What follows belongs to an exercise in optimizing a design on an open flow for small area and a short achievable clock period; a production flow would make more cautious choices.
At most, simulation tests tie the RTL to the original design; equivalence was not proved.
Some runs may be left out. An edit can pass the tests and still lose a function that they never use.
Only the layout flow was run in runs 2 to 10; the RTL was not checked for function there.

==> design/flow/design.v <==
`timescale 1ns/1ps
module fir_filter #(
    parameter DATA_WIDTH = 16,
    parameter TAPS       = 8
)(
    input  wire                      clk,
    input  wire                      rst,
    input  wire [DATA_WIDTH-1:0]     s_axis_tdata,
    input  wire                      s_axis_tvalid,
    output wire                      s_axis_tready,   
    input  wire                      s_axis_tlast,
    output reg  [DATA_WIDTH-1:0]     m_axis_tdata,
    output reg                       m_axis_tvalid,
    input  wire                      m_axis_tready,   
    output reg                       m_axis_tlast
);
    reg signed [DATA_WIDTH-1:0] coeffs [0:TAPS-1];
    integer i;
    initial begin
        coeffs[0] = 16'd2;
        coeffs[1] = 16'd4;
        coeffs[2] = 16'd6;
        coeffs[3] = 16'd8;
        coeffs[4] = 16'd6;
        coeffs[5] = 16'd4;
        coeffs[6] = 16'd2;
        coeffs[7] = 16'd1;
    end
    reg signed [DATA_WIDTH-1:0] shift_reg [0:TAPS-1];
    reg signed [2*DATA_WIDTH-1:0] acc;
    reg flushing;   
    reg [$clog2(TAPS):0] flush_count;   
    assign s_axis_tready = !flushing;
    always @(posedge clk) begin
        if (rst) begin
            m_axis_tdata    <= 0;
            m_axis_tvalid   <= 0;
            m_axis_tlast    <= 0;
            flushing        <= 0;
            flush_count     <= 0;
            for (i = 0; i < TAPS; i = i + 1)
                shift_reg[i] <= 0;
        end else begin
            m_axis_tvalid <= 0;
            m_axis_tlast  <= 0;
            if (s_axis_tvalid && !flushing) begin
                for (i = TAPS-1; i > 0; i = i - 1)
                    shift_reg[i] <= shift_reg[i-1];
                shift_reg[0] <= s_axis_tdata;
                acc = 0;
                for (i = 0; i < TAPS; i = i + 1)
                    acc = acc + shift_reg[i] * coeffs[i];
                m_axis_tdata  <= acc[DATA_WIDTH-1:0];
                m_axis_tvalid <= 1;
                if (s_axis_tlast) begin
                    flushing    <= 1;
                    flush_count <= TAPS - 1;  
                end
            end 
            else if (flushing) begin
                for (i = TAPS-1; i > 0; i = i - 1)
                    shift_reg[i] <= shift_reg[i-1];
                shift_reg[0] <= 0;
                acc = 0;
                for (i = 0; i < TAPS; i = i + 1)
                    acc = acc + shift_reg[i] * coeffs[i];
                m_axis_tdata  <= acc[DATA_WIDTH-1:0];
                m_axis_tvalid <= 1;
                if (flush_count == 0) begin
                    m_axis_tlast <= 1;
                    flushing    <= 0;
                end else begin
                    flush_count <= flush_count - 1;
                end
            end
        end
    end
endmodule
==> design/flow/run.sh <==
#!/bin/bash
# synth_recipe.tcl (not shown) runs the flow's synth.tcl, then flattens the netlist and writes it again
# the make line also repeats each setting of config.mk as NAME=value (left out here)
make -C /OpenROAD-flow-scripts/flow DESIGN_CONFIG=/design/flow/config.mk WORK_HOME=/design/flow/orfs CLKGATE_MAP_FILE= SYNTH_SCRIPT=/design/flow/synth_recipe.tcl finish
==> design/flow/config.mk <==
export PLATFORM = sky130hd
export DESIGN_NAME = fir_filter
export DESIGN_NICKNAME = fir_filter
export VERILOG_FILES = /design/flow/design.v
export SDC_FILE = /design/flow/constraint.sdc
export NUM_CORES = 4
export LEC_CHECK = 0
export CAP_MARGIN = 20
export CORE_MARGIN = 2
export CORE_UTILIZATION = 40
export SLEW_MARGIN = 20
==> design/flow/constraint.sdc <==
create_clock -name core_clock -period 7.0 [get_ports {clk}]
set_input_delay 1.4000 -clock core_clock [delete_from_list [all_inputs] [get_ports {clk}]]
set_output_delay 1.4000 -clock core_clock [all_outputs]
set_load 0.01 [all_outputs]
Run 1, sequential cells colored by netlist name:
Other sequential cells in the stronger gray, the rest of the logic in the fainter gray.
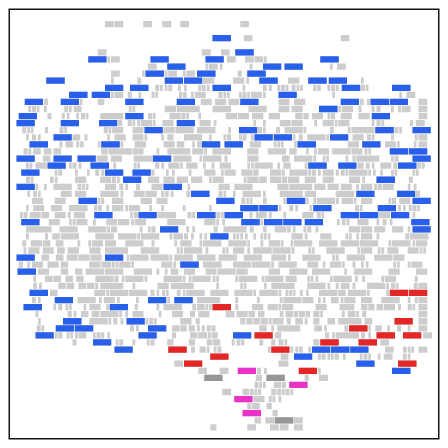
[blue] `shift_reg` | placed flops: 128
[magenta] `flush_count` | placed flops: 4 | where: south
[red] `m_axis_tdata` | placed flops: 16

Run 1, wire density map:
The bar under the picture is 50 um long. The die is cut into 33 by 33 equal tiles; white is low, dark blue is high, scaled to the fullest tile. Values are wire area over tile area, all layers added.
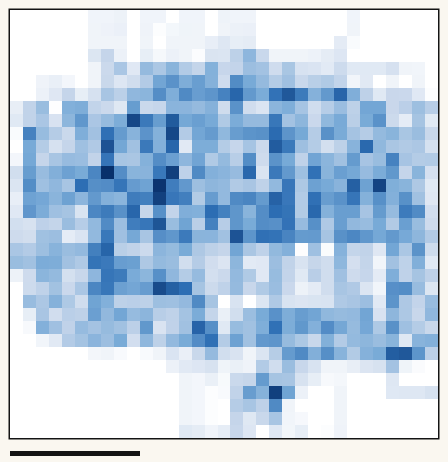
fullest tile: 0.41
nearly empty tiles: 22%
tiles over half the peak: 20%
emptiest ninth of the die: south-west
mean over tiles: 0.12

==> flow_summary.json, run 1 <==
{
  "status": "finished clean",
  "grt_max_degree": 101,
  "place_area_um2": 11000,
  "hold_end": "shift_reg[7][13]$_SDFFE_PP0P_",
  "worstSetupPathType": "reg -> reg",
  "slew_headroom_pct": 30.5,
  "clk_path_buf_depth": 2,
  "tns_ps": 0,
  "grt_pass1_wl_mm": 35.0,
  "clock_area_share_pct": 4.86,
  "setup_violations": 0,
  "synth_area_leaders": "dfxtp_1, ha_1, fa_1",
  "layout.nets": 1436,
  "die_x_um": 165,
  "ios": 40,
  "drt_iter0_drc": 360,
  "synth.net_count": 1420,
  "clock_sinks": 151,
  "htreeDepth": 4,
  "synthFlopType": "dfxtp_1",
  "r2r-start": "shift_reg[4][5]$_SDFFE_PP0P_",
  "path_cells": "ha_1 -> ha_1 -> ha_1 -> ha_1 -> ha_1 -> inv_1 -> fa_1 -> inv_1 -> fa_1 -> fa_1 -> fa_1 -> inv_1 -> fa_1 -> inv_1 -> ha_1 -> a21o_1 -> a21oi_2 -> o211ai_2 -> a21o_1 -> o311a_1 -> or3_1 -> a311oi_1",
  "wl_mm": 21.0,
  "synth_top_area_share_pct": 29.3,
  "multi_input_area_um2": 6470,
  "reg2reg_slack_ps": 620,
  "hold_path_startpoint": "shift_reg[7][13]$_SDFFE_PP0P_",
  "path_clk_slew_ps": 70,
  "fill_cells": 2457,
  "dp.final_hpwl_mm": 15.4,
  "cpMaxStageDelayCell": "fa_1",
  "preCtsSetupSlack_ps": 579,
  "buf_share_pct": 3.83,
  "coreArea_um2": 25300,
  "diodes": 0,
  "synth-seq-cells": 151,
  "detail_route.first_pass.iterations": 4,
  "synth_cells": 1140
}
Run 1, clock wiring as the flow saved it:
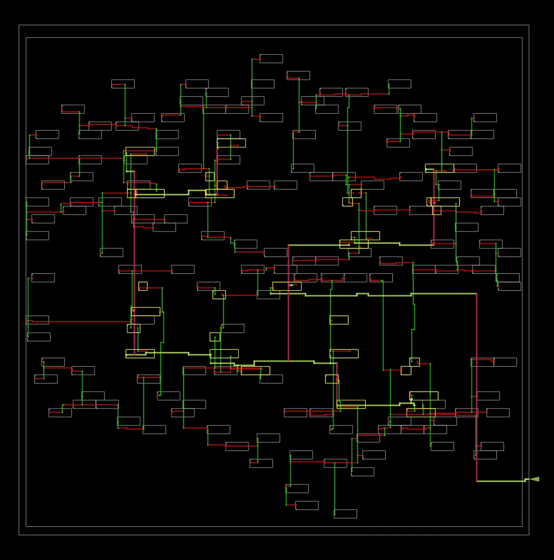
Inserted Clock Buffers: 17
Clock Buffer Count: 18
Worst Skew: 10.0 ps

run 1: per-layer routing:
layer	up-vias	GRT usage (%)	share of wire, %	wire length, um
met2	73	30.0	52	10900
li1	3649	-	-	-
met5	-	0	0	0
met4	0	5.10	1.7	358
met3	22	2.66	2.1	446
met1	3402	20.4	44	9330
run 1: placed cells by master, fill, tap and decap left out, types with 2 or more instances in the layout:
| cell | n |
|---|---|
| ha_1 | 170 |
| xor2_1 | 10 |
| clkinv_4 | 2 |
| nand3b_1 | 2 |
| nand3_1 | 3 |
| or4_1 | 3 |
| a21oi_1 | 131 |
| o21bai_1 | 2 |
| o21ai_0 | 4 |
| a211oi_1 | 3 |
| inv_8 | 3 |
| dfxtp_1 | 151 |
| fa_1 | 89 |
| clkbuf_16 | 17 |
| clkdlybuf4s50_1 | 37 |
| buf_4 | 6 |
| xnor2_1 | 29 |
| nand4b_1 | 3 |
| a21o_1 | 6 |
| o21a_1 | 2 |
| nor3_1 | 4 |
| nor2_1 | 27 |
| inv_1 | 172 |
| clkinvlp_4 | 4 |
| and2_1 | 3 |
| inv_6 | 4 |
| nand2_1 | 246 |
| mux2i_1 | 16 |
Run 1, I/O pins on the die edge:
Pins as bars across the die edge, other pins in gray.
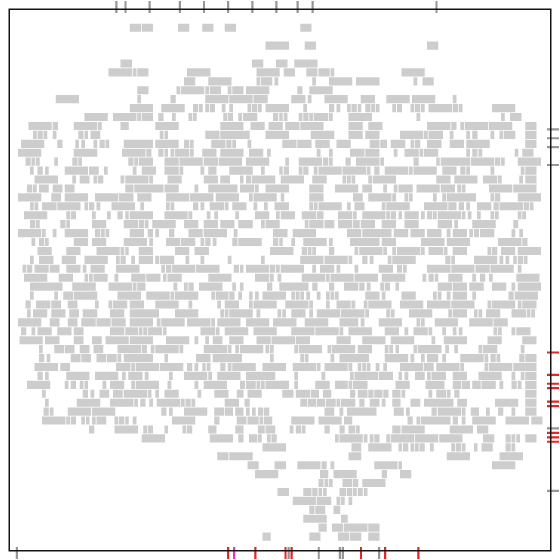

==> run 2: changes to the inputs <==
==> design/flow/design.v (replaced) <==
`timescale 1ns/1ps
module fir_filter #(
    parameter DATA_WIDTH = 16,
    parameter TAPS       = 8
)(
    input  wire                      clk,
    input  wire                      rst,
    input  wire [DATA_WIDTH-1:0]     s_axis_tdata,
    input  wire                      s_axis_tvalid,
    output wire                      s_axis_tready,   
    input  wire                      s_axis_tlast,
    output reg  [DATA_WIDTH-1:0]     m_axis_tdata,
    output reg                       m_axis_tvalid,
    input  wire                      m_axis_tready,   
    output reg                       m_axis_tlast
);
    reg [15:0] s0, b1, b2, b3, b4, b5, b6, b7;
    reg       flushing;
    reg [2:0] flush_count;
    assign s_axis_tready = !flushing;
    wire step = s_axis_tvalid | flushing;
    wire [15:0] x = flushing ? 16'd0 : s_axis_tdata;
    wire [15:0] s0x2 = {s0[14:0], 1'b0};
    wire [15:0] s0x4 = {s0[13:0], 2'b0};
    wire [15:0] s0x8 = {s0[12:0], 3'b0};
    wire [15:0] s0x6 = s0x4 + s0x2;
    always @(posedge clk) begin
        m_axis_tdata <= s0x2 + b1;
        if (rst) begin
            s0 <= 0; b1 <= 0; b2 <= 0; b3 <= 0;
            b4 <= 0; b5 <= 0; b6 <= 0; b7 <= 0;
        end else if (step) begin
            s0 <= x;
            b1 <= s0x4 + b2;
            b2 <= s0x6 + b3;
            b3 <= s0x8 + b4;
            b4 <= s0x6 + b5;
            b5 <= s0x4 + b6;
            b6 <= s0x2 + b7;
            b7 <= s0;
        end
        if (rst) begin
            m_axis_tvalid <= 0;
            m_axis_tlast  <= 0;
            flushing      <= 0;
            flush_count   <= 0;
        end else begin
            m_axis_tvalid <= step;
            m_axis_tlast  <= flushing && flush_count == 0;
            if (!flushing) begin
                if (s_axis_tvalid && s_axis_tlast) begin
                    flushing    <= 1;
                    flush_count <= 3'd7;
                end
            end else begin
                if (flush_count == 0)
                    flushing <= 0;
                flush_count <= flush_count - 1'b1;
            end
        end
    end
endmodule
Run 2, I/O pins on the die edge:
Pins as bars across the die edge, other pins in gray.
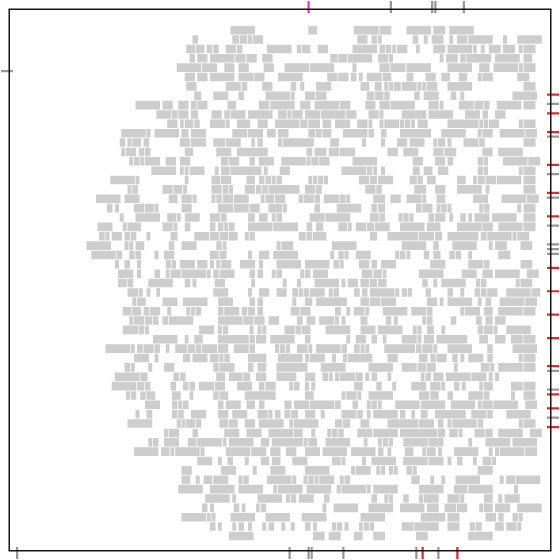
[magenta] `rst` | pins: 1 | direction: input | edge: north
[red] `m_axis_tdata` | pins: 16 | direction: output | edge: 14 east, 2 south
all pins by edge: 25 east, 9 south, 5 north, 1 west

Run 2, gate families picked out:
The bar under the picture is 50 um long.
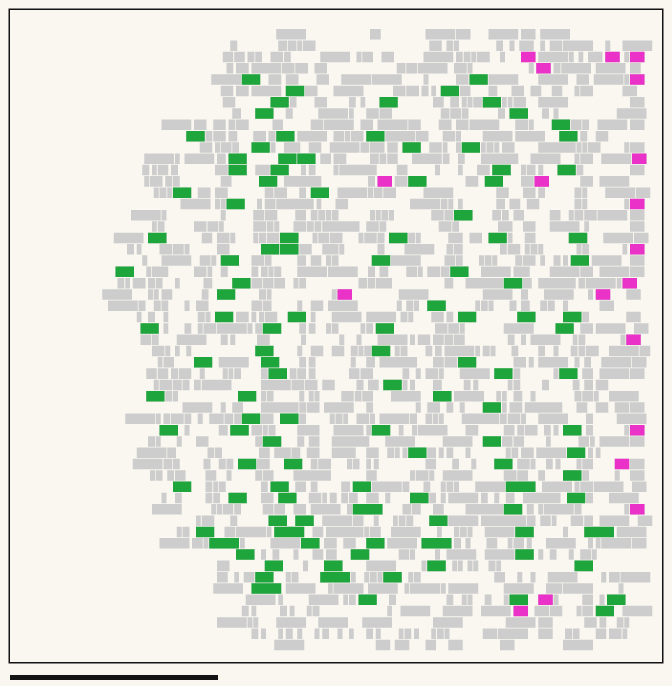
[green] fa/ha/maj cells | cells: 119 | most used: ha_1
[magenta] mux cells | cells: 19 | most used: mux2i_1

==> flow_summary.json, run 2 <==
{
  "numCtsBuffers": 17,
  "buf_share_pct": 4.06,
  "wl_mm": 21.5,
  "synth_area_leaders": "dfxtp_1, ha_1, a21oi_1",
  "wl_met1_mm": 10.7,
  "clock_area_share_pct": 5.54,
  "met2_usage_pct": 30.7,
  "layout.nets": 1284,
  "top_usage_layer": "met2",
  "path_clk_slew_ps": 70,
  "status": "finished clean",
  "dr_wl_met3_um": 554,
  "clock_sinks": 150,
  "r2r-start": "s0[1]$_SDFFE_PP0P_",
  "multi_input_area_um2": 6050,
  "nClkBuffers": 18,
  "ios": 40,
  "detail_route.first_pass.iterations": 5,
  "setup_violations": 0,
  "reg2reg_slack_ps": 2580,
  "route.met2.wl_mm": 9.84,
  "synth-seq-cells": 150,
  "synth_top_area_share_pct": 32.1,
  "diodes": 0,
  "use_met1_pct": 23.1,
  "dp.final_hpwl_mm": 15.5,
  "drt_iter0_drc": 350,
  "hold_end": "m_axis_tdata[0]$_DFF_P_",
  "grt_pass1_wl_mm": 35.5,
  "coreArea_um2": 22800,
  "fill_cells": 2215,
  "worstSetupPathType": "reg -> reg"
}
Run 2, wire density map:
The bar under the picture is 50 um long. The die is cut into 31 by 31 equal tiles; white is low, dark blue is high, scaled to the fullest tile. Values are wire area over tile area, all layers added.
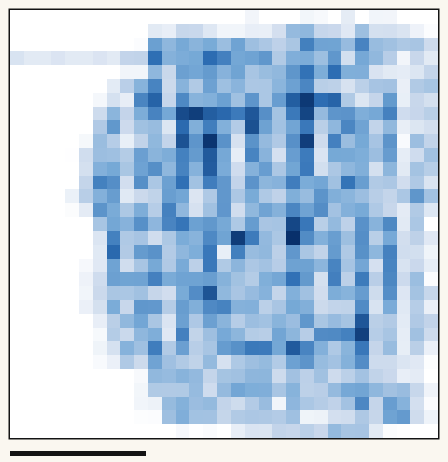
mean over tiles: 0.14
tiles over half the peak: 22%
emptiest ninth of the die: south-west

## run 2: cell count changes after synthesis, moves of 14 or more
| cell | before | now |
|---|---|---|
| nor3_1 | 4 | 22 |
| a21o_1 | 6 | 32 |
| o21ai_0 | 4 | 36 |
| ha_1 | 170 | 111 |
| xnor2_1 | 29 | 73 |
| fa_1 | 89 | 8 |
| a211oi_1 | 3 | 22 |
| nand2_1 | 246 | 168 |
| nor2_1 | 28 | 86 |
| a22o_1 | 0 | 14 |
| inv_1 | 172 | 37 |
## run 2: worst max-delay path, stage by stage (launching register included)
cell and delay (ps):
dfxtp_1 490, ha_1 320, fa_1 420, a21o_1 200, a21oi_1 210, o21bai_1 100
a21oi_1 300, o21ai_0 190, a31oi_1 220, xnor2_1 250, ha_1 340, and4_1 180
a21oi_1 140, o21ai_0 100, a21o_1 170, a21oi_1 180, xor2_1 190, xnor2_1 90
a22o_1 200
==> run 3: changes to the inputs <==
--- a/design/flow/config.mk
+++ b/design/flow/config.mk
@@ -6,6 +6,8 @@
 export NUM_CORES = 4
 export LEC_CHECK = 0
+export ABC_CLOCK_PERIOD_IN_PS = 2500
 export CAP_MARGIN = 20
 export CORE_MARGIN = 2
 export CORE_UTILIZATION = 40
+export SETUP_SLACK_MARGIN = 4.5
 export SLEW_MARGIN = 20
Run 3, wire density map:
The bar under the picture is 50 um long. The die is cut into 31 by 31 equal tiles; white is low, dark blue is high, scaled to the fullest tile. Values are wire area over tile area, all layers added.
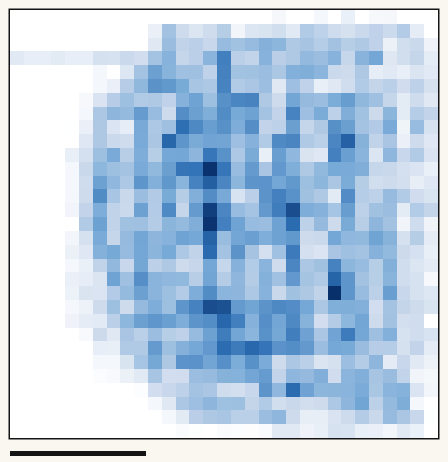
tiles over half the peak: 17%
fullest tile: 0.57
emptiest ninth of the die: south-west
mean over tiles: 0.16

Run 3, I/O pins on the die edge:
Pins as bars across the die edge, other pins in gray.
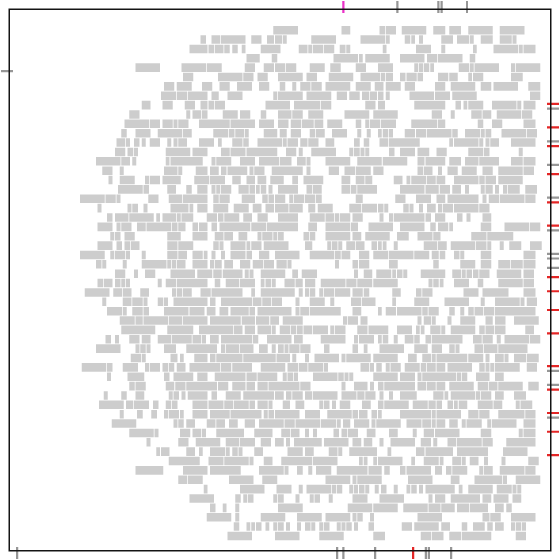
[red] `m_axis_tdata` | pins: 16 | direction: output | edge: 15 east, 1 south
[magenta] `rst` | pins: 1 | direction: input | edge: north
all pins by edge: 26 east, 8 south, 5 north, 1 west

Run 3, zoomed window:
The bar under the picture is 10 um long. Region (98, 19) to (138, 59) um. Cells in gray, sequential cells in the stronger gray; small squares are vias.
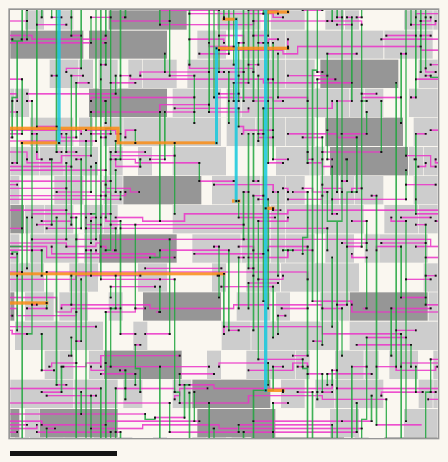
[magenta] M1
[green] M2
[orange] M3
[cyan] M4
netlist names of flops here include: `b2` (6), `b1` (5), `b7` (4)
sequential cells in the window: 15
cells with their middle in the window: 123
most frequent: nand2_1 (17), dfxtp_1 (15), buf_4 (13)

==> flow_summary.json, run 3 <==
{
  "slew_headroom_pct": 59.8,
  "worstSetupPathType": "reg -> reg",
  "detail_route.first_pass.iterations": 4,
  "grt_pass1_wl_mm": 40.6,
  "numCtsBuffers": 17,
  "htreeDepth": 4,
  "path_cells": "ha_4 -> fa_2 -> a21o_1 -> a21oi_2 -> o21bai_1 -> a21oi_2 -> o21ai_2 -> a31oi_2 -> xnor2_2 -> ha_1 -> and4_1 -> a21oi_1 -> o21ai_1 -> a21o_1 -> a21oi_2 -> xor2_1 -> xnor2_1 -> a22o_1",
  "synth_area_leaders": "dfxtp_1, ha_1, a21oi_1",
  "fill_cells": 2046,
  "clk_path_buf_depth": 2,
  "preCtsSetupSlack_ps": 2960,
  "hold_path_startpoint": "b1[0]$_SDFFE_PP0P_",
  "tns_ps": 0,
  "synthFlopType": "dfxtp_1",
  "final_common_cell": "nand2_1",
  "diodes": 0,
  "synth.net_count": 1262,
  "cp.depth": 18,
  "cpPeakStageDelay_ps": 380,
  "ios": 40,
  "synth_top_area_share_pct": 32.1,
  "synth_cells": 1122,
  "path_clk_slew_ps": 70,
  "r2r-start": "s0[1]$_SDFFE_PP0P_",
  "layout.nets": 1366,
  "place_area_um2": 10100,
  "mostFrequentLayoutCells": "nand2_1, dfxtp_1, a21oi_1",
  "synth-seq-cells": 150,
  "status": "finished clean",
  "crit_buf_inv": 0,
  "cpMaxStageDelayCell": "dfxtp_4",
  "reg2reg_slack_ps": 3340,
  "die_x_um": 157,
  "cpMostUsedCell": "a21oi_2",
  "clock_sinks": 150,
  "coreArea_um2": 22800,
  "grt_max_degree": 66,
  "crit_family": "compound AO/OA/AOI/OAI gates"
}
## run 3: logic make-up after synthesis
family                     count (synthesis)  synth area share [%]
adders and majority gates                119                  16.6
muxes                                     19                  2.04
buffers and inverters                     81                  3.25
and+or+nand+nor                          332                  15.2
DFF                                      150                  32.1
xor gates and xnor gates                  89                  8.34
AOI/OAI and AO/OA                        332                  22.4
## run 3: per-layer routing
metal | part of all wire [%] | global-route usage [%] | vias to the layer above
li1 | - | - | 4194
met1 | 46 | 26.5 | 3874
met2 | 48 | 36.0 | 139
met3 | 3.5 | 3.18 | 38
met4 | 2.0 | 7.65 | 0
met5 | 0 | 0 | -
## run 3: area by class of cell
cell class              instances  area, um2  area share, %
well taps                     313        392           3.19
clock buffers                  19        443           3.61
inverters                      39        153           1.24
flip-flops and latches        150       3030           24.7
multi-input cells             894       6980           56.9
clock inverters                13        111          0.908
repair buffers                124       1170           9.51
==> run 4: changes to the inputs <==
--- a/design/flow/design.v
+++ b/design/flow/design.v
@@ -24,5 +24,4 @@
     wire [15:0] s0x4 = {s0[13:0], 2'b0};
     wire [15:0] s0x8 = {s0[12:0], 3'b0};
-    wire [15:0] s0x6 = s0x4 + s0x2;
     always @(posedge clk) begin
         m_axis_tdata <= s0x2 + b1;
@@ -33,7 +32,7 @@
             s0 <= x;
             b1 <= s0x4 + b2;
-            b2 <= s0x6 + b3;
+            b2 <= s0x4 + s0x2 + b3;
             b3 <= s0x8 + b4;
-            b4 <= s0x6 + b5;
+            b4 <= s0x4 + s0x2 + b5;
             b5 <= s0x4 + b6;
             b6 <= s0x2 + b7;
==> flow_summary.json, run 4 <==
{
  "worstSetupPathType": "reg -> reg",
  "dr_wl_met3_um": 868,
  "wl_met1_mm": 11.6,
  "place_area_um2": 10200,
  "numCtsBuffers": 17,
  "synth_top_family_by_area": "compound AO/OA/AOI/OAI gates",
  "regArea_um2": 3040,
  "clk_path_buf_depth": 2,
  "synth.net_count": 1260,
  "setup_violations": 0,
  "synthFlopType": "dfxtp_1",
  "synth_area_leaders": "dfxtp_1, ha_1, a21oi_1",
  "synth_cells": 1120,
  "cpMostUsedCell": "a21oi_2",
  "synth-seq-cells": 150,
  "crit_buf_inv": 1,
  "top_usage_layer": "met2",
  "finalClockSkew_ps": 12.0,
  "mostFrequentLayoutCells": "nand2_1, dfxtp_1, a21oi_1",
  "multi_input_area_um2": 7000,
  "detail_route.first_pass.iterations": 5,
  "use_met1_pct": 26.0,
  "ios": 40,
  "wl_mm": 25.4,
  "crit_family": "compound AO/OA/AOI/OAI gates",
  "tns_ps": 0,
  "synthMuxAreaShare_pct": 1.70,
  "coreArea_um2": 23300,
  "grt_max_degree": 61,
  "yosys.area_share.adder_pct": 16.4,
  "layout.nets": 1361,
  "clock_sinks": 150,
  "path_cells": "ha_4 -> fa_2 -> a21o_1 -> a21oi_2 -> o21bai_1 -> a21oi_2 -> buf_4 -> o21bai_1 -> a21oi_1 -> xnor2_1 -> ha_1 -> a21oi_2 -> o21bai_1 -> a22oi_2 -> a21oi_2 -> xor2_1 -> xnor2_1 -> a22o_1",
  "status": "finished clean",
  "die_x_um": 158,
  "diodes": 0,
  "final_common_cell": "nand2_1",
  "route.met2.wl_mm": 12.6,
  "synth_compound_area_share_pct": 21.5,
  "synth_simple_gate_area_share_pct": 16.8,
  "cpPeakStageDelay_ps": 380
}
## run 4: cell type report
cell class | instances | share of cell area (%)
tap | 319 | 3.24
timing repair buffer | 123 | 9.51
clock inverter | 13 | 1.10
sequential | 150 | 24.7
multi-input combinational | 899 | 56.9
inverter | 30 | 0.945
clock buffer | 19 | 3.69
## run 4: worst paths after layout
| kind | start | end | slack, ps | cells after the start |
|---|---|---|---|---|
| max | s0[1]$_SDFFE_PP0P_ | b2[15]$_SDFFE_PP0P_ | 3360 | 18 |
| min | b1[0]$_SDFFE_PP0P_ | m_axis_tdata[0]$_DFF_P_ | 350 | 0 |
| max reg2reg | s0[1]$_SDFFE_PP0P_ | b2[15]$_SDFFE_PP0P_ | 3360 | 18 |
| min reg2reg | b1[0]$_SDFFE_PP0P_ | m_axis_tdata[0]$_DFF_P_ | 350 | 0 |
## run 4: repair_timing
| action | 4_1_cts | 5_1_grt |
|---|---|---|
| pin swaps | 73 | 114 |
| hold buffers | 0 | 0 |
| setup endpoints to repair | 136 | 106 |
| resized for setup | 122 | 100 |
| gates cloned | 3 | 2 |
| buffers inserted | 48 | 27 |
Run 4, I/O pins on the die edge:
Pins as bars across the die edge, other pins in gray.
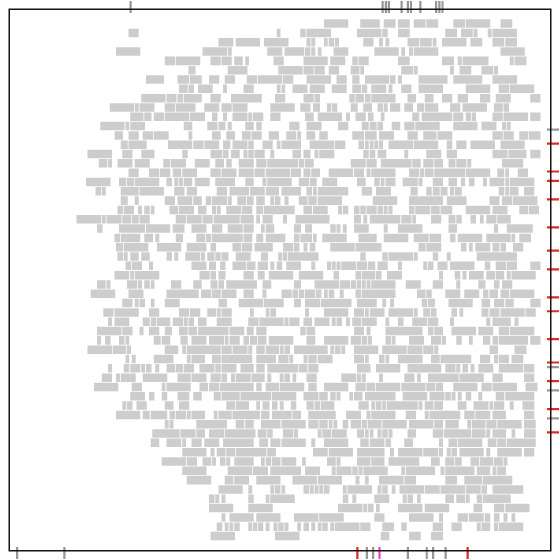
[magenta] `rst` | pins: 1 | direction: input | edge: south
[red] `m_axis_tdata` | pins: 16 | direction: output | edge: 14 east, 2 south
all pins by edge: 18 east, 11 south, 11 north

Run 4, gate families picked out:
The bar under the picture is 50 um long.
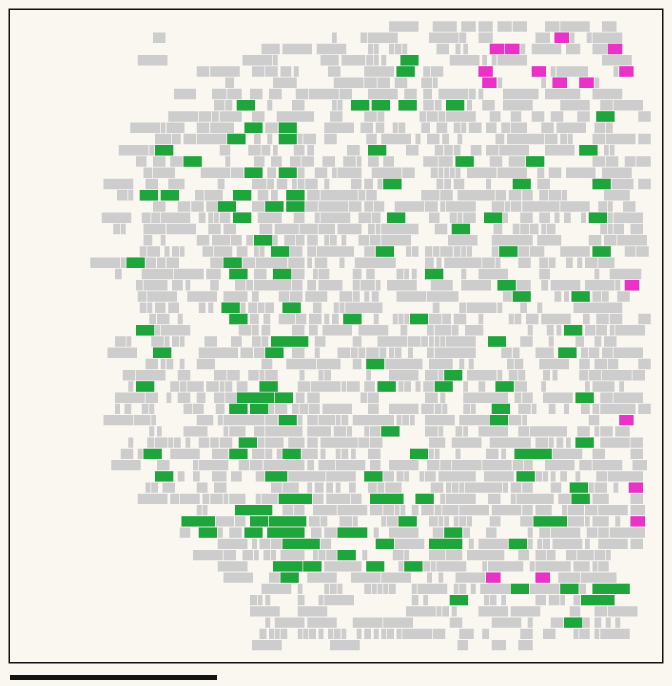
[green] fa/ha/maj cells | cells: 119 | most used: ha_1
[magenta] mux cells | cells: 16 | most used: mux2i_1

Run 4, zoomed window:
The bar under the picture is 10 um long. Region (98, 19) to (138, 59) um. Cells in gray, sequential cells in the stronger gray; small squares are vias.
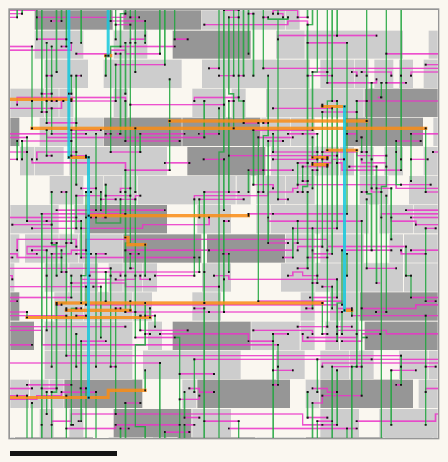
[orange] M3
[cyan] M4
[magenta] M1
[green] M2
sequential cells in the window: 18
netlist names of flops here include: `b2` (7), `b1` (4), `b7` (4)
most frequent: nand2_1 (18), dfxtp_1 (16), a21oi_1 (8)
cells with their middle in the window: 115

==> run 5: changes to the inputs <==
--- a/design/flow/design.v
+++ b/design/flow/design.v
@@ -21,9 +21,21 @@
     wire step = s_axis_tvalid | flushing;
     wire [15:0] x = flushing ? 16'd0 : s_axis_tdata;
-    wire [15:0] s0x2 = {s0[14:0], 1'b0};
-    wire [15:0] s0x4 = {s0[13:0], 2'b0};
-    wire [15:0] s0x8 = {s0[12:0], 3'b0};
+    wire [15:0] y, n1, n2, n3, n4, n5, n6;
+    fir_add #(15) a_y (.a(s0[14:0]), .b(b1[15:1]), .s(y[15:1]));
+    assign y[0] = b1[0];
+    fir_add #(14) a_1 (.a(s0[13:0]), .b(b2[15:2]), .s(n1[15:2]));
+    assign n1[1:0] = b2[1:0];
+    fir_add3 #(15) a_2 (.a({s0[13:0], 1'b0}), .b(s0[14:0]), .c(b3[15:1]), .s(n2[15:1]));
+    assign n2[0] = b3[0];
+    fir_add #(13) a_3 (.a(s0[12:0]), .b(b4[15:3]), .s(n3[15:3]));
+    assign n3[2:0] = b4[2:0];
+    fir_add3 #(15) a_4 (.a({s0[13:0], 1'b0}), .b(s0[14:0]), .c(b5[15:1]), .s(n4[15:1]));
+    assign n4[0] = b5[0];
+    fir_add #(14) a_5 (.a(s0[13:0]), .b(b6[15:2]), .s(n5[15:2]));
+    assign n5[1:0] = b6[1:0];
+    fir_add #(15) a_6 (.a(s0[14:0]), .b(b7[15:1]), .s(n6[15:1]));
+    assign n6[0] = b7[0];
     always @(posedge clk) begin
-        m_axis_tdata <= s0x2 + b1;
+        m_axis_tdata <= y;
         if (rst) begin
             s0 <= 0; b1 <= 0; b2 <= 0; b3 <= 0;
@@ -31,10 +43,10 @@
         end else if (step) begin
             s0 <= x;
-            b1 <= s0x4 + b2;
-            b2 <= s0x4 + s0x2 + b3;
-            b3 <= s0x8 + b4;
-            b4 <= s0x4 + s0x2 + b5;
-            b5 <= s0x4 + b6;
-            b6 <= s0x2 + b7;
+            b1 <= n1;
+            b2 <= n2;
+            b3 <= n3;
+            b4 <= n4;
+            b5 <= n5;
+            b6 <= n6;
             b7 <= s0;
         end
@@ -60,2 +72,43 @@
     end
 endmodule
+module fir_add #(
+    parameter W = 16
+)(
+    input  wire [W-1:0] a,
+    input  wire [W-1:0] b,
+    output wire [W-1:0] s
+);
+    localparam L = $clog2(W);
+    wire [W-1:0] g [0:L];
+    wire [W-1:0] p [0:L];
+    assign g[0] = a & b;
+    assign p[0] = a ^ b;
+    genvar l, i;
+    generate
+        for (l = 0; l < L; l = l + 1) begin : lvl
+            for (i = 0; i < W; i = i + 1) begin : bt
+                if ((i >> l) & 1) begin : merge
+                    localparam integer J = ((i >> l) << l) - 1;
+                    assign g[l+1][i] = g[l][i] | (p[l][i] & g[l][J]);
+                    assign p[l+1][i] = p[l][i] & p[l][J];
+                end else begin : pass
+                    assign g[l+1][i] = g[l][i];
+                    assign p[l+1][i] = p[l][i];
+                end
+            end
+        end
+    endgenerate
+    assign s = p[0] ^ {g[L][W-2:0], 1'b0};
+endmodule
+module fir_add3 #(
+    parameter W = 16
+)(
+    input  wire [W-1:0] a,
+    input  wire [W-1:0] b,
+    input  wire [W-1:0] c,
+    output wire [W-1:0] s
+);
+    wire [W-1:0] hs = a ^ b ^ c;
+    wire [W-1:0] hc = (a & b) | (a & c) | (b & c);
+    fir_add #(W) add (.a(hs), .b({hc[W-2:0], 1'b0}), .s(s));
+endmodule
Run 5, zoomed window:
The bar under the picture is 10 um long. Region (96, 19) to (136, 59) um. Cells in gray, sequential cells in the stronger gray; small squares are vias.
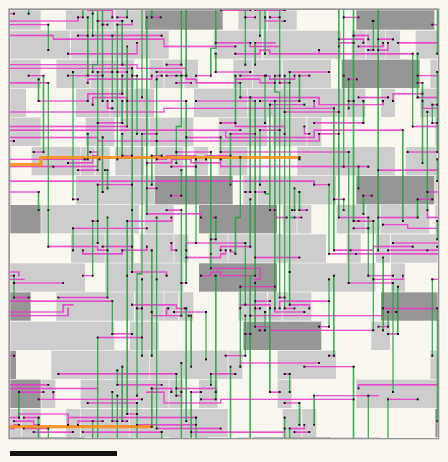
[orange] M3
[green] M2
[magenta] M1
most frequent: nand2_1 (17)
sequential cells in the window: 9
netlist names of flops here include: `b2` (5), `b1` (4)
cells with their middle in the window: 103

Run 5, clock wiring as the flow saved it:
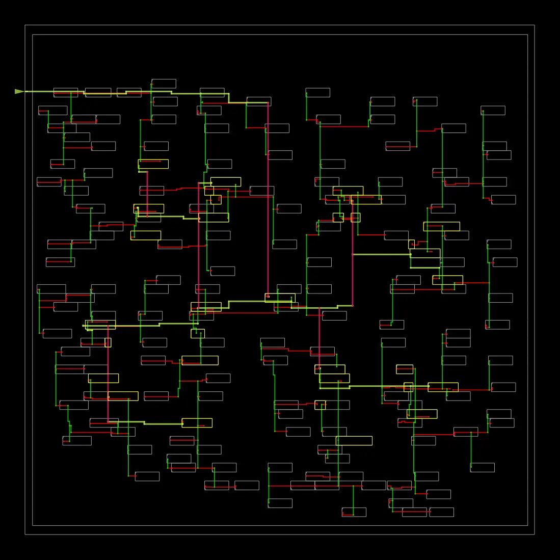
CTS sink count: 150

Run 5, I/O pins on the die edge:
Pins as bars across the die edge, other pins in gray.
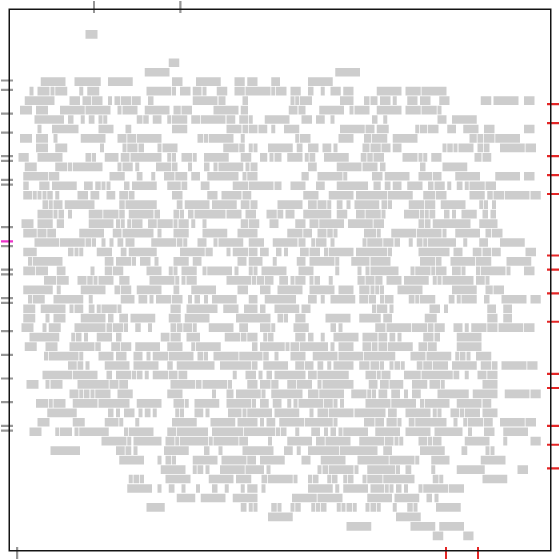
[red] `m_axis_tdata` | pins: 16 | direction: output | edge: 14 east, 2 south
[magenta] `rst` | pins: 1 | direction: input | edge: west

==> flow_summary.json, run 5 <==
{
  "htreeDepth": 4,
  "hold_buffers": 0,
  "regArea_um2": 3050,
  "status": "finished clean",
  "clock_area_share_pct": 5.70,
  "reg2reg_slack_ps": 4220,
  "setup_violations": 0,
  "detail_route.first_pass.iterations": 4,
  "mostFrequentLayoutCells": "nand2_1, dfxtp_1, a21oi_1",
  "dp.final_hpwl_mm": 12.6,
  "preCtsSetupSlack_ps": 2380,
  "nMultiInputCombCells": 768,
  "cts-resized-gates": 83,
  "r2r-start": "s0[1]$_SDFFE_PP0P_",
  "synthFlopType": "dfxtp_1",
  "timing.rr.end": "b4[9]$_SDFFE_PP0P_",
  "synth_area_leaders": "dfxtp_1, ha_1, fa_1",
  "tns_ps": 0,
  "worstSetupPathType": "reg -> reg",
  "slew_headroom_pct": 38.7,
  "finalClockSkew_ps": 7.49,
  "ios": 40,
  "synth.net_count": 1182,
  "hold_path_startpoint": "b1[0]$_SDFFE_PP0P_",
  "layout.nets": 1260,
  "largest_class": "multi-input combinational cells",
  "min_path_cells": 0,
  "flops_and_latches": 150,
  "coreArea_um2": 22600,
  "synth_top_area_share_pct": 32.8,
  "final_common_cell": "nand2_1",
  "inverters": 59,
  "synth-seq-cells": 150,
  "cp-startpoint": "s0[1]$_SDFFE_PP0P_",
  "grt_max_degree": 75,
  "die_x_um": 155,
  "reg2regPathDepth": 8,
  "seq_share_pct": 26.8
}
[run 5: cells by family after synthesis]
group / share of synthesized area (%)
buf+inv: 4.28
flops: 32.8
compound gates: 17.3
simple gates: 14.0
fa+ha+maj: 23.8
mux: 1.86
xor+xnor: 5.93
[run 5: stage by stage]
step	std cells	cell area, um2
finish	1394	11400
global route	1394	11400
CTS	1382	11100
detailed placement	1300	9850
global placement	1300	9850
floorplan	1018	9250
[run 5: layer usage]
metal | vias up | GRT usage, % | share of wire (%)
li1 | 3667 | - | -
met5 | - | 0 | 0
met4 | 0 | 5.37 | 1.4
met3 | 23 | 3.48 | 4.7
met1 | 3350 | 23.9 | 47
met2 | 110 | 30.0 | 47
[run 5: worst max-delay path: stages (launching register included)]
cell and delay (ps):
dfxtp_4 390, fa_1 580, ha_4 230, a211oi_4 260
o21bai_4 100, or4_4 440, nand2_2 90, fa_1 400
a211oi_1 190
Run 5, gate families picked out:
The bar under the picture is 50 um long.
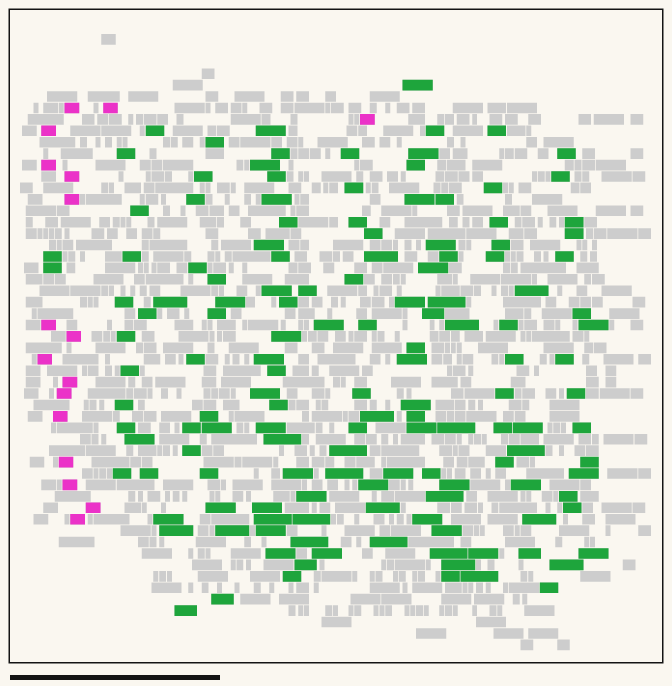

==> run 6: changes to the inputs <==
--- a/design/flow/config.mk
+++ b/design/flow/config.mk
@@ -10,4 +10,6 @@
 export CORE_MARGIN = 2
 export CORE_UTILIZATION = 40
+export CTS_BUF_LIST = sky130_fd_sc_hd__clkbuf_8
+export CTS_CLUSTER_SIZE = 30
 export SETUP_SLACK_MARGIN = 4.5
 export SLEW_MARGIN = 20
Run 6, gate families picked out:
The bar under the picture is 50 um long.
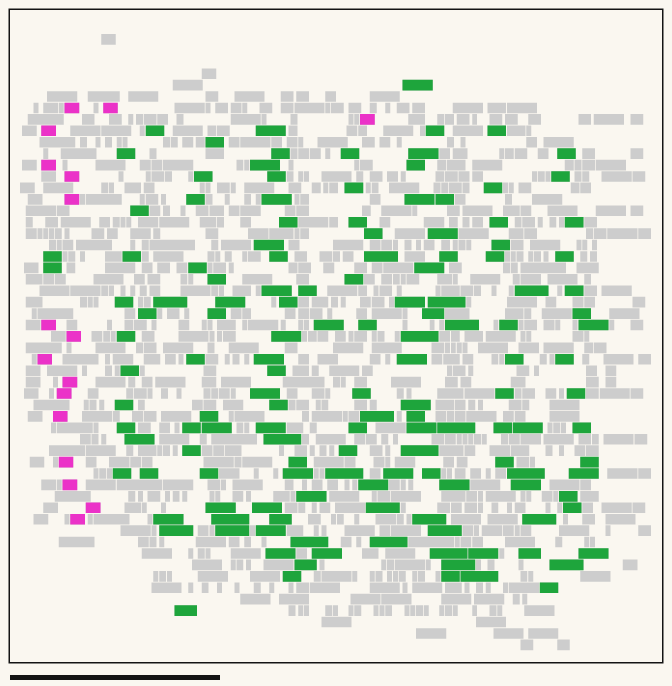
[green] fa/ha/maj cells | cells: 143 | most used: ha_1
[magenta] mux cells | cells: 17 | most used: mux2i_1

Run 6, clock wiring as the flow saved it:
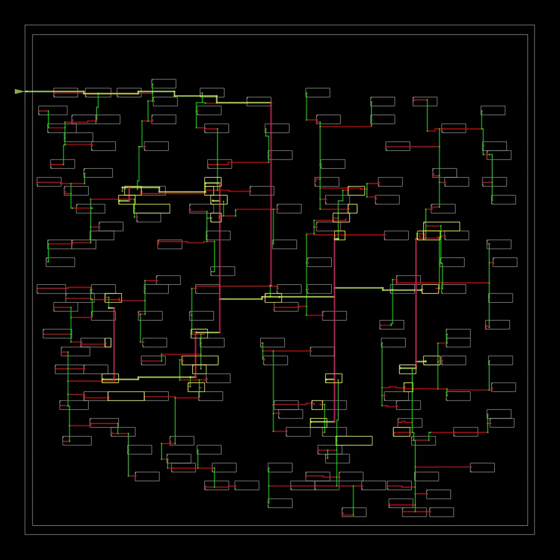
Worst Skew: 14.0 ps
worst skew pair latency: 470 ps

==> flow_summary.json, run 6 <==
{
  "fin_cells": 1393,
  "mostFrequentLayoutCells": "nand2_1, dfxtp_1, a21oi_1",
  "nWellTaps": 285,
  "coreArea_um2": 22600,
  "grt_max_degree": 75,
  "final_common_cell": "nand2_1",
  "multi_input_area_um2": 6220,
  "synth_compound_area_share_pct": 17.3,
  "buf_share_pct": 7.79,
  "grt_pass1_wl_mm": 34.3,
  "path_cells": "fa_1 -> ha_4 -> a211oi_4 -> o21bai_2 -> or4_4 -> nand2_2 -> fa_1 -> a211oi_1",
  "diodes": 0,
  "synth_area_leaders": "dfxtp_1, ha_1, fa_1",
  "top_usage_layer": "met2",
  "inverters": 59,
  "finalInstanceArea_um2": 11200,
  "use_met1_pct": 23.8,
  "buffers": 99,
  "place_area_um2": 9850,
  "cpMostUsedCell": "fa_1",
  "setup_violations": 0,
  "cpMaxStageDelayCell": "fa_1",
  "synthMuxAreaShare_pct": 1.86,
  "synth_top_family_by_area": "adder cells",
  "htreeDepth": 4,
  "status": "finished clean"
}
Run 6, I/O pins on the die edge:
Pins as bars across the die edge, other pins in gray.
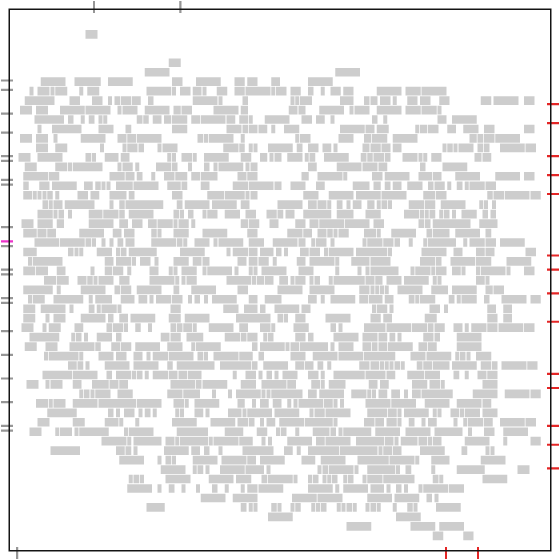
[red] `m_axis_tdata` | pins: 16 | direction: output | edge: 14 east, 2 south
[magenta] `rst` | pins: 1 | direction: input | edge: west
all pins by edge: 21 west, 14 east, 3 south, 2 north

==> run 6: per-layer routing <==
| layer | share of wire [%] | wire, um |
|---|---|---|
| met4 | 1.7 | 343 |
| met5 | 0 | 0 |
| met2 | 46 | 9520 |
| met3 | 2.7 | 557 |
| met1 | 49 | 10200 |
==> run 6: timing repair <==
| item | in CTS | in global routing |
|---|---|---|
| gates resized for setup | 93 | 35 |
| buffers inserted | 45 | 13 |
| cloned | 3 | 0 |
| endpoints found under the setup margin | 155 | 77 |
| pin swaps | 45 | 48 |
==> run 6: worst paths after layout <==
kind                 startpoint  slack [ps]  cells after the start                       to
min          b1[0]$_SDFFE_PP0P_         360                      0  m_axis_tdata[0]$_DFF_P_
max reg2reg  s0[2]$_SDFFE_PP0P_        4210                      8       b4[9]$_SDFFE_PP0P_
max          s0[2]$_SDFFE_PP0P_        4210                      8       b4[9]$_SDFFE_PP0P_
min reg2reg  b1[0]$_SDFFE_PP0P_         360                      0  m_axis_tdata[0]$_DFF_P_
==> run 6: worst max-delay path, delay by kind of cell, from the launching register on <==
| kind | cells | cell delay, ps |
|---|---|---|
| fa+ha+maj | 3 | 1210 |
| flops | 1 | 380 |
| compound gates | 3 | 580 |
| simple gates | 2 | 540 |
==> run 7: changes to the inputs <==
--- a/design/flow/design.v
+++ b/design/flow/design.v
@@ -15,5 +15,5 @@
     output reg                       m_axis_tlast
 );
-    reg [15:0] s0, b1, b2, b3, b4, b5, b6, b7;
+    reg [15:0] s0, s1, t, r1, r2, r3, r4, r5, r6;
     reg       flushing;
     reg [2:0] flush_count;
@@ -21,33 +21,34 @@
     wire step = s_axis_tvalid | flushing;
     wire [15:0] x = flushing ? 16'd0 : s_axis_tdata;
-    wire [15:0] y, n1, n2, n3, n4, n5, n6;
-    fir_add #(15) a_y (.a(s0[14:0]), .b(b1[15:1]), .s(y[15:1]));
-    assign y[0] = b1[0];
-    fir_add #(14) a_1 (.a(s0[13:0]), .b(b2[15:2]), .s(n1[15:2]));
-    assign n1[1:0] = b2[1:0];
-    fir_add3 #(15) a_2 (.a({s0[13:0], 1'b0}), .b(s0[14:0]), .c(b3[15:1]), .s(n2[15:1]));
-    assign n2[0] = b3[0];
-    fir_add #(13) a_3 (.a(s0[12:0]), .b(b4[15:3]), .s(n3[15:3]));
-    assign n3[2:0] = b4[2:0];
-    fir_add3 #(15) a_4 (.a({s0[13:0], 1'b0}), .b(s0[14:0]), .c(b5[15:1]), .s(n4[15:1]));
-    assign n4[0] = b5[0];
-    fir_add #(14) a_5 (.a(s0[13:0]), .b(b6[15:2]), .s(n5[15:2]));
-    assign n5[1:0] = b6[1:0];
-    fir_add #(15) a_6 (.a(s0[14:0]), .b(b7[15:1]), .s(n6[15:1]));
-    assign n6[0] = b7[0];
+    wire [15:0] y, nt, n1, n2, n3, n4, n5;
+    fir_add3 #(15) a_y (.a(s0[14:0]), .b({s1[13:0], 1'b0}), .c(r1[15:1]), .s(y[15:1]));
+    assign y[0] = r1[0];
+    fir_add #(15) a_t (.a(s0[14:0]), .b(s0[15:1]), .s(nt[15:1]));
+    assign nt[0] = s0[0];
+    fir_add #(15) a_1 (.a(t[14:0]), .b(r2[15:1]), .s(n1[15:1]));
+    assign n1[0] = r2[0];
+    fir_add #(13) a_2 (.a(s1[12:0]), .b(r3[15:3]), .s(n2[15:3]));
+    assign n2[2:0] = r3[2:0];
+    fir_add #(15) a_3 (.a(t[14:0]), .b(r4[15:1]), .s(n3[15:1]));
+    assign n3[0] = r4[0];
+    fir_add #(14) a_4 (.a(s1[13:0]), .b(r5[15:2]), .s(n4[15:2]));
+    assign n4[1:0] = r5[1:0];
+    fir_add #(15) a_5 (.a(s1[14:0]), .b(r6[15:1]), .s(n5[15:1]));
+    assign n5[0] = r6[0];
     always @(posedge clk) begin
         m_axis_tdata <= y;
         if (rst) begin
-            s0 <= 0; b1 <= 0; b2 <= 0; b3 <= 0;
-            b4 <= 0; b5 <= 0; b6 <= 0; b7 <= 0;
+            s0 <= 0; s1 <= 0; t <= 0;
+            r1 <= 0; r2 <= 0; r3 <= 0; r4 <= 0; r5 <= 0; r6 <= 0;
         end else if (step) begin
             s0 <= x;
-            b1 <= n1;
-            b2 <= n2;
-            b3 <= n3;
-            b4 <= n4;
-            b5 <= n5;
-            b6 <= n6;
-            b7 <= s0;
+            s1 <= s0;
+            t  <= nt;
+            r1 <= n1;
+            r2 <= n2;
+            r3 <= n3;
+            r4 <= n4;
+            r5 <= n5;
+            r6 <= s1;
         end
         if (rst) begin
==> flow_summary.json, run 7 <==
{
  "tns_ps": 0,
  "clk_latency_ps": 470,
  "buf_share_pct": 7.69,
  "dp_cells": 1398,
  "grt_max_degree": 94,
  "cp-startpoint": "s1[0]$_SDFFE_PP0P_",
  "preCtsSetupSlack_ps": 2960,
  "multi_input_area_share_pct": 54.2,
  "multi_input_area_um2": 6210,
  "cpMaxStageDelayCell": "fa_2",
  "synth_cells": 1086,
  "min_path_cells": 0,
  "synth_area_leaders": "dfxtp_1, ha_1, fa_1",
  "nClkBuffers": 18,
  "mostFrequentLayoutCells": "nand2_1, dfxtp_1, a21oi_1",
  "clk_path_buf_depth": 2,
  "status": "finished clean",
  "numCtsBuffers": 17,
  "cpPeakStageDelay_ps": 460,
  "slew_headroom_pct": 59.9,
  "largest_class": "multi-input combinational cells",
  "timing.rr.end": "r5[9]$_SDFFE_PP0P_",
  "r2r-start": "s1[0]$_SDFFE_PP0P_",
  "cp.depth": 10,
  "seq_share_pct": 29.1,
  "die_x_um": 159,
  "fin_cells": 1478,
  "synthFlopType": "dfxtp_1",
  "crit_buf_inv": 1,
  "worstSetupPathType": "reg -> reg"
}
==> run 7: changes by cell type in the layout (fill, tap and decap cells not counted), moves of 10 or more <==
cell,change
nor2_1,-10
nand2_1,+11
fa_1,-10
nand3_1,+12
xnor2_1,-13
o211ai_1,+11
buf_4,-10
==> run 7: cells by family (layout without fill, tap and decap cells) <==
family / after synthesis / after routing / synth area share (%)
compound gates: 272 / 272 / 18.5
xor+xnor: 47 / 47 / 4.29
fa+ha+maj: 130 / 130 / 20.1
buf+inv: 114 / 184 / 4.63
flops: 164 / 164 / 34.2
mux: 18 / 18 / 1.88
simple gates: 341 / 344 / 16.3
==> run 7: routing by layer <==
layer	GRT usage (%)	share of wire [%]	routed length, um	up-vias
li1	-	-	-	3921
met1	24.1	48	10800	3715
met2	29.6	47	10500	121
met3	3.27	3.1	693	26
met4	5.75	1.5	334	0
met5	0	0	0	-
Run 7, clock wiring as the flow saved it:
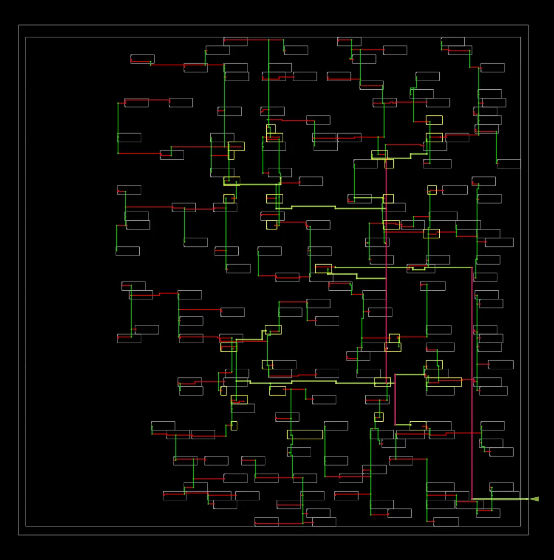
Worst Skew: 21.7 ps
CTS sink count: 164
FFs & Latches: 164

Run 7, gate families picked out:
The bar under the picture is 50 um long.
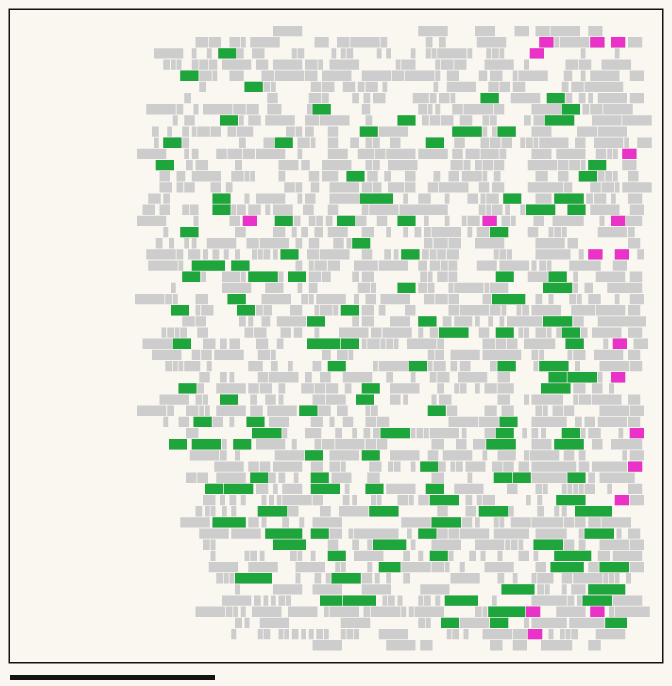
[magenta] mux cells | cells: 18 | most used: mux2i_1
[green] fa/ha/maj cells | cells: 130 | most used: ha_1

Run 7, I/O pins on the die edge:
Pins as bars across the die edge, other pins in gray.
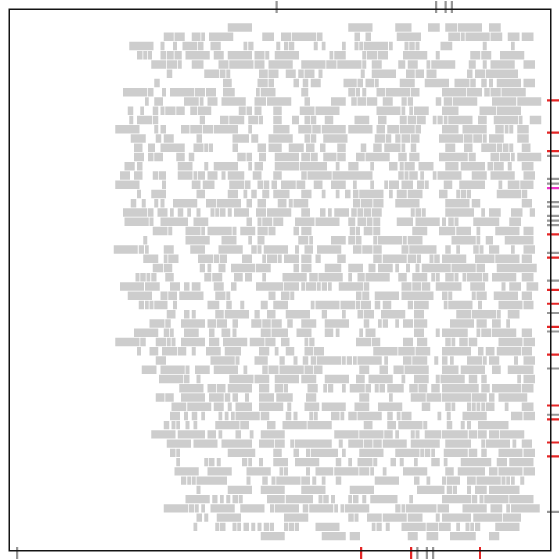
[magenta] `rst` | pins: 1 | direction: input | edge: east
[red] `m_axis_tdata` | pins: 16 | direction: output | edge: 13 east, 3 south
all pins by edge: 29 east, 7 south, 4 north

==> run 8: changes to the inputs <==
--- a/design/flow/config.mk
+++ b/design/flow/config.mk
@@ -12,4 +12,4 @@
 export CTS_BUF_LIST = sky130_fd_sc_hd__clkbuf_8
 export CTS_CLUSTER_SIZE = 30
-export SETUP_SLACK_MARGIN = 4.5
+export SETUP_SLACK_MARGIN = 5
 export SLEW_MARGIN = 20
==> flow_summary.json, run 8 <==
{
  "status": "finished clean",
  "cpMostUsedCell": "fa_2",
  "synthFlopType": "dfxtp_1",
  "hold_end": "m_axis_tdata[0]$_DFF_P_",
  "layout.nets": 1409,
  "path_clk_slew_ps": 90,
  "synth_top_area_share_pct": 34.2,
  "clock_sinks": 164,
  "ios": 40,
  "r2r-start": "s1[0]$_SDFFE_PP0P_",
  "preCtsSetupSlack_ps": 2750,
  "hold_buffers": 0,
  "cp-startpoint": "s1[0]$_SDFFE_PP0P_",
  "diodes": 0,
  "path_cells": "buf_4 -> ha_4 -> fa_2 -> a211oi_4 -> o21ai_2 -> a21oi_2 -> nor2b_1 -> nor2_2 -> fa_2 -> a211oi_1",
  "numCtsBuffers": 17,
  "synth-seq-cells": 164,
  "setup_violations": 0,
  "timing.rr.end": "r3[9]$_SDFFE_PP0P_",
  "mostFrequentLayoutCells": "dfxtp_1, nand2_1, ha_1",
  "clk_path_buf_depth": 2,
  "slew_headroom_pct": 65.5,
  "htreeDepth": 4,
  "reg2reg_slack_ps": 4390,
  "grt_pass1_wl_mm": 45.1,
  "final_common_cell": "dfxtp_1",
  "grt_max_degree": 65,
  "detail_route.first_pass.iterations": 5,
  "finalInstanceArea_um2": 14100,
  "reg2regPathDepth": 10,
  "synth_cells": 1086,
  "synth.net_count": 1237,
  "cts-resized-gates": 311,
  "fin_cells": 1590,
  "dp.final_hpwl_mm": 14.7,
  "synth_area_leaders": "dfxtp_1, ha_1, fa_1",
  "post_cts_buffers": 94,
  "finalClockSkew_ps": 17.4,
  "fill_cells": 1889,
  "cpMaxStageDelayCell": "fa_2",
  "place_area_um2": 10400,
  "cpPeakStageDelay_ps": 430
}
-- run 8: per-layer routing --
layer | share of wire (%) | routed length [um] | up-vias | track usage, %
met5 | 0 | 0 | - | 0
met4 | 2.3 | 689 | 0 | 6.76
met3 | 5.0 | 1490 | 58 | 3.47
met2 | 49 | 14500 | 219 | 37.8
met1 | 44 | 13100 | 4238 | 30.2
li1 | - | - | 4173 | -
-- run 8: final cells by class --
type	count	share of cell area (%)
well taps	319	2.84
flip-flops and latches	164	23.9
repair inverters	1	0.0445
repair buffers	197	17.1
multi-input cells	814	51.9
inverters	63	1.75
clock buffers	18	1.76
clock inverters	14	0.801
-- run 8: critical path, delay by kind of cell, from the launching register on --
kind / cells / cell delay, ps
AO/OA/AOI/OAI: 4 / 810
adder cells (fa/ha/maj): 3 / 960
buffers and inverters: 1 / 150
flip-flops: 1 / 400
AND/OR/NAND/NOR: 2 / 190
-- run 8: kinds of logic (layout without fill, tap and decap cells) --
kind of cell	Yosys count	count (layout)	synth area share [%]
muxes	18	18	1.88
AOI/OAI and AO/OA	272	272	18.5
xor gates and xnor gates	47	47	4.29
buffers and inverters	114	293	4.63
DFF	164	164	34.2
and+or+nand+nor	341	347	16.3
adders and majority gates	130	130	20.1
Run 8, zoomed window:
The bar under the picture is 10 um long. Region (99, 20) to (139, 60) um. Cells in gray, sequential cells in the stronger gray; small squares are vias.
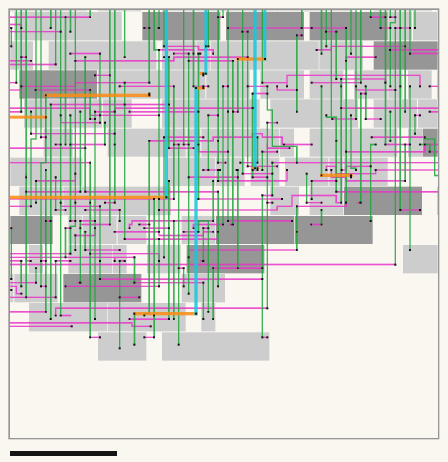
[magenta] M1
[orange] M3
[green] M2
[cyan] M4
most frequent: dfxtp_1 (11)
sequential cells in the window: 11
netlist names of flops here include: `r5` (4), `r6` (4), `r4` (3)
cells with their middle in the window: 67

Run 8, gate families picked out:
The bar under the picture is 50 um long.
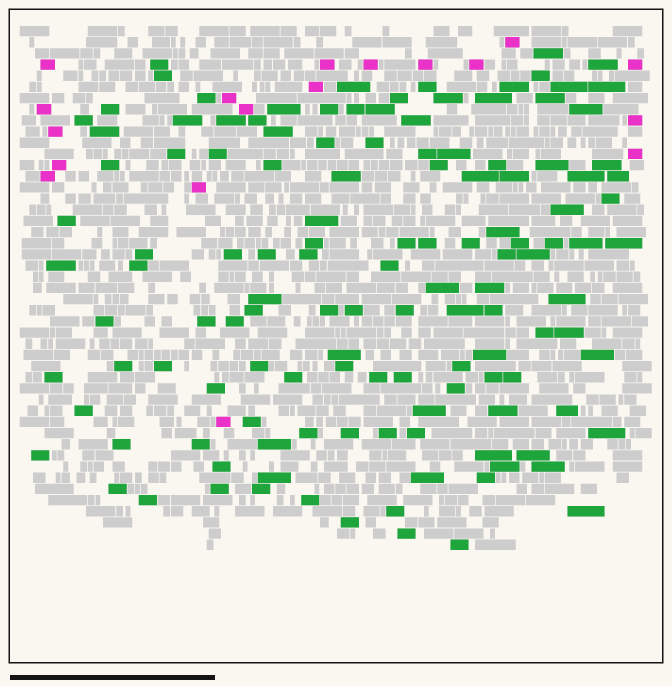
[magenta] mux cells | cells: 18 | most used: mux2i_1
[green] fa/ha/maj cells | cells: 130 | most used: ha_1

Run 8, wire density map:
The bar under the picture is 50 um long. The die is cut into 32 by 32 equal tiles; white is low, dark blue is high, scaled to the fullest tile. Values are wire area over tile area, all layers added.
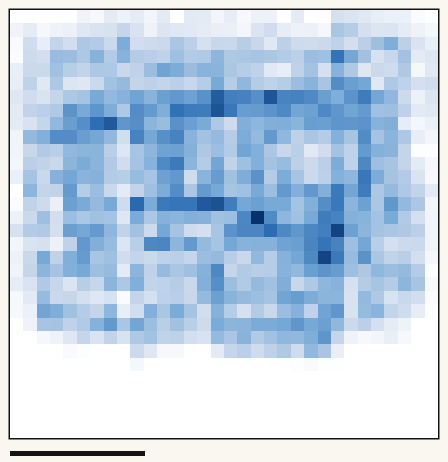
densest ninth of the die: center
mean over tiles: 0.19
nearly empty tiles: 23%
emptiest ninth of the die: south-west
fullest tile: 0.68

Run 8, I/O pins on the die edge:
Pins as bars across the die edge, other pins in gray.
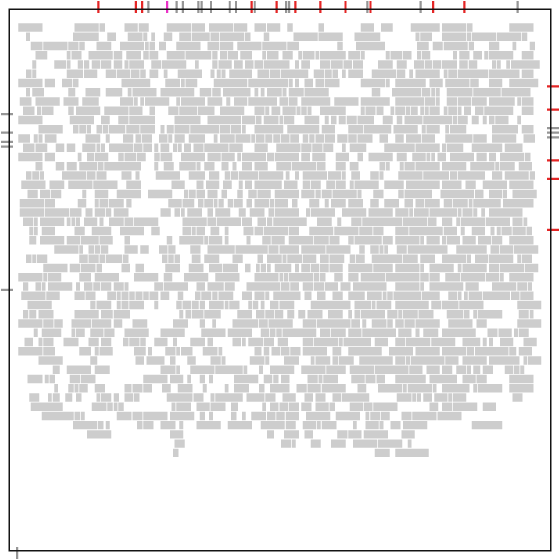

==> run 9: changes to the inputs <==
==> design/flow/flow/run.sh (new file) <==
#!/bin/bash
# Standard ORFS layout, with the port buffers made of plain buffers
# (buf_2) instead of delay cells, and the resizer free to swap a cell for
# one of another footprint. ORFS keeps each step's own log under orfs/logs.
set -euo pipefail
cat >> config.mk <<'EOC'
export BUFFER_PORTS_ARGS = -buffer_cell sky130_fd_sc_hd__buf_2
EOC
bash standard.sh MATCH_CELL_FOOTPRINT=0 finish > layout.log 2>&1
==> design/flow/standard.sh (new file) <==
#!/bin/bash
# synth_recipe.tcl (not shown) runs the flow's synth.tcl, then flattens the netlist and writes it again
# the make line also repeats each setting of config.mk as NAME=value (left out here)
make -C /OpenROAD-flow-scripts/flow DESIGN_CONFIG=/design/flow/config.mk WORK_HOME=/design/flow/orfs CLKGATE_MAP_FILE= SYNTH_SCRIPT=/design/flow/synth_recipe.tcl "${@:-finish}"
--- a/design/flow/config.mk
+++ b/design/flow/config.mk
@@ -12,4 +12,5 @@
 export CTS_BUF_LIST = sky130_fd_sc_hd__clkbuf_8
 export CTS_CLUSTER_SIZE = 30
-export SETUP_SLACK_MARGIN = 5
+export SETUP_SLACK_MARGIN = 4.5
 export SLEW_MARGIN = 20
+export BUFFER_PORTS_ARGS = -buffer_cell sky130_fd_sc_hd__buf_2
removed: design/flow/run.sh
Run 9, I/O pins on the die edge:
Pins as bars across the die edge, other pins in gray.
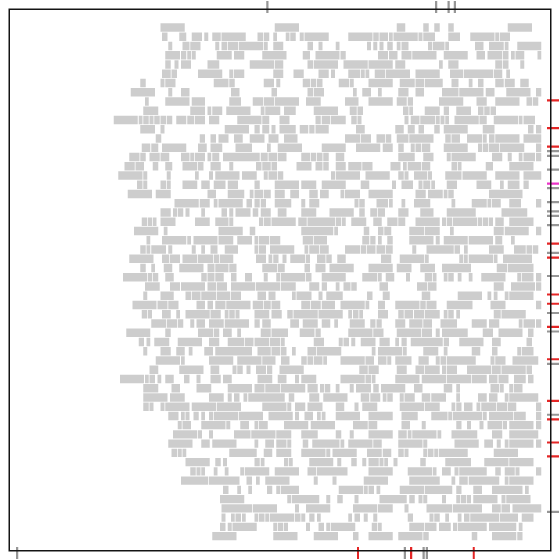
[magenta] `rst` | pins: 1 | direction: input | edge: east
[red] `m_axis_tdata` | pins: 16 | direction: output | edge: 13 east, 3 south
all pins by edge: 29 east, 7 south, 4 north

Run 9, gate families picked out:
The bar under the picture is 50 um long.
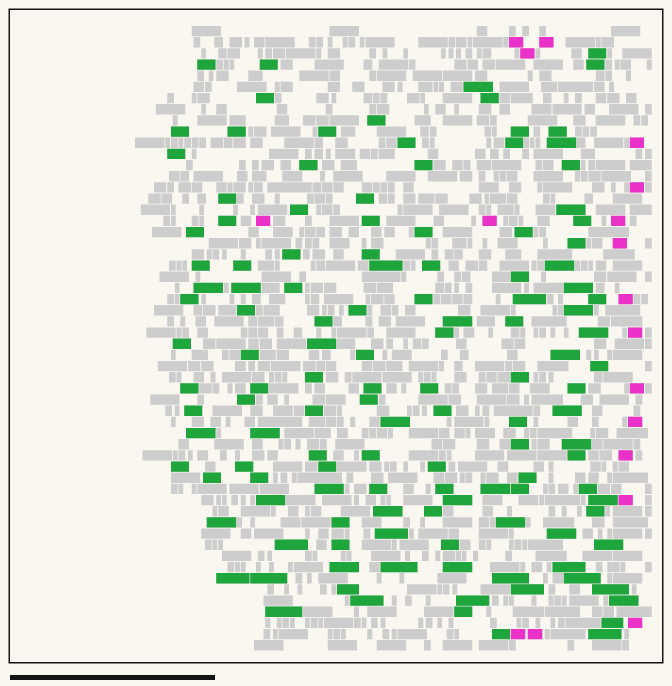
[magenta] mux cells | cells: 18 | most used: mux2i_1
[green] fa/ha/maj cells | cells: 130 | most used: ha_1

Run 9, wire density map:
The bar under the picture is 50 um long. The die is cut into 32 by 32 equal tiles; white is low, dark blue is high, scaled to the fullest tile. Values are wire area over tile area, all layers added.
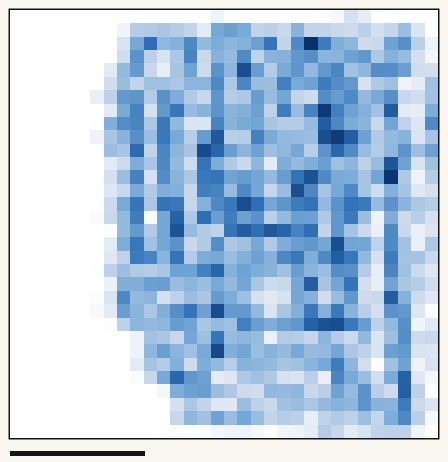
nearly empty tiles: 27%
emptiest ninth of the die: south-west
fullest tile: 0.43
densest ninth of the die: center
mean over tiles: 0.13
tiles over half the peak: 25%

==> flow_summary.json, run 9 <==
{
  "clock_sinks": 164,
  "tns_ps": 0,
  "post_cts_buffers": 33,
  "die_x_um": 159,
  "cp-startpoint": "r1[4]$_SDFFE_PP0P_",
  "min_path_cells": 0,
  "grt_pass1_wl_mm": 35.5,
  "detail_route.first_pass.iterations": 4,
  "numCtsBuffers": 17,
  "final_common_cell": "nand2_1",
  "synth_top_family_by_area": "adder cells",
  "cpMaxStageDelayCell": "fa_1",
  "reg2regPathDepth": 8,
  "crit_buf_inv": 1,
  "synth_area_leaders": "dfxtp_1, ha_1, fa_1",
  "seq_share_pct": 29.7,
  "reg2reg_slack_ps": 4440,
  "status": "finished clean",
  "nMultiInputCombCells": 810,
  "dp.final_hpwl_mm": 14.2,
  "cpPeakStageDelay_ps": 600,
  "setup_violations": 0,
  "path_clk_slew_ps": 90,
  "hold_buffers": 0,
  "yosys.area_share.adder_pct": 20.1,
  "htreeDepth": 4,
  "finalInstanceArea_um2": 11300
}
-- run 9: worst max-delay path by stage --
stage | endpoint | slack (ps) | depth (start not counted)
after global routing | m_axis_tdata[14]$_DFF_P_ | 4360 | 8
after CTS | m_axis_tdata[14]$_DFF_P_ | 4410 | 7
after floorplan | r1[0]$_SDFFE_PP0P_ | 4420 | 5
after global placement | s1[15]$_SDFFE_PP0P_ | 3150 | 5
final | m_axis_tdata[14]$_DFF_P_ | 4440 | 8
after detailed placement | s1[15]$_SDFFE_PP0P_ | 3130 | 5
-- run 9: cell families (layout without fill, tap and decap cells) --
family / Yosys count / after routing
compound gates: 272 / 272
xor+xnor: 47 / 47
fa+ha+maj: 130 / 130
buf+inv: 114 / 182
flops: 164 / 164
mux: 18 / 18
simple gates: 341 / 343
-- run 9: routing by layer --
| layer | vias up | global-route usage, % | wire [um] |
|---|---|---|---|
| li1 | 3921 | - | - |
| met1 | 3651 | 22.8 | 10500 |
| met2 | 82 | 29.0 | 10500 |
| met3 | 21 | 2.43 | 495 |
| met4 | 0 | 5.42 | 301 |
| met5 | - | 0 | 0 |
==> run 10: changes to the inputs <==
--- a/design/flow/config.mk
+++ b/design/flow/config.mk
@@ -12,5 +12,5 @@
 export CTS_BUF_LIST = sky130_fd_sc_hd__clkbuf_8
 export CTS_CLUSTER_SIZE = 30
-export SETUP_SLACK_MARGIN = 4.5
+export SETUP_SLACK_MARGIN = 5
 export SLEW_MARGIN = 20
 export BUFFER_PORTS_ARGS = -buffer_cell sky130_fd_sc_hd__buf_2
Run 10, gate families picked out:
The bar under the picture is 50 um long.
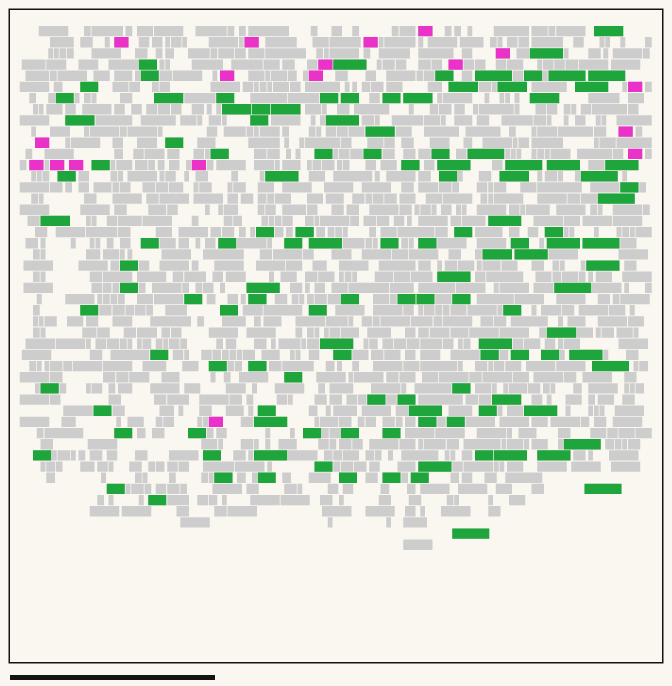
[green] fa/ha/maj cells | cells: 130 | most used: ha_1
[magenta] mux cells | cells: 18 | most used: mux2i_1

Run 10, wire density map:
The bar under the picture is 50 um long. The die is cut into 32 by 32 equal tiles; white is low, dark blue is high, scaled to the fullest tile. Values are wire area over tile area, all layers added.
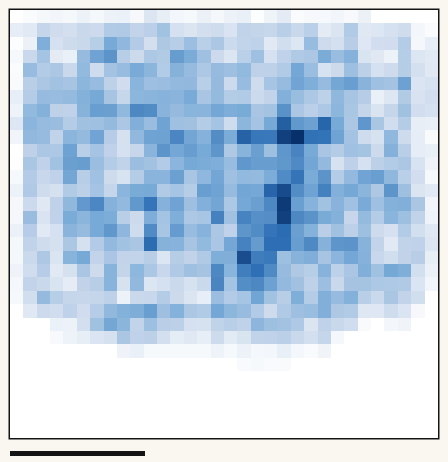
tiles over half the peak: 13%
mean over tiles: 0.18
densest ninth of the die: center
fullest tile: 0.70
nearly empty tiles: 23%

Run 10, I/O pins on the die edge:
Pins as bars across the die edge, other pins in gray.
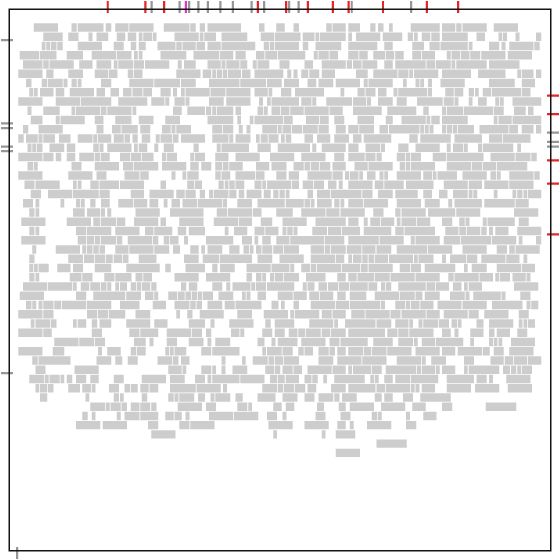
[magenta] `rst` | pins: 1 | direction: input | edge: north
[red] `m_axis_tdata` | pins: 16 | direction: output | edge: 11 north, 5 east
all pins by edge: 25 north, 8 east, 6 west, 1 south

==> flow_summary.json, run 10 <==
{
  "crit_family": "adder cells",
  "clock_sinks": 164,
  "wl_mm": 29.3,
  "reg2regPathDepth": 9,
  "path_clk_slew_ps": 100,
  "hold_path_startpoint": "r1[0]$_SDFFE_PP0P_",
  "worstSetupPathType": "reg -> reg",
  "ios": 40,
  "dp_cells": 1395,
  "path_cells": "buf_6 -> ha_4 -> fa_2 -> a211oi_4 -> o21ai_2 -> a211o_1 -> nand2_2 -> fa_2 -> a211oi_2",
  "met2_usage_pct": 35.3,
  "drt_iter0_drc": 540,
  "synth_top_area_share_pct": 34.2,
  "finalInstanceArea_um2": 13500,
  "status": "finished clean",
  "die_x_um": 159,
  "detail_route.first_pass.iterations": 5,
  "synth.net_count": 1237,
  "dp.final_hpwl_mm": 14.4,
  "route.met2.wl_mm": 13.8,
  "grt_pass1_wl_mm": 43.6,
  "place_area_um2": 10200,
  "layout.nets": 1380,
  "yosys.area_share.adder_pct": 20.1,
  "r2r-start": "s1[0]$_SDFFE_PP0P_",
  "numCtsBuffers": 17,
  "timing.rr.end": "r1[9]$_SDFFE_PP0P_",
  "clk_path_buf_depth": 2,
  "grt_max_degree": 65,
  "synth_simple_gate_area_share_pct": 16.3,
  "cpPeakStageDelay_ps": 450,
  "grt_util_met3_pct": 3.42,
  "hold_buffers": 0,
  "final_common_cell": "nand2_1",
  "synthMuxAreaShare_pct": 1.88,
  "dr.max_layer_used": "met4",
  "use_met1_pct": 29.8
}
==> run 10: cell counts after synthesis <==
Identical to the previous run, type by type.
==> run 10: worst max-delay path by stage <==
stage | startpoint | endpoint | slack, ps | cells after the start
finish | s1[0]$_SDFFE_PP0P_ | r1[9]$_SDFFE_PP0P_ | 4400 | 9
floorplan | s_axis_tvalid | r1[11]$_SDFFE_PP0P_ | 4620 | 6
global placement | s_axis_tvalid | r2[13]$_SDFFE_PP0P_ | 2980 | 6
global route | s1[0]$_SDFFE_PP0P_ | m_axis_tdata[9]$_DFF_P_ | 4330 | 9
detailed placement | s_axis_tvalid | r2[13]$_SDFFE_PP0P_ | 2950 | 6
CTS | s0[5]$_SDFFE_PP0P_ | m_axis_tdata[14]$_DFF_P_ | 4420 | 8
==> run 10: cell type report <==
| cell class | count | area, um2 |
|---|---|---|
| Clock inverter | 14 | 151 |
| Fill cell | 1952 | 9970 |
| Timing Repair Buffer | 171 | 1900 |
| Sequential cell | 164 | 3360 |
| Tap cell | 319 | 399 |
| Inverter | 63 | 241 |
| Multi-Input combinational cell | 812 | 7210 |
| Clock buffer | 18 | 248 |
==> run 11: changes to the inputs <==
--- a/design/flow/design.v
+++ b/design/flow/design.v
@@ -16,9 +16,9 @@
 );
     reg [15:0] s0, s1, t, r1, r2, r3, r4, r5, r6;
-    reg       flushing;
+    reg       ready;
     reg [2:0] flush_count;
-    assign s_axis_tready = !flushing;
-    wire step = s_axis_tvalid | flushing;
-    wire [15:0] x = flushing ? 16'd0 : s_axis_tdata;
+    assign s_axis_tready = ready;
+    wire step = s_axis_tvalid | !ready;
+    wire [15:0] x = ready ? s_axis_tdata : 16'd0;
     wire [15:0] y, nt, n1, n2, n3, n4, n5;
     fir_add3 #(15) a_y (.a(s0[14:0]), .b({s1[13:0], 1'b0}), .c(r1[15:1]), .s(y[15:1]));
@@ -55,17 +55,17 @@
             m_axis_tvalid <= 0;
             m_axis_tlast  <= 0;
-            flushing      <= 0;
+            ready         <= 1;
             flush_count   <= 0;
         end else begin
             m_axis_tvalid <= step;
-            m_axis_tlast  <= flushing && flush_count == 0;
-            if (!flushing) begin
+            m_axis_tlast  <= !ready && flush_count == 0;
+            if (ready) begin
                 if (s_axis_tvalid && s_axis_tlast) begin
-                    flushing    <= 1;
+                    ready       <= 0;
                     flush_count <= 3'd7;
                 end
             end else begin
                 if (flush_count == 0)
-                    flushing <= 0;
+                    ready <= 1;
                 flush_count <= flush_count - 1'b1;
             end
--- a/design/flow/config.mk
+++ b/design/flow/config.mk
@@ -12,5 +12,5 @@
 export CTS_BUF_LIST = sky130_fd_sc_hd__clkbuf_8
 export CTS_CLUSTER_SIZE = 30
-export SETUP_SLACK_MARGIN = 5
+export SETUP_SLACK_MARGIN = 4.5
 export SLEW_MARGIN = 20
 export BUFFER_PORTS_ARGS = -buffer_cell sky130_fd_sc_hd__buf_2
==> flow_summary.json, run 11 <==
{
  "drt_iter0_drc": 378,
  "setup_violations": 0,
  "use_met1_pct": 25.6,
  "mostFrequentLayoutCells": "nand2_1, dfxtp_1, a21oi_1",
  "cts-resized-gates": 69,
  "status": "finished clean",
  "min_path_cells": 0,
  "synth_top_area_share_pct": 34.6,
  "clock_sinks": 164,
  "dr.max_layer_used": "met4",
  "synth_xor_xnor_area_share_pct": 4.43,
  "cp-startpoint": "s0[4]$_SDFFE_PP0P_",
  "finalClockSkew_ps": 16.6,
  "path_cells": "buf_4 -> ha_1 -> o211ai_1 -> o21ai_2 -> a21oi_2 -> nor2b_1 -> nor2_2 -> fa_2 -> a211oi_1",
  "synth_compound_area_share_pct": 18.3,
  "ios": 40,
  "synthMuxAreaShare_pct": 1.79,
  "clk_latency_ps": 470,
  "crit_buf_inv": 1,
  "worstSetupPathType": "reg -> reg",
  "dp.final_hpwl_mm": 14.8,
  "synth.net_count": 1231,
  "clk_path_buf_depth": 2,
  "hold_path_startpoint": "r1[0]$_SDFFE_PP0P_",
  "grt_util_met3_pct": 3.64,
  "cpMaxStageDelayCell": "o211ai_1",
  "cp.depth": 9,
  "numCtsBuffers": 17,
  "wl_met1_mm": 11.2,
  "synth_cells": 1080
}
-- run 11: cell type report --
class / count / area [um2] / share of cell area (%)
Clock buffer: 17 / 234 / 2.09
Clock inverter: 15 / 121 / 1.09
Inverter: 56 / 218 / 1.95
Multi-Input combinational cell: 815 / 6150 / 55.0
Sequential cell: 164 / 3340 / 29.9
Tap cell: 319 / 399 / 3.57
Timing Repair Buffer: 95 / 718 / 6.42
-- run 11: metrics by stage --
stage                     cells  worst slack (ps)  instance area [um2]  hold slack, ps
after floorplan            1080              4470                 9540             331
final                      1481              4460                11200             362
after global placement     1395              2950                 9930             341
after global routing       1481              4400                11200             380
after CTS                  1467              4440                10800             364
after detailed placement   1395              2980                 9930             341
Run 11, zoomed window:
The bar under the picture is 10 um long. Region (99, 20) to (139, 60) um. Cells in gray, sequential cells in the stronger gray; small squares are vias.
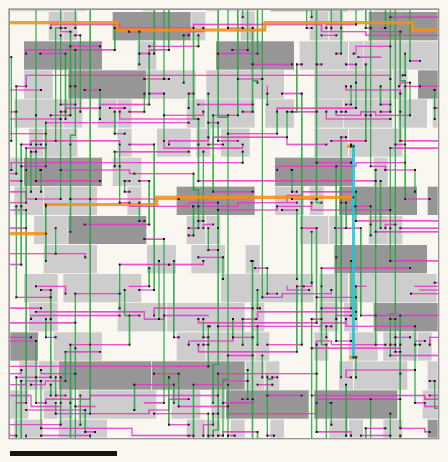
[green] M2
[cyan] M4
[magenta] M1
[orange] M3
most frequent: nand2_1 (22), a21oi_1 (15), dfxtp_1 (10)
netlist names of flops here include: `t` (5), `r2` (4), `s1` (4)
sequential cells in the window: 16
cells with their middle in the window: 109

Run 11, gate families picked out:
The bar under the picture is 50 um long.
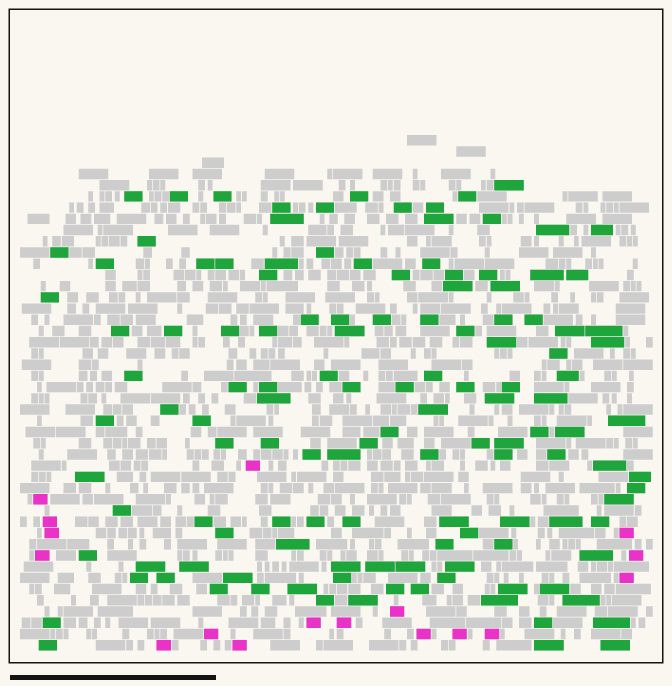
[green] fa/ha/maj cells | cells: 130 | most used: ha_1
[magenta] mux cells | cells: 17 | most used: mux2i_1

Run 11, clock wiring as the flow saved it:
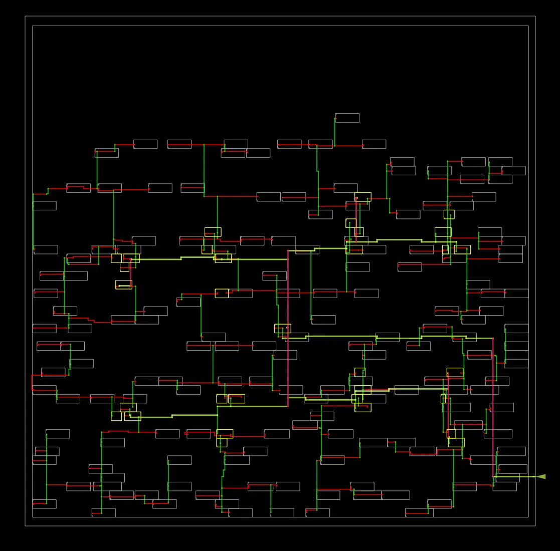
Clock Buffer Count: 17

==> run 12: changes to the inputs <==
--- a/design/flow/config.mk
+++ b/design/flow/config.mk
@@ -9,8 +9,10 @@
 export CAP_MARGIN = 20
 export CORE_MARGIN = 2
-export CORE_UTILIZATION = 40
+export CORE_UTILIZATION = 55
 export CTS_BUF_LIST = sky130_fd_sc_hd__clkbuf_8
-export CTS_CLUSTER_SIZE = 30
-export SETUP_SLACK_MARGIN = 4.5
+export CTS_CLUSTER_DIAMETER = 60
+export CTS_CLUSTER_SIZE = 40
+export PLACE_DENSITY = 0.7
+export SETUP_SLACK_MARGIN = 4.6
 export SLEW_MARGIN = 20
 export BUFFER_PORTS_ARGS = -buffer_cell sky130_fd_sc_hd__buf_2
Run 12, I/O pins on the die edge:
Pins as bars across the die edge, other pins in gray.
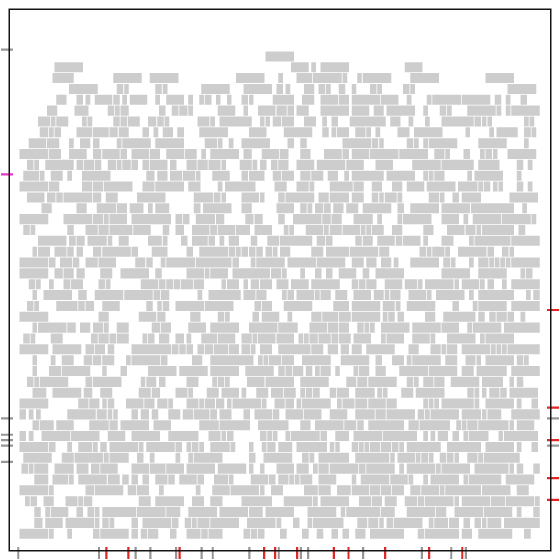
[red] `m_axis_tdata` | pins: 16 | direction: output | edge: 11 south, 5 east
[magenta] `rst` | pins: 1 | direction: input | edge: west
all pins by edge: 26 south, 7 west, 7 east

Run 12, clock wiring as the flow saved it:
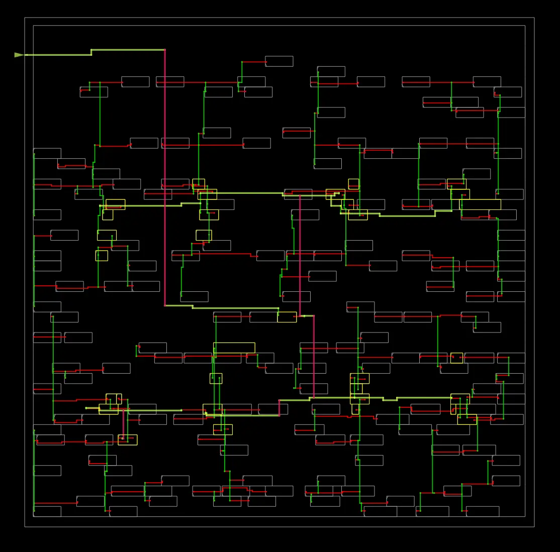
worst skew pair latency: 460 ps

Run 12, zoomed window:
The bar under the picture is 10 um long. Region (82, 14) to (122, 54) um. Cells in gray, sequential cells in the stronger gray; small squares are vias.
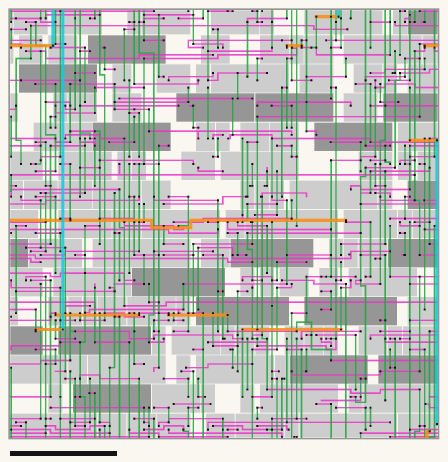
[magenta] M1
[green] M2
[cyan] M4
[orange] M3
cells with their middle in the window: 137
netlist names of flops here include: `t` (5), `r1` (4), `s1` (4)
most frequent: nand2_1 (23)
sequential cells in the window: 16

==> flow_summary.json, run 12 <==
{
  "timing.rr.end": "r5[9]$_SDFFE_PP0P_",
  "multi_input_area_share_pct": 55.3,
  "cts-resized-gates": 95,
  "grt_pass1_wl_mm": 38.3,
  "met2_usage_pct": 44.5,
  "tns_ps": 0,
  "path_clk_slew_ps": 100,
  "cp-startpoint": "s1[0]$_SDFFE_PP0P_",
  "seq_share_pct": 29.5,
  "numCtsBuffers": 17,
  "grt_util_met3_pct": 5.13,
  "nClkBuffers": 17,
  "synth_top_area_share_pct": 34.6,
  "coreArea_um2": 17100,
  "dr_wl_met3_um": 961,
  "synth_cells": 1080,
  "hold_ws_ps": 358,
  "ios": 40,
  "min_path_cells": 0,
  "synth-seq-cells": 164,
  "dr.max_layer_used": "met4",
  "htreeDepth": 4,
  "die_x_um": 135,
  "reg2reg_slack_ps": 4510,
  "setup_violations": 0,
  "hold_path_startpoint": "r1[0]$_SDFFE_PP0P_",
  "r2r-start": "s1[0]$_SDFFE_PP0P_",
  "status": "finished clean",
  "hold_end": "m_axis_tdata[0]$_DFF_P_",
  "nMultiInputCombCells": 817,
  "layout_setup_ws_ps": 4510,
  "inverters": 56,
  "clk_path_buf_depth": 2,
  "cpPeakStageDelay_ps": 460,
  "dp.final_hpwl_mm": 14.1,
  "layout.nets": 1308,
  "post_cts_buffers": 46,
  "cpMaxStageDelayCell": "fa_2",
  "path_cells": "ha_2 -> fa_2 -> a211oi_4 -> o21ai_2 -> a21oi_2 -> nor2b_1 -> nor2_1 -> fa_2 -> a211oi_2",
  "slew_headroom_pct": 45.6,
  "cpMostUsedCell": "fa_2",
  "clock_area_share_pct": 3.47
}
[run 12: cell count changes in the layout (fill, tap and decap cells not counted), sizes merged]
cell	delta
inv	-3
buf	+5
clkinv	+1
bufinv	+2
clkbuf	+1
nor2	+2
[run 12: through the flow]
step,area (um2),instances
after detailed placement,9840,1300
final,11300,1395
after global placement,9840,1300
after CTS,11000,1383
after floorplan,9590,1080
after global routing,11300,1395
[run 12: logic make-up after synthesis]
| group | after synthesis | share of synthesized area [%] |
|---|---|---|
| xor gates and xnor gates | 48 | 4.43 |
| muxes | 17 | 1.79 |
| buffers and inverters | 103 | 4.65 |
| DFF | 164 | 34.6 |
| AOI/OAI and AO/OA | 274 | 18.3 |
| and+or+nand+nor | 344 | 16.0 |
| adders and majority gates | 130 | 20.3 |
[run 12: worst max-delay path, delay by kind of cell, from the launching register on]
kind                     cells  cell delay, ps
adder cells (fa/ha/maj)      3            1040
AO/OA/AOI/OAI                4             740
flip-flops                   1             410
AND/OR/NAND/NOR              2             200
==> run 13: changes to the inputs <==
==> design/flow/flow/run.sh (replaced) <==
#!/bin/bash
# Standard ORFS layout, except: the port buffers are plain buffers (buf_2)
# instead of delay cells, the resizer may swap a cell for one of another
# footprint, and CTS adds no dummy loads to balance the clock tree.
# ORFS keeps each step's own log under orfs/logs; make's output goes to layout.log.
set -euo pipefail
cat >> config.mk <<'EOC'
export BUFFER_PORTS_ARGS = -buffer_cell sky130_fd_sc_hd__buf_2
export CTS_ARGS = -sink_clustering_enable -repair_clock_nets -dont_use_dummy_load -sink_clustering_size 30 -buf_list sky130_fd_sc_hd__clkbuf_8
EOC
bash standard.sh MATCH_CELL_FOOTPRINT=0 finish > layout.log 2>&1
--- a/design/flow/config.mk
+++ b/design/flow/config.mk
@@ -9,10 +9,9 @@
 export CAP_MARGIN = 20
 export CORE_MARGIN = 2
-export CORE_UTILIZATION = 55
+export CORE_UTILIZATION = 40
 export CTS_BUF_LIST = sky130_fd_sc_hd__clkbuf_8
-export CTS_CLUSTER_DIAMETER = 60
-export CTS_CLUSTER_SIZE = 40
-export PLACE_DENSITY = 0.7
-export SETUP_SLACK_MARGIN = 4.6
+export CTS_CLUSTER_SIZE = 30
+export SETUP_SLACK_MARGIN = 4.5
 export SLEW_MARGIN = 20
 export BUFFER_PORTS_ARGS = -buffer_cell sky130_fd_sc_hd__buf_2
+export CTS_ARGS = -sink_clustering_enable -repair_clock_nets -dont_use_dummy_load -sink_clustering_size 30 -buf_list sky130_fd_sc_hd__clkbuf_8
Run 13, gate families picked out:
The bar under the picture is 50 um long.
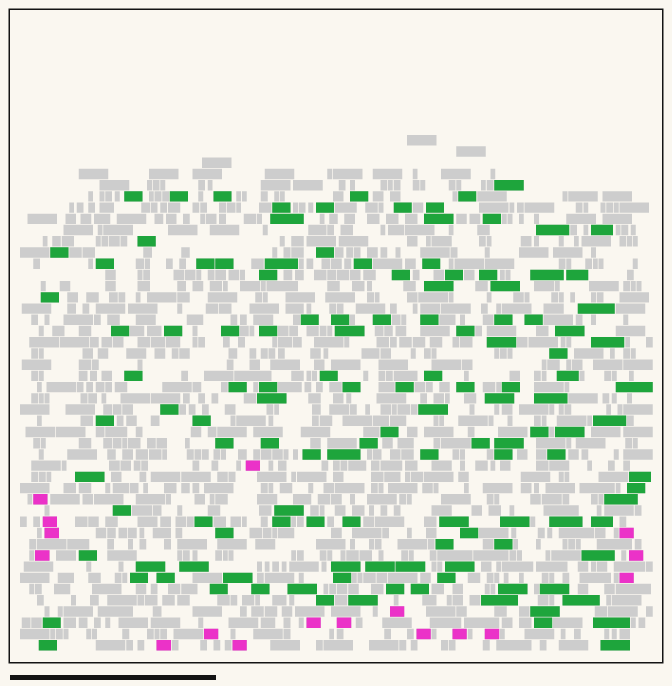
[magenta] mux cells | cells: 17 | most used: mux2i_1
[green] fa/ha/maj cells | cells: 130 | most used: ha_1

Run 13, zoomed window:
The bar under the picture is 10 um long. Region (99, 20) to (139, 60) um. Cells in gray, sequential cells in the stronger gray; small squares are vias.
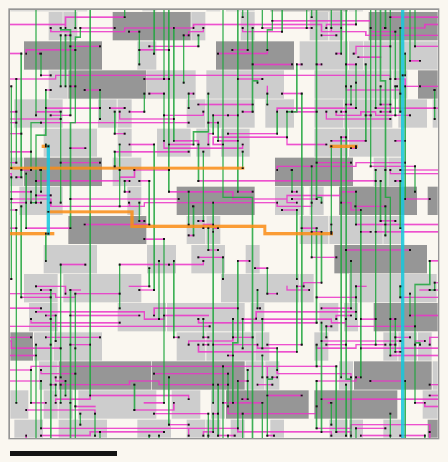
[orange] M3
[magenta] M1
[cyan] M4
[green] M2
most frequent: nand2_1 (22), a21oi_1 (15), dfxtp_1 (11)
netlist names of flops here include: `t` (5), `r2` (4), `s1` (4)
sequential cells in the window: 17
cells with their middle in the window: 105

==> flow_summary.json, run 13 <==
{
  "synth_cells": 1080,
  "flops_and_latches": 164,
  "preCtsSetupSlack_ps": 2980,
  "synthFlopType": "dfxtp_1",
  "inverters": 56,
  "htreeDepth": 4,
  "nMultiInputCombCells": 815,
  "ios": 40,
  "status": "finished clean",
  "grt_util_met3_pct": 3.42,
  "met2_usage_pct": 30.4,
  "coreArea_um2": 23400,
  "clock_sinks": 164,
  "synth-seq-cells": 164,
  "diodes": 0,
  "slew_headroom_pct": 50.1,
  "worstSetupPathType": "in -> reg",
  "reg2reg_slack_ps": 4520,
  "setup_violations": 0,
  "dp_cells": 1395,
  "synth.net_count": 1231,
  "tns_ps": 0,
  "dp.final_hpwl_mm": 14.8,
  "wl_mm": 23.1
}
Run 13, I/O pins on the die edge:
Pins as bars across the die edge, other pins in gray.
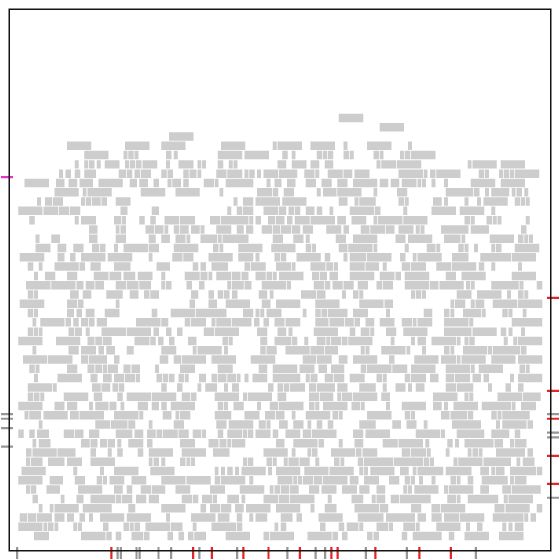
[magenta] `rst` | pins: 1 | direction: input | edge: west
[red] `m_axis_tdata` | pins: 16 | direction: output | edge: 11 south, 5 east
all pins by edge: 26 south, 9 east, 5 west

[run 13: critical path, stage by stage]
cell      delay, ps
buf_12          170
nand2b_4        240
nand2_8         130
or3_1           320
or4_1           440
o211ai_1        130
[run 13: timing repair]
action,4_1_cts,5_1_grt
endpoints found under the hold margin,0,0
pin swaps,35,53
buffers inserted,39,12
endpoints found under the setup margin,135,36
cloned,3,0
resized for setup,69,63
[run 13: kinds of logic (layout without fill, tap and decap cells)]
kind of cell / count (synthesis) / after routing / share of synthesized area, %
buffers and inverters: 103 / 168 / 4.65
and+or+nand+nor: 344 / 346 / 16.0
adders and majority gates: 130 / 130 / 20.3
muxes: 17 / 17 / 1.79
xor gates and xnor gates: 48 / 48 / 4.43
DFF: 164 / 164 / 34.6
AOI/OAI and AO/OA: 274 / 274 / 18.3
[run 13: metal layers]
layer	routed length (um)	vias to the layer above
met3	586	25
met1	11200	3721
li1	-	3917
met2	10900	81
met4	416	0
met5	0	-
[run 13: per-stage QoR]
stage                     area, um2
after detailed placement       9930
after global routing          11100
after floorplan                9540
after global placement         9930
final                         11100
after CTS                     10700
==> run 14: changes to the inputs <==
--- a/design/flow/config.mk
+++ b/design/flow/config.mk
@@ -12,5 +12,5 @@
 export CTS_BUF_LIST = sky130_fd_sc_hd__clkbuf_8
 export CTS_CLUSTER_SIZE = 30
-export SETUP_SLACK_MARGIN = 4.5
+export SETUP_SLACK_MARGIN = 4.75
 export SLEW_MARGIN = 20
 export BUFFER_PORTS_ARGS = -buffer_cell sky130_fd_sc_hd__buf_2
Run 14, wire density map:
The bar under the picture is 50 um long. The die is cut into 32 by 32 equal tiles; white is low, dark blue is high, scaled to the fullest tile. Values are wire area over tile area, all layers added.
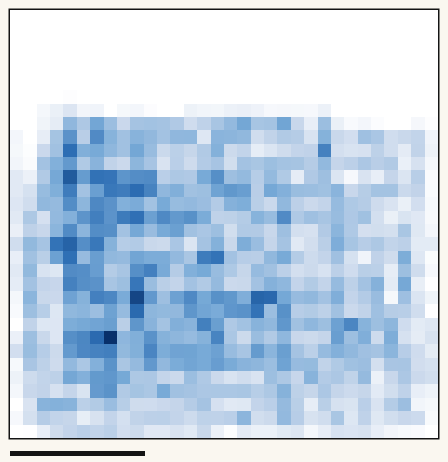
tiles over half the peak: 13%
densest ninth of the die: west
fullest tile: 0.63
nearly empty tiles: 25%

Run 14, gate families picked out:
The bar under the picture is 50 um long.
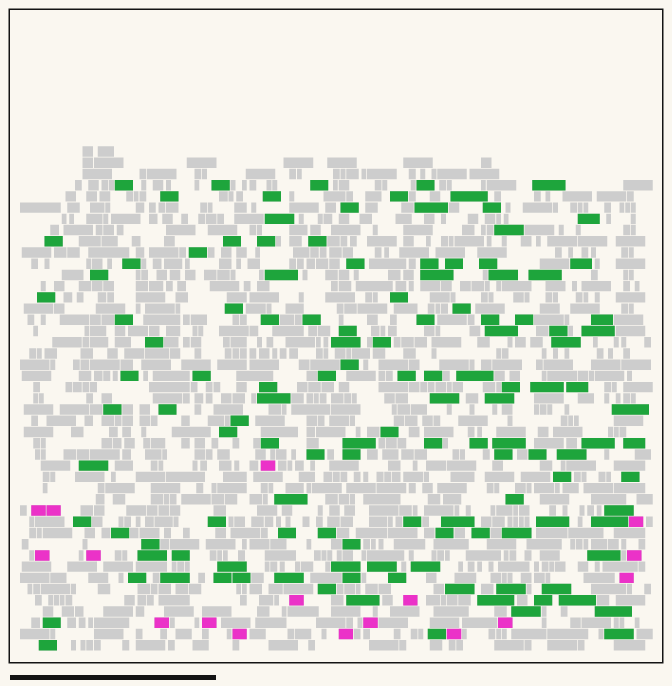
[magenta] mux cells | cells: 17 | most used: mux2i_1
[green] fa/ha/maj cells | cells: 130 | most used: ha_1

==> flow_summary.json, run 14 <==
{
  "diodes": 0,
  "dp.final_hpwl_mm": 14.7,
  "preCtsSetupSlack_ps": 2880,
  "reg2reg_slack_ps": 4500,
  "ios": 40,
  "regArea_um2": 3340,
  "flops_and_latches": 164,
  "cpPeakStageDelay_ps": 450,
  "wl_mm": 26.1,
  "dp_cells": 1396,
  "tns_ps": 0,
  "multi_input_area_share_pct": 54.5,
  "nMultiInputCombCells": 817,
  "crit_buf_inv": 0,
  "seq_share_pct": 28.6,
  "synth-seq-cells": 164,
  "status": "finished clean",
  "finalInstanceArea_um2": 11700,
  "layout_setup_ws_ps": 4500,
  "timing.rr.end": "r1[9]$_SDFFE_PP0P_",
  "cpMostUsedCell": "fa_2",
  "coreArea_um2": 23400,
  "hold_buffers": 0,
  "setup_violations": 0,
  "buffers": 118,
  "buf_share_pct": 9.57,
  "slew_headroom_pct": 42.3,
  "grt_pass1_wl_mm": 40.1,
  "mostFrequentLayoutCells": "nand2_1, dfxtp_1, a21oi_1",
  "hold_end": "m_axis_tdata[0]$_DFF_P_",
  "detail_route.first_pass.iterations": 5,
  "final_common_cell": "nand2_1",
  "hold_ws_ps": 357,
  "crit_family": "adder cells",
  "fin_cells": 1491,
  "synth_cells": 1080,
  "htreeDepth": 4,
  "nWellTaps": 319,
  "clock_area_share_pct": 2.00,
  "synth_area_leaders": "dfxtp_1, ha_1, fa_1",
  "drt_iter0_drc": 490
}
Run 14, clock wiring as the flow saved it:
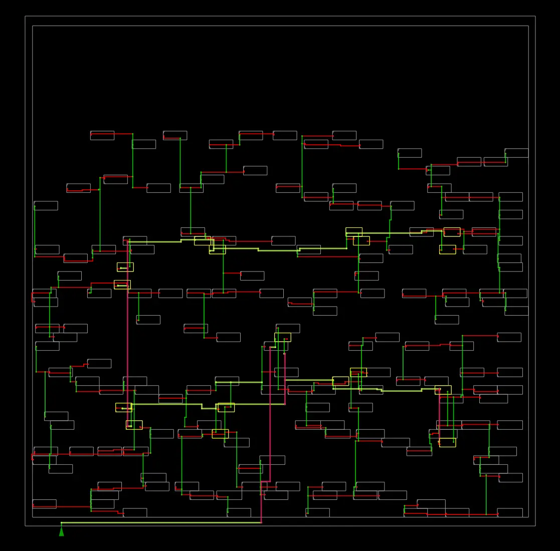
worst skew pair latency: 470 ps
Worst Skew: 30.2 ps

[run 14: cell counts after synthesis]
No cell type changed its count.
[run 14: layer usage]
layer	global-route usage (%)	up-vias	wire, um
li1	-	3972	-
met1	29.2	3898	12500
met2	33.4	158	12400
met3	3.28	28	843
met4	5.45	0	374
met5	0	-	0
[run 14: logic make-up after synthesis]
| kind of cell | synth area share, % |
|---|---|
| compound gates | 18.3 |
| fa+ha+maj | 20.3 |
| simple gates | 16.0 |
| buf+inv | 4.65 |
| mux | 1.79 |
| flops | 34.6 |
| xor+xnor | 4.43 |
[run 14: worst max-delay path by stage]
stage	start	to	cells after the start	slack [ps]
detailed placement	s_axis_tvalid	r2[15]$_SDFFE_PP0P_	7	2880
CTS	s1[0]$_SDFFE_PP0P_	r3[9]$_SDFFE_PP0P_	9	4490
global route	s1[0]$_SDFFE_PP0P_	r5[9]$_SDFFE_PP0P_	9	4410
floorplan	s_axis_tvalid	r1[15]$_SDFFE_PP0P_	6	4470
finish	s1[0]$_SDFFE_PP0P_	r1[9]$_SDFFE_PP0P_	9	4500
global placement	s_axis_tvalid	r2[15]$_SDFFE_PP0P_	7	2920
==> run 15: changes to the inputs <==
--- a/design/flow/config.mk
+++ b/design/flow/config.mk
@@ -6,5 +6,5 @@
 export NUM_CORES = 4
 export LEC_CHECK = 0
-export ABC_CLOCK_PERIOD_IN_PS = 2500
+export ABC_AREA = 1
 export CAP_MARGIN = 20
 export CORE_MARGIN = 2
@@ -12,5 +12,5 @@
 export CTS_BUF_LIST = sky130_fd_sc_hd__clkbuf_8
 export CTS_CLUSTER_SIZE = 30
-export SETUP_SLACK_MARGIN = 4.75
+export SETUP_SLACK_MARGIN = 4.5
 export SLEW_MARGIN = 20
 export BUFFER_PORTS_ARGS = -buffer_cell sky130_fd_sc_hd__buf_2
Run 15, gate families picked out:
The bar under the picture is 50 um long.
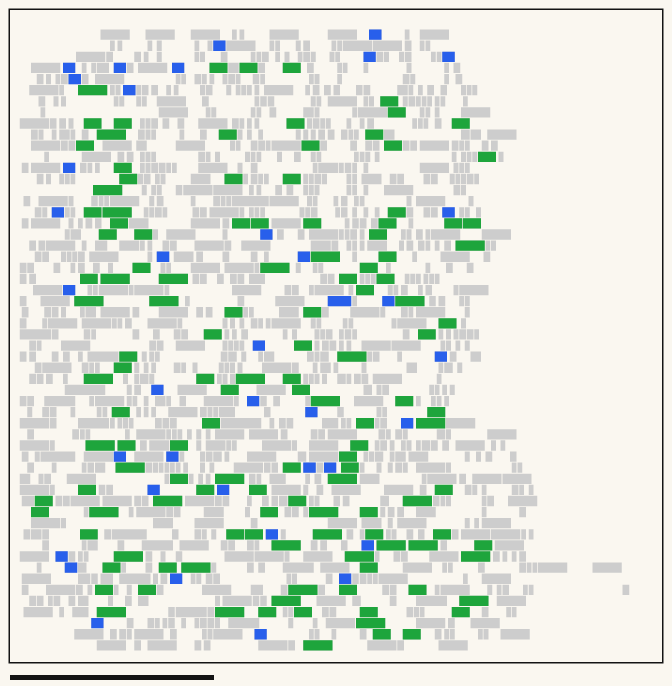
[blue] xor and xnor cells | cells: 38 | most used: xor2_1
[green] fa/ha/maj cells | cells: 130 | most used: ha_1

Run 15, wire density map:
The bar under the picture is 50 um long. The die is cut into 32 by 32 equal tiles; white is low, dark blue is high, scaled to the fullest tile. Values are wire area over tile area, all layers added.
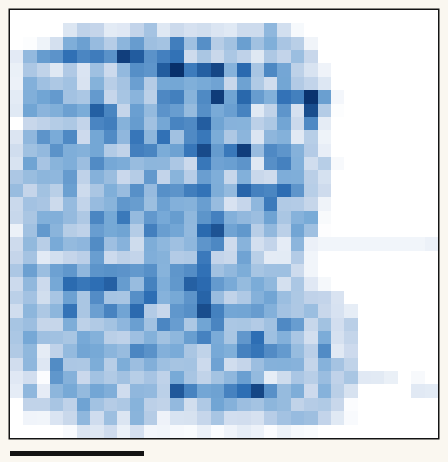
fullest tile: 0.45
mean over tiles: 0.13
tiles over half the peak: 22%
nearly empty tiles: 26%

Run 15, clock wiring as the flow saved it:
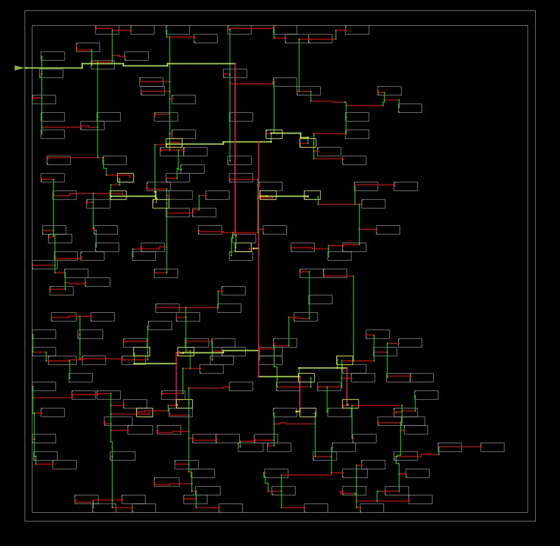
Worst Skew: 36.0 ps
worst skew pair latency: 460 ps

==> flow_summary.json, run 15 <==
{
  "path_cells": "clkbuf_4 -> nor2_8 -> inv_8 -> buf_16 -> nand3_1 -> nand2_1 -> inv_1",
  "cpMaxStageDelayCell": "clkbuf_4",
  "synth_area_um2": 9700,
  "min_path_cells": 0,
  "ios": 40,
  "synth_top_area_share_pct": 33.8,
  "reg2reg_slack_ps": 4630,
  "finalInstanceArea_um2": 10500,
  "detail_route.first_pass.iterations": 5,
  "tns_ps": 0,
  "wl_met1_mm": 11.5,
  "slew_headroom_pct": 57.4,
  "dr.max_layer_used": "met4",
  "worstSetupPathType": "in -> reg",
  "met2_usage_pct": 29.2,
  "dp_cells": 1604,
  "wl_mm": 22.3,
  "endpoint": "t[14]$_SDFFE_PP0P_",
  "hold_end": "m_axis_tdata[0]$_DFF_P_",
  "status": "finished clean",
  "area_delta_synth_final_pct": 8.62,
  "clk_path_buf_depth": 2,
  "arrival_ps": 2780,
  "grt_util_met3_pct": 2.60,
  "coreArea_um2": 23600,
  "grt_max_degree": 89,
  "dp.final_hpwl_mm": 14.5,
  "synthFlopType": "dfxtp_1",
  "clock_sinks": 164,
  "route.met2.wl_mm": 9.96,
  "fin_cells": 1630,
  "mostFrequentLayoutCells": "nand2_1, nor2_1, inv_1",
  "place_area_um2": 10100,
  "reg2regPathDepth": 9,
  "synth.net_count": 1442,
  "final_common_cell": "nand2_1",
  "htreeDepth": 4,
  "use_met1_pct": 25.5,
  "diodes": 0,
  "cp-startpoint": "s_axis_tvalid",
  "setup_violations": 0,
  "hold_path_startpoint": "r1[0]$_SDFFE_PP0P_",
  "top_usage_layer": "met2",
  "timing.rr.end": "m_axis_tdata[9]$_DFF_P_",
  "r2r-start": "s1[3]$_SDFFE_PP0P_",
  "synth_area_leaders": "dfxtp_1, ha_1, nand2_1"
}
## run 15: cell types whose count changed in the layout (fill, tap and decap cells not counted), moves of 17 or more
cell / change
o21ai_0: +98
o211ai_1: -18
nand2_1: +44
inv_1: +108
fa_1: +17
buf_4: -54
nor2_1: +125
nand3_1: +32
fa_2: -17
mux2i_1: -17
## run 15: final cells by class
type / instances / area, um2
flip-flops and latches: 164 / 3300
multi-input cells: 921 / 5650
repair buffers: 46 / 329
fillers: 2432 / 13100
inverters: 163 / 624
well taps: 319 / 399
clock buffers: 17 / 234
## run 15: cells by family after synthesis
family | after synthesis | synth area share (%)
XOR/XNOR | 38 | 3.43
AND/OR/NAND/NOR | 492 | 20.4
buffers and inverters | 209 | 8.64
flip-flops | 164 | 33.8
AO/OA/AOI/OAI | 258 | 13.8
adder cells (fa/ha/maj) | 130 | 19.9
## run 15: metrics by stage
| step | worst slack (ps) |
|---|---|
| floorplan | 4640 |
| global placement | 2760 |
| detailed placement | 2690 |
| CTS | 4510 |
| global route | 4500 |
| finish | 4550 |
## run 15: critical path: cells and delay by family
family        cells  cell delay (ps)
simple gates      3              350
buf+inv           4              980
==> run 16: changes to the inputs <==
--- a/design/flow/config.mk
+++ b/design/flow/config.mk
@@ -12,5 +12,5 @@
 export CTS_BUF_LIST = sky130_fd_sc_hd__clkbuf_8
 export CTS_CLUSTER_SIZE = 30
-export SETUP_SLACK_MARGIN = 4.5
+export SETUP_SLACK_MARGIN = 4.85
 export SLEW_MARGIN = 20
 export BUFFER_PORTS_ARGS = -buffer_cell sky130_fd_sc_hd__buf_2
Run 16, gate families picked out:
The bar under the picture is 50 um long.
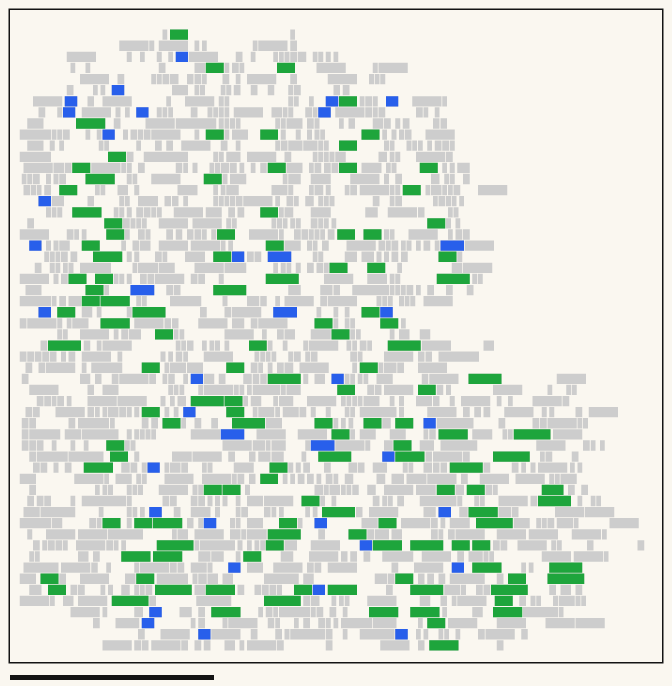
[green] fa/ha/maj cells | cells: 130 | most used: ha_1
[blue] xor and xnor cells | cells: 38 | most used: xor2_1

Run 16, clock wiring as the flow saved it:
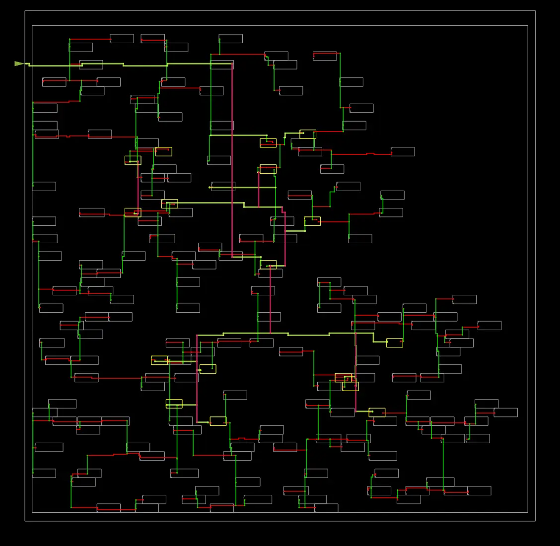
worst skew pair latency: 470 ps
Worst Skew: 43.8 ps

Run 16, wire density map:
The bar under the picture is 50 um long. The die is cut into 32 by 32 equal tiles; white is low, dark blue is high, scaled to the fullest tile. Values are wire area over tile area, all layers added.
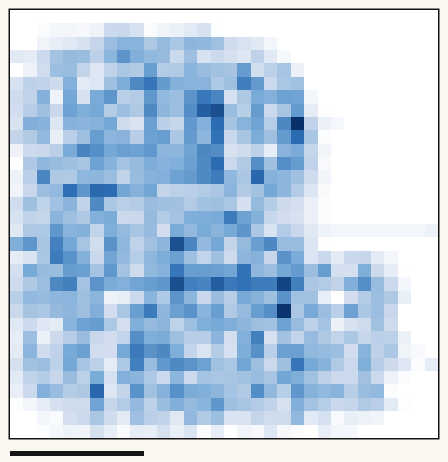
densest ninth of the die: center
tiles over half the peak: 16%
nearly empty tiles: 23%
emptiest ninth of the die: north-east
mean over tiles: 0.14
fullest tile: 0.52

==> flow_summary.json, run 16 <==
{
  "diodes": 0,
  "synth-seq-cells": 164,
  "met2_usage_pct": 30.6,
  "seq_share_pct": 28.7,
  "nMultiInputCombCells": 919,
  "hold_end": "m_axis_tdata[0]$_DFF_P_",
  "hold_path_startpoint": "r1[0]$_SDFFE_PP0P_",
  "synth_area_um2": 9700,
  "cpMostUsedCell": "inv_2",
  "mostFrequentLayoutCells": "nand2_1, nor2_1, inv_1",
  "route.met2.wl_mm": 11.2,
  "status": "finished clean",
  "nWellTaps": 319,
  "largest_class": "multi-input combinational cells",
  "crit_buf_inv": 4,
  "flops_and_latches": 164,
  "synth.net_count": 1442,
  "clk_path_buf_depth": 2,
  "arrival_ps": 2740,
  "buffers": 83,
  "setup_violations": 0,
  "numCtsBuffers": 17,
  "final_common_cell": "nand2_1",
  "grt_pass1_wl_mm": 37.9,
  "synth_top_area_share_pct": 33.8,
  "layout.nets": 1502,
  "nClkBuffers": 17,
  "detail_route.first_pass.iterations": 5,
  "cpPeakStageDelay_ps": 550,
  "grt_max_degree": 55
}
## run 16: cell counts after synthesis
Identical to the previous run, type by type.
## run 16: logic make-up after synthesis
kind of cell	after synthesis	share of synthesized area [%]
flops	164	33.8
compound gates	258	13.8
simple gates	492	20.4
xor+xnor	38	3.43
fa+ha+maj	130	19.9
buf+inv	209	8.64
## run 16: worst max path at each step
stage,startpoint,end,slack (ps),cells past startpoint
global placement,s_axis_tvalid,r1[8]$_SDFFE_PP0P_,3110,7
CTS,ready$_SDFF_PP1_,s_axis_tready,4620,1
floorplan,s1[3]$_SDFFE_PP0P_,m_axis_tdata[10]$_DFF_P_,4740,9
detailed placement,s_axis_tvalid,r4[8]$_SDFFE_PP0P_,3090,7
global route,s0[4]$_SDFFE_PP0P_,m_axis_tdata[9]$_DFF_P_,4550,9
finish,s0[4]$_SDFFE_PP0P_,m_axis_tdata[9]$_DFF_P_,4630,9
## run 16: stage by stage
step,instance area (um2)
floorplan,9820
global placement,10200
detailed placement,10200
CTS,11100
global route,11600
finish,11600
==> run 17: changes to the inputs <==
--- a/design/flow/config.mk
+++ b/design/flow/config.mk
@@ -12,5 +12,5 @@
 export CTS_BUF_LIST = sky130_fd_sc_hd__clkbuf_8
 export CTS_CLUSTER_SIZE = 30
-export SETUP_SLACK_MARGIN = 4.85
+export SETUP_SLACK_MARGIN = 4.7
 export SLEW_MARGIN = 20
 export BUFFER_PORTS_ARGS = -buffer_cell sky130_fd_sc_hd__buf_2
Run 17, zoomed window:
The bar under the picture is 10 um long. Region (100, 20) to (140, 60) um. Cells in gray, sequential cells in the stronger gray; small squares are vias.
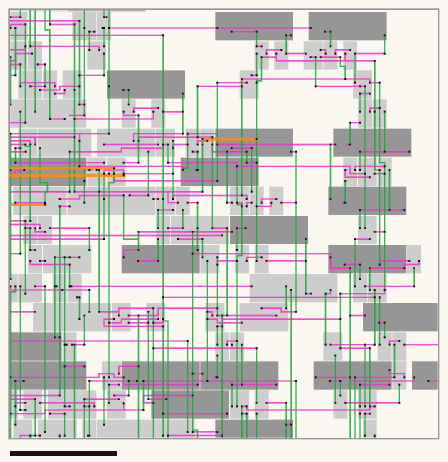
[magenta] M1
[green] M2
[orange] M3
sequential cells in the window: 19
cells with their middle in the window: 100
most frequent: nor2_1 (29), dfxtp_1 (19), o21ai_0 (18)
netlist names of flops here include: `r3` (4), `r4` (4), `r2` (3)

Run 17, gate families picked out:
The bar under the picture is 50 um long.
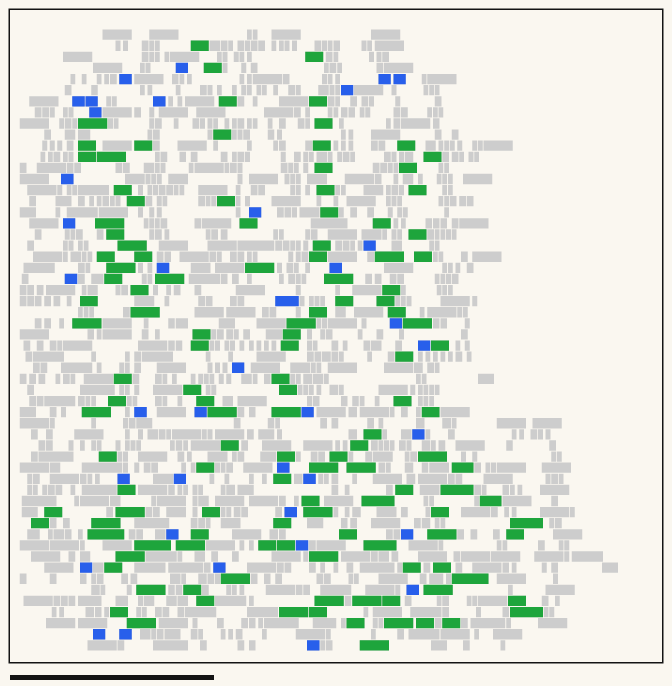
[blue] xor and xnor cells | cells: 38 | most used: xor2_1
[green] fa/ha/maj cells | cells: 130 | most used: ha_1

Run 17, clock wiring as the flow saved it:
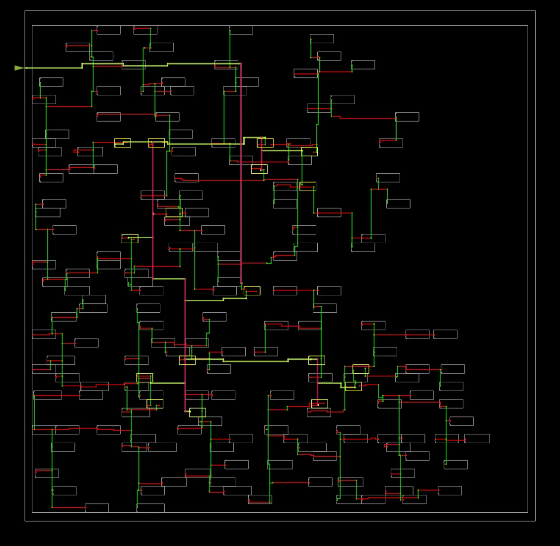
Worst Skew: 41.4 ps

==> flow_summary.json, run 17 <==
{
  "diodes": 0,
  "clk_latency_ps": 470,
  "clock_sinks": 164,
  "dp.final_hpwl_mm": 14.5,
  "arrival_ps": 950,
  "grt_util_met3_pct": 2.99,
  "hold_ws_ps": 352,
  "synth_area_um2": 9700,
  "use_met1_pct": 25.9,
  "synth.net_count": 1442,
  "status": "finished clean",
  "cp-startpoint": "ready$_SDFF_PP1_",
  "drt_iter0_drc": 337,
  "hold_buffers": 0,
  "top_usage_layer": "met2",
  "synth_top_area_share_pct": 33.8,
  "synth_cells": 1291,
  "clk_path_buf_depth": 2,
  "fill_cells": 2382,
  "coreArea_um2": 23600,
  "cpMaxStageDelayCell": "dfxtp_4",
  "layout.nets": 1476,
  "layout_setup_ws_ps": 4650,
  "reg2reg_slack_ps": 4670,
  "hold_end": "m_axis_tdata[0]$_DFF_P_",
  "tns_ps": 0,
  "cp.depth": 1,
  "endpoint": "s_axis_tready"
}
-- run 17: per-layer routing --
| metal | wire, um | up-vias |
|---|---|---|
| li1 | - | 4204 |
| met1 | 11600 | 3701 |
| met2 | 10200 | 105 |
| met3 | 702 | 19 |
| met4 | 246 | 0 |
| met5 | 0 | - |
-- run 17: repair_timing --
action	in CTS	in global routing
pin swaps	8	13
gates resized for setup	74	38
hold endpoints to repair	0	0
setup endpoints to repair	166	49
gates cloned	5	1
setup buffers	10	5
-- run 17: area by class of cell --
type                            instances  area, um2  share of cell area [%]
Inverter                              163        644                    5.94
Multi-Input combinational cell        922       5770                    53.2
Timing Repair Buffer                   57        450                    4.15
Sequential cell                       164       3340                    30.8
Tap cell                              319        399                    3.68
Clock buffer                           17        234                    2.16
-- run 17: cell families (layout without fill, tap and decap cells) --
group           count (synthesis)  after routing  share of synthesized area (%)
compound gates                258            258                           13.8
xor+xnor                       38             38                           3.43
fa+ha+maj                     130            130                           19.9
buf+inv                       209            237                           8.64
flops                         164            164                           33.8
simple gates                  492            496                           20.4
-- run 17: stage by stage --
step                std cells  area (um2)
global placement         1604       10100
global route             1642       10800
floorplan                1291        9710
CTS                      1636       10700
detailed placement       1604       10100
finish                   1642       10800

afterwards: timing with drivers on the ports:
Ports are ideal in the flow. The routed layouts listed here were re-timed in OpenROAD.
Step 1 (the two cells are an assumption about what drives the block):
set clk [get_ports {clk}]
set_driving_cell -lib_cell sky130_fd_sc_hd__clkbuf_16 $clk
set_driving_cell -lib_cell sky130_fd_sc_hd__buf_2 [delete_from_list [all_inputs] $clk]
Step 2, shift: input delay + t, output delay - t, t = (earliest + latest rising clock arrival at the registers) / 2. This alone moves slack from input paths to output paths.
Three values: ideal, step 1, step 2; two values: the first two.
run	shift t [ns]	slack for setup (ns)	worst slew at a driven data input, ns	pins driven straight from the clock port
run 1	0.477	0.616 / 0.616 / 0.616	0.03	1
run 2	0.475	2.582 / 2.582 / 2.582	0.03	1
run 3	0.475	3.340 / 3.340 / 3.340	0.04	1
run 4	0.477	3.364 / 3.364 / 3.364	0.04	1
run 5	0.472	4.223 / 4.223 / 4.145	0.04	1
run 6	0.500	4.206 / 4.206 / 4.171	0.04	1
run 7	0.504	4.431 / 4.431 / 4.146	0.05	1
run 8	0.506	4.393 / 4.393 / 4.123	0.06	1
run 9	0.507	4.438 / 4.438 / 4.087	0.06	1
run 10	0.508	4.403 / 4.403 / 4.228	0.13	1
run 11	0.503	4.456 / 4.456 / 4.012	0.06	1
run 12	0.500	4.512 / 4.512 / 4.062	0.06	1
run 13	0.493	4.506 / 4.486 / 3.993	0.06	1
run 14	0.493	4.495 / 4.462 / 3.969	0.25	1
run 15	0.485	4.553 / 4.535 / 4.086	0.05	1
run 16	0.492	4.627 / 4.611 / 4.400	0.04	1
run 17	0.491	4.653 / 4.610 / 4.315	0.06	1
After both steps setup and hold are still met in every run listed. The setup slack of run 14, which loses most, moves by -0.033 ns with the drivers and by -0.526 ns with both steps.
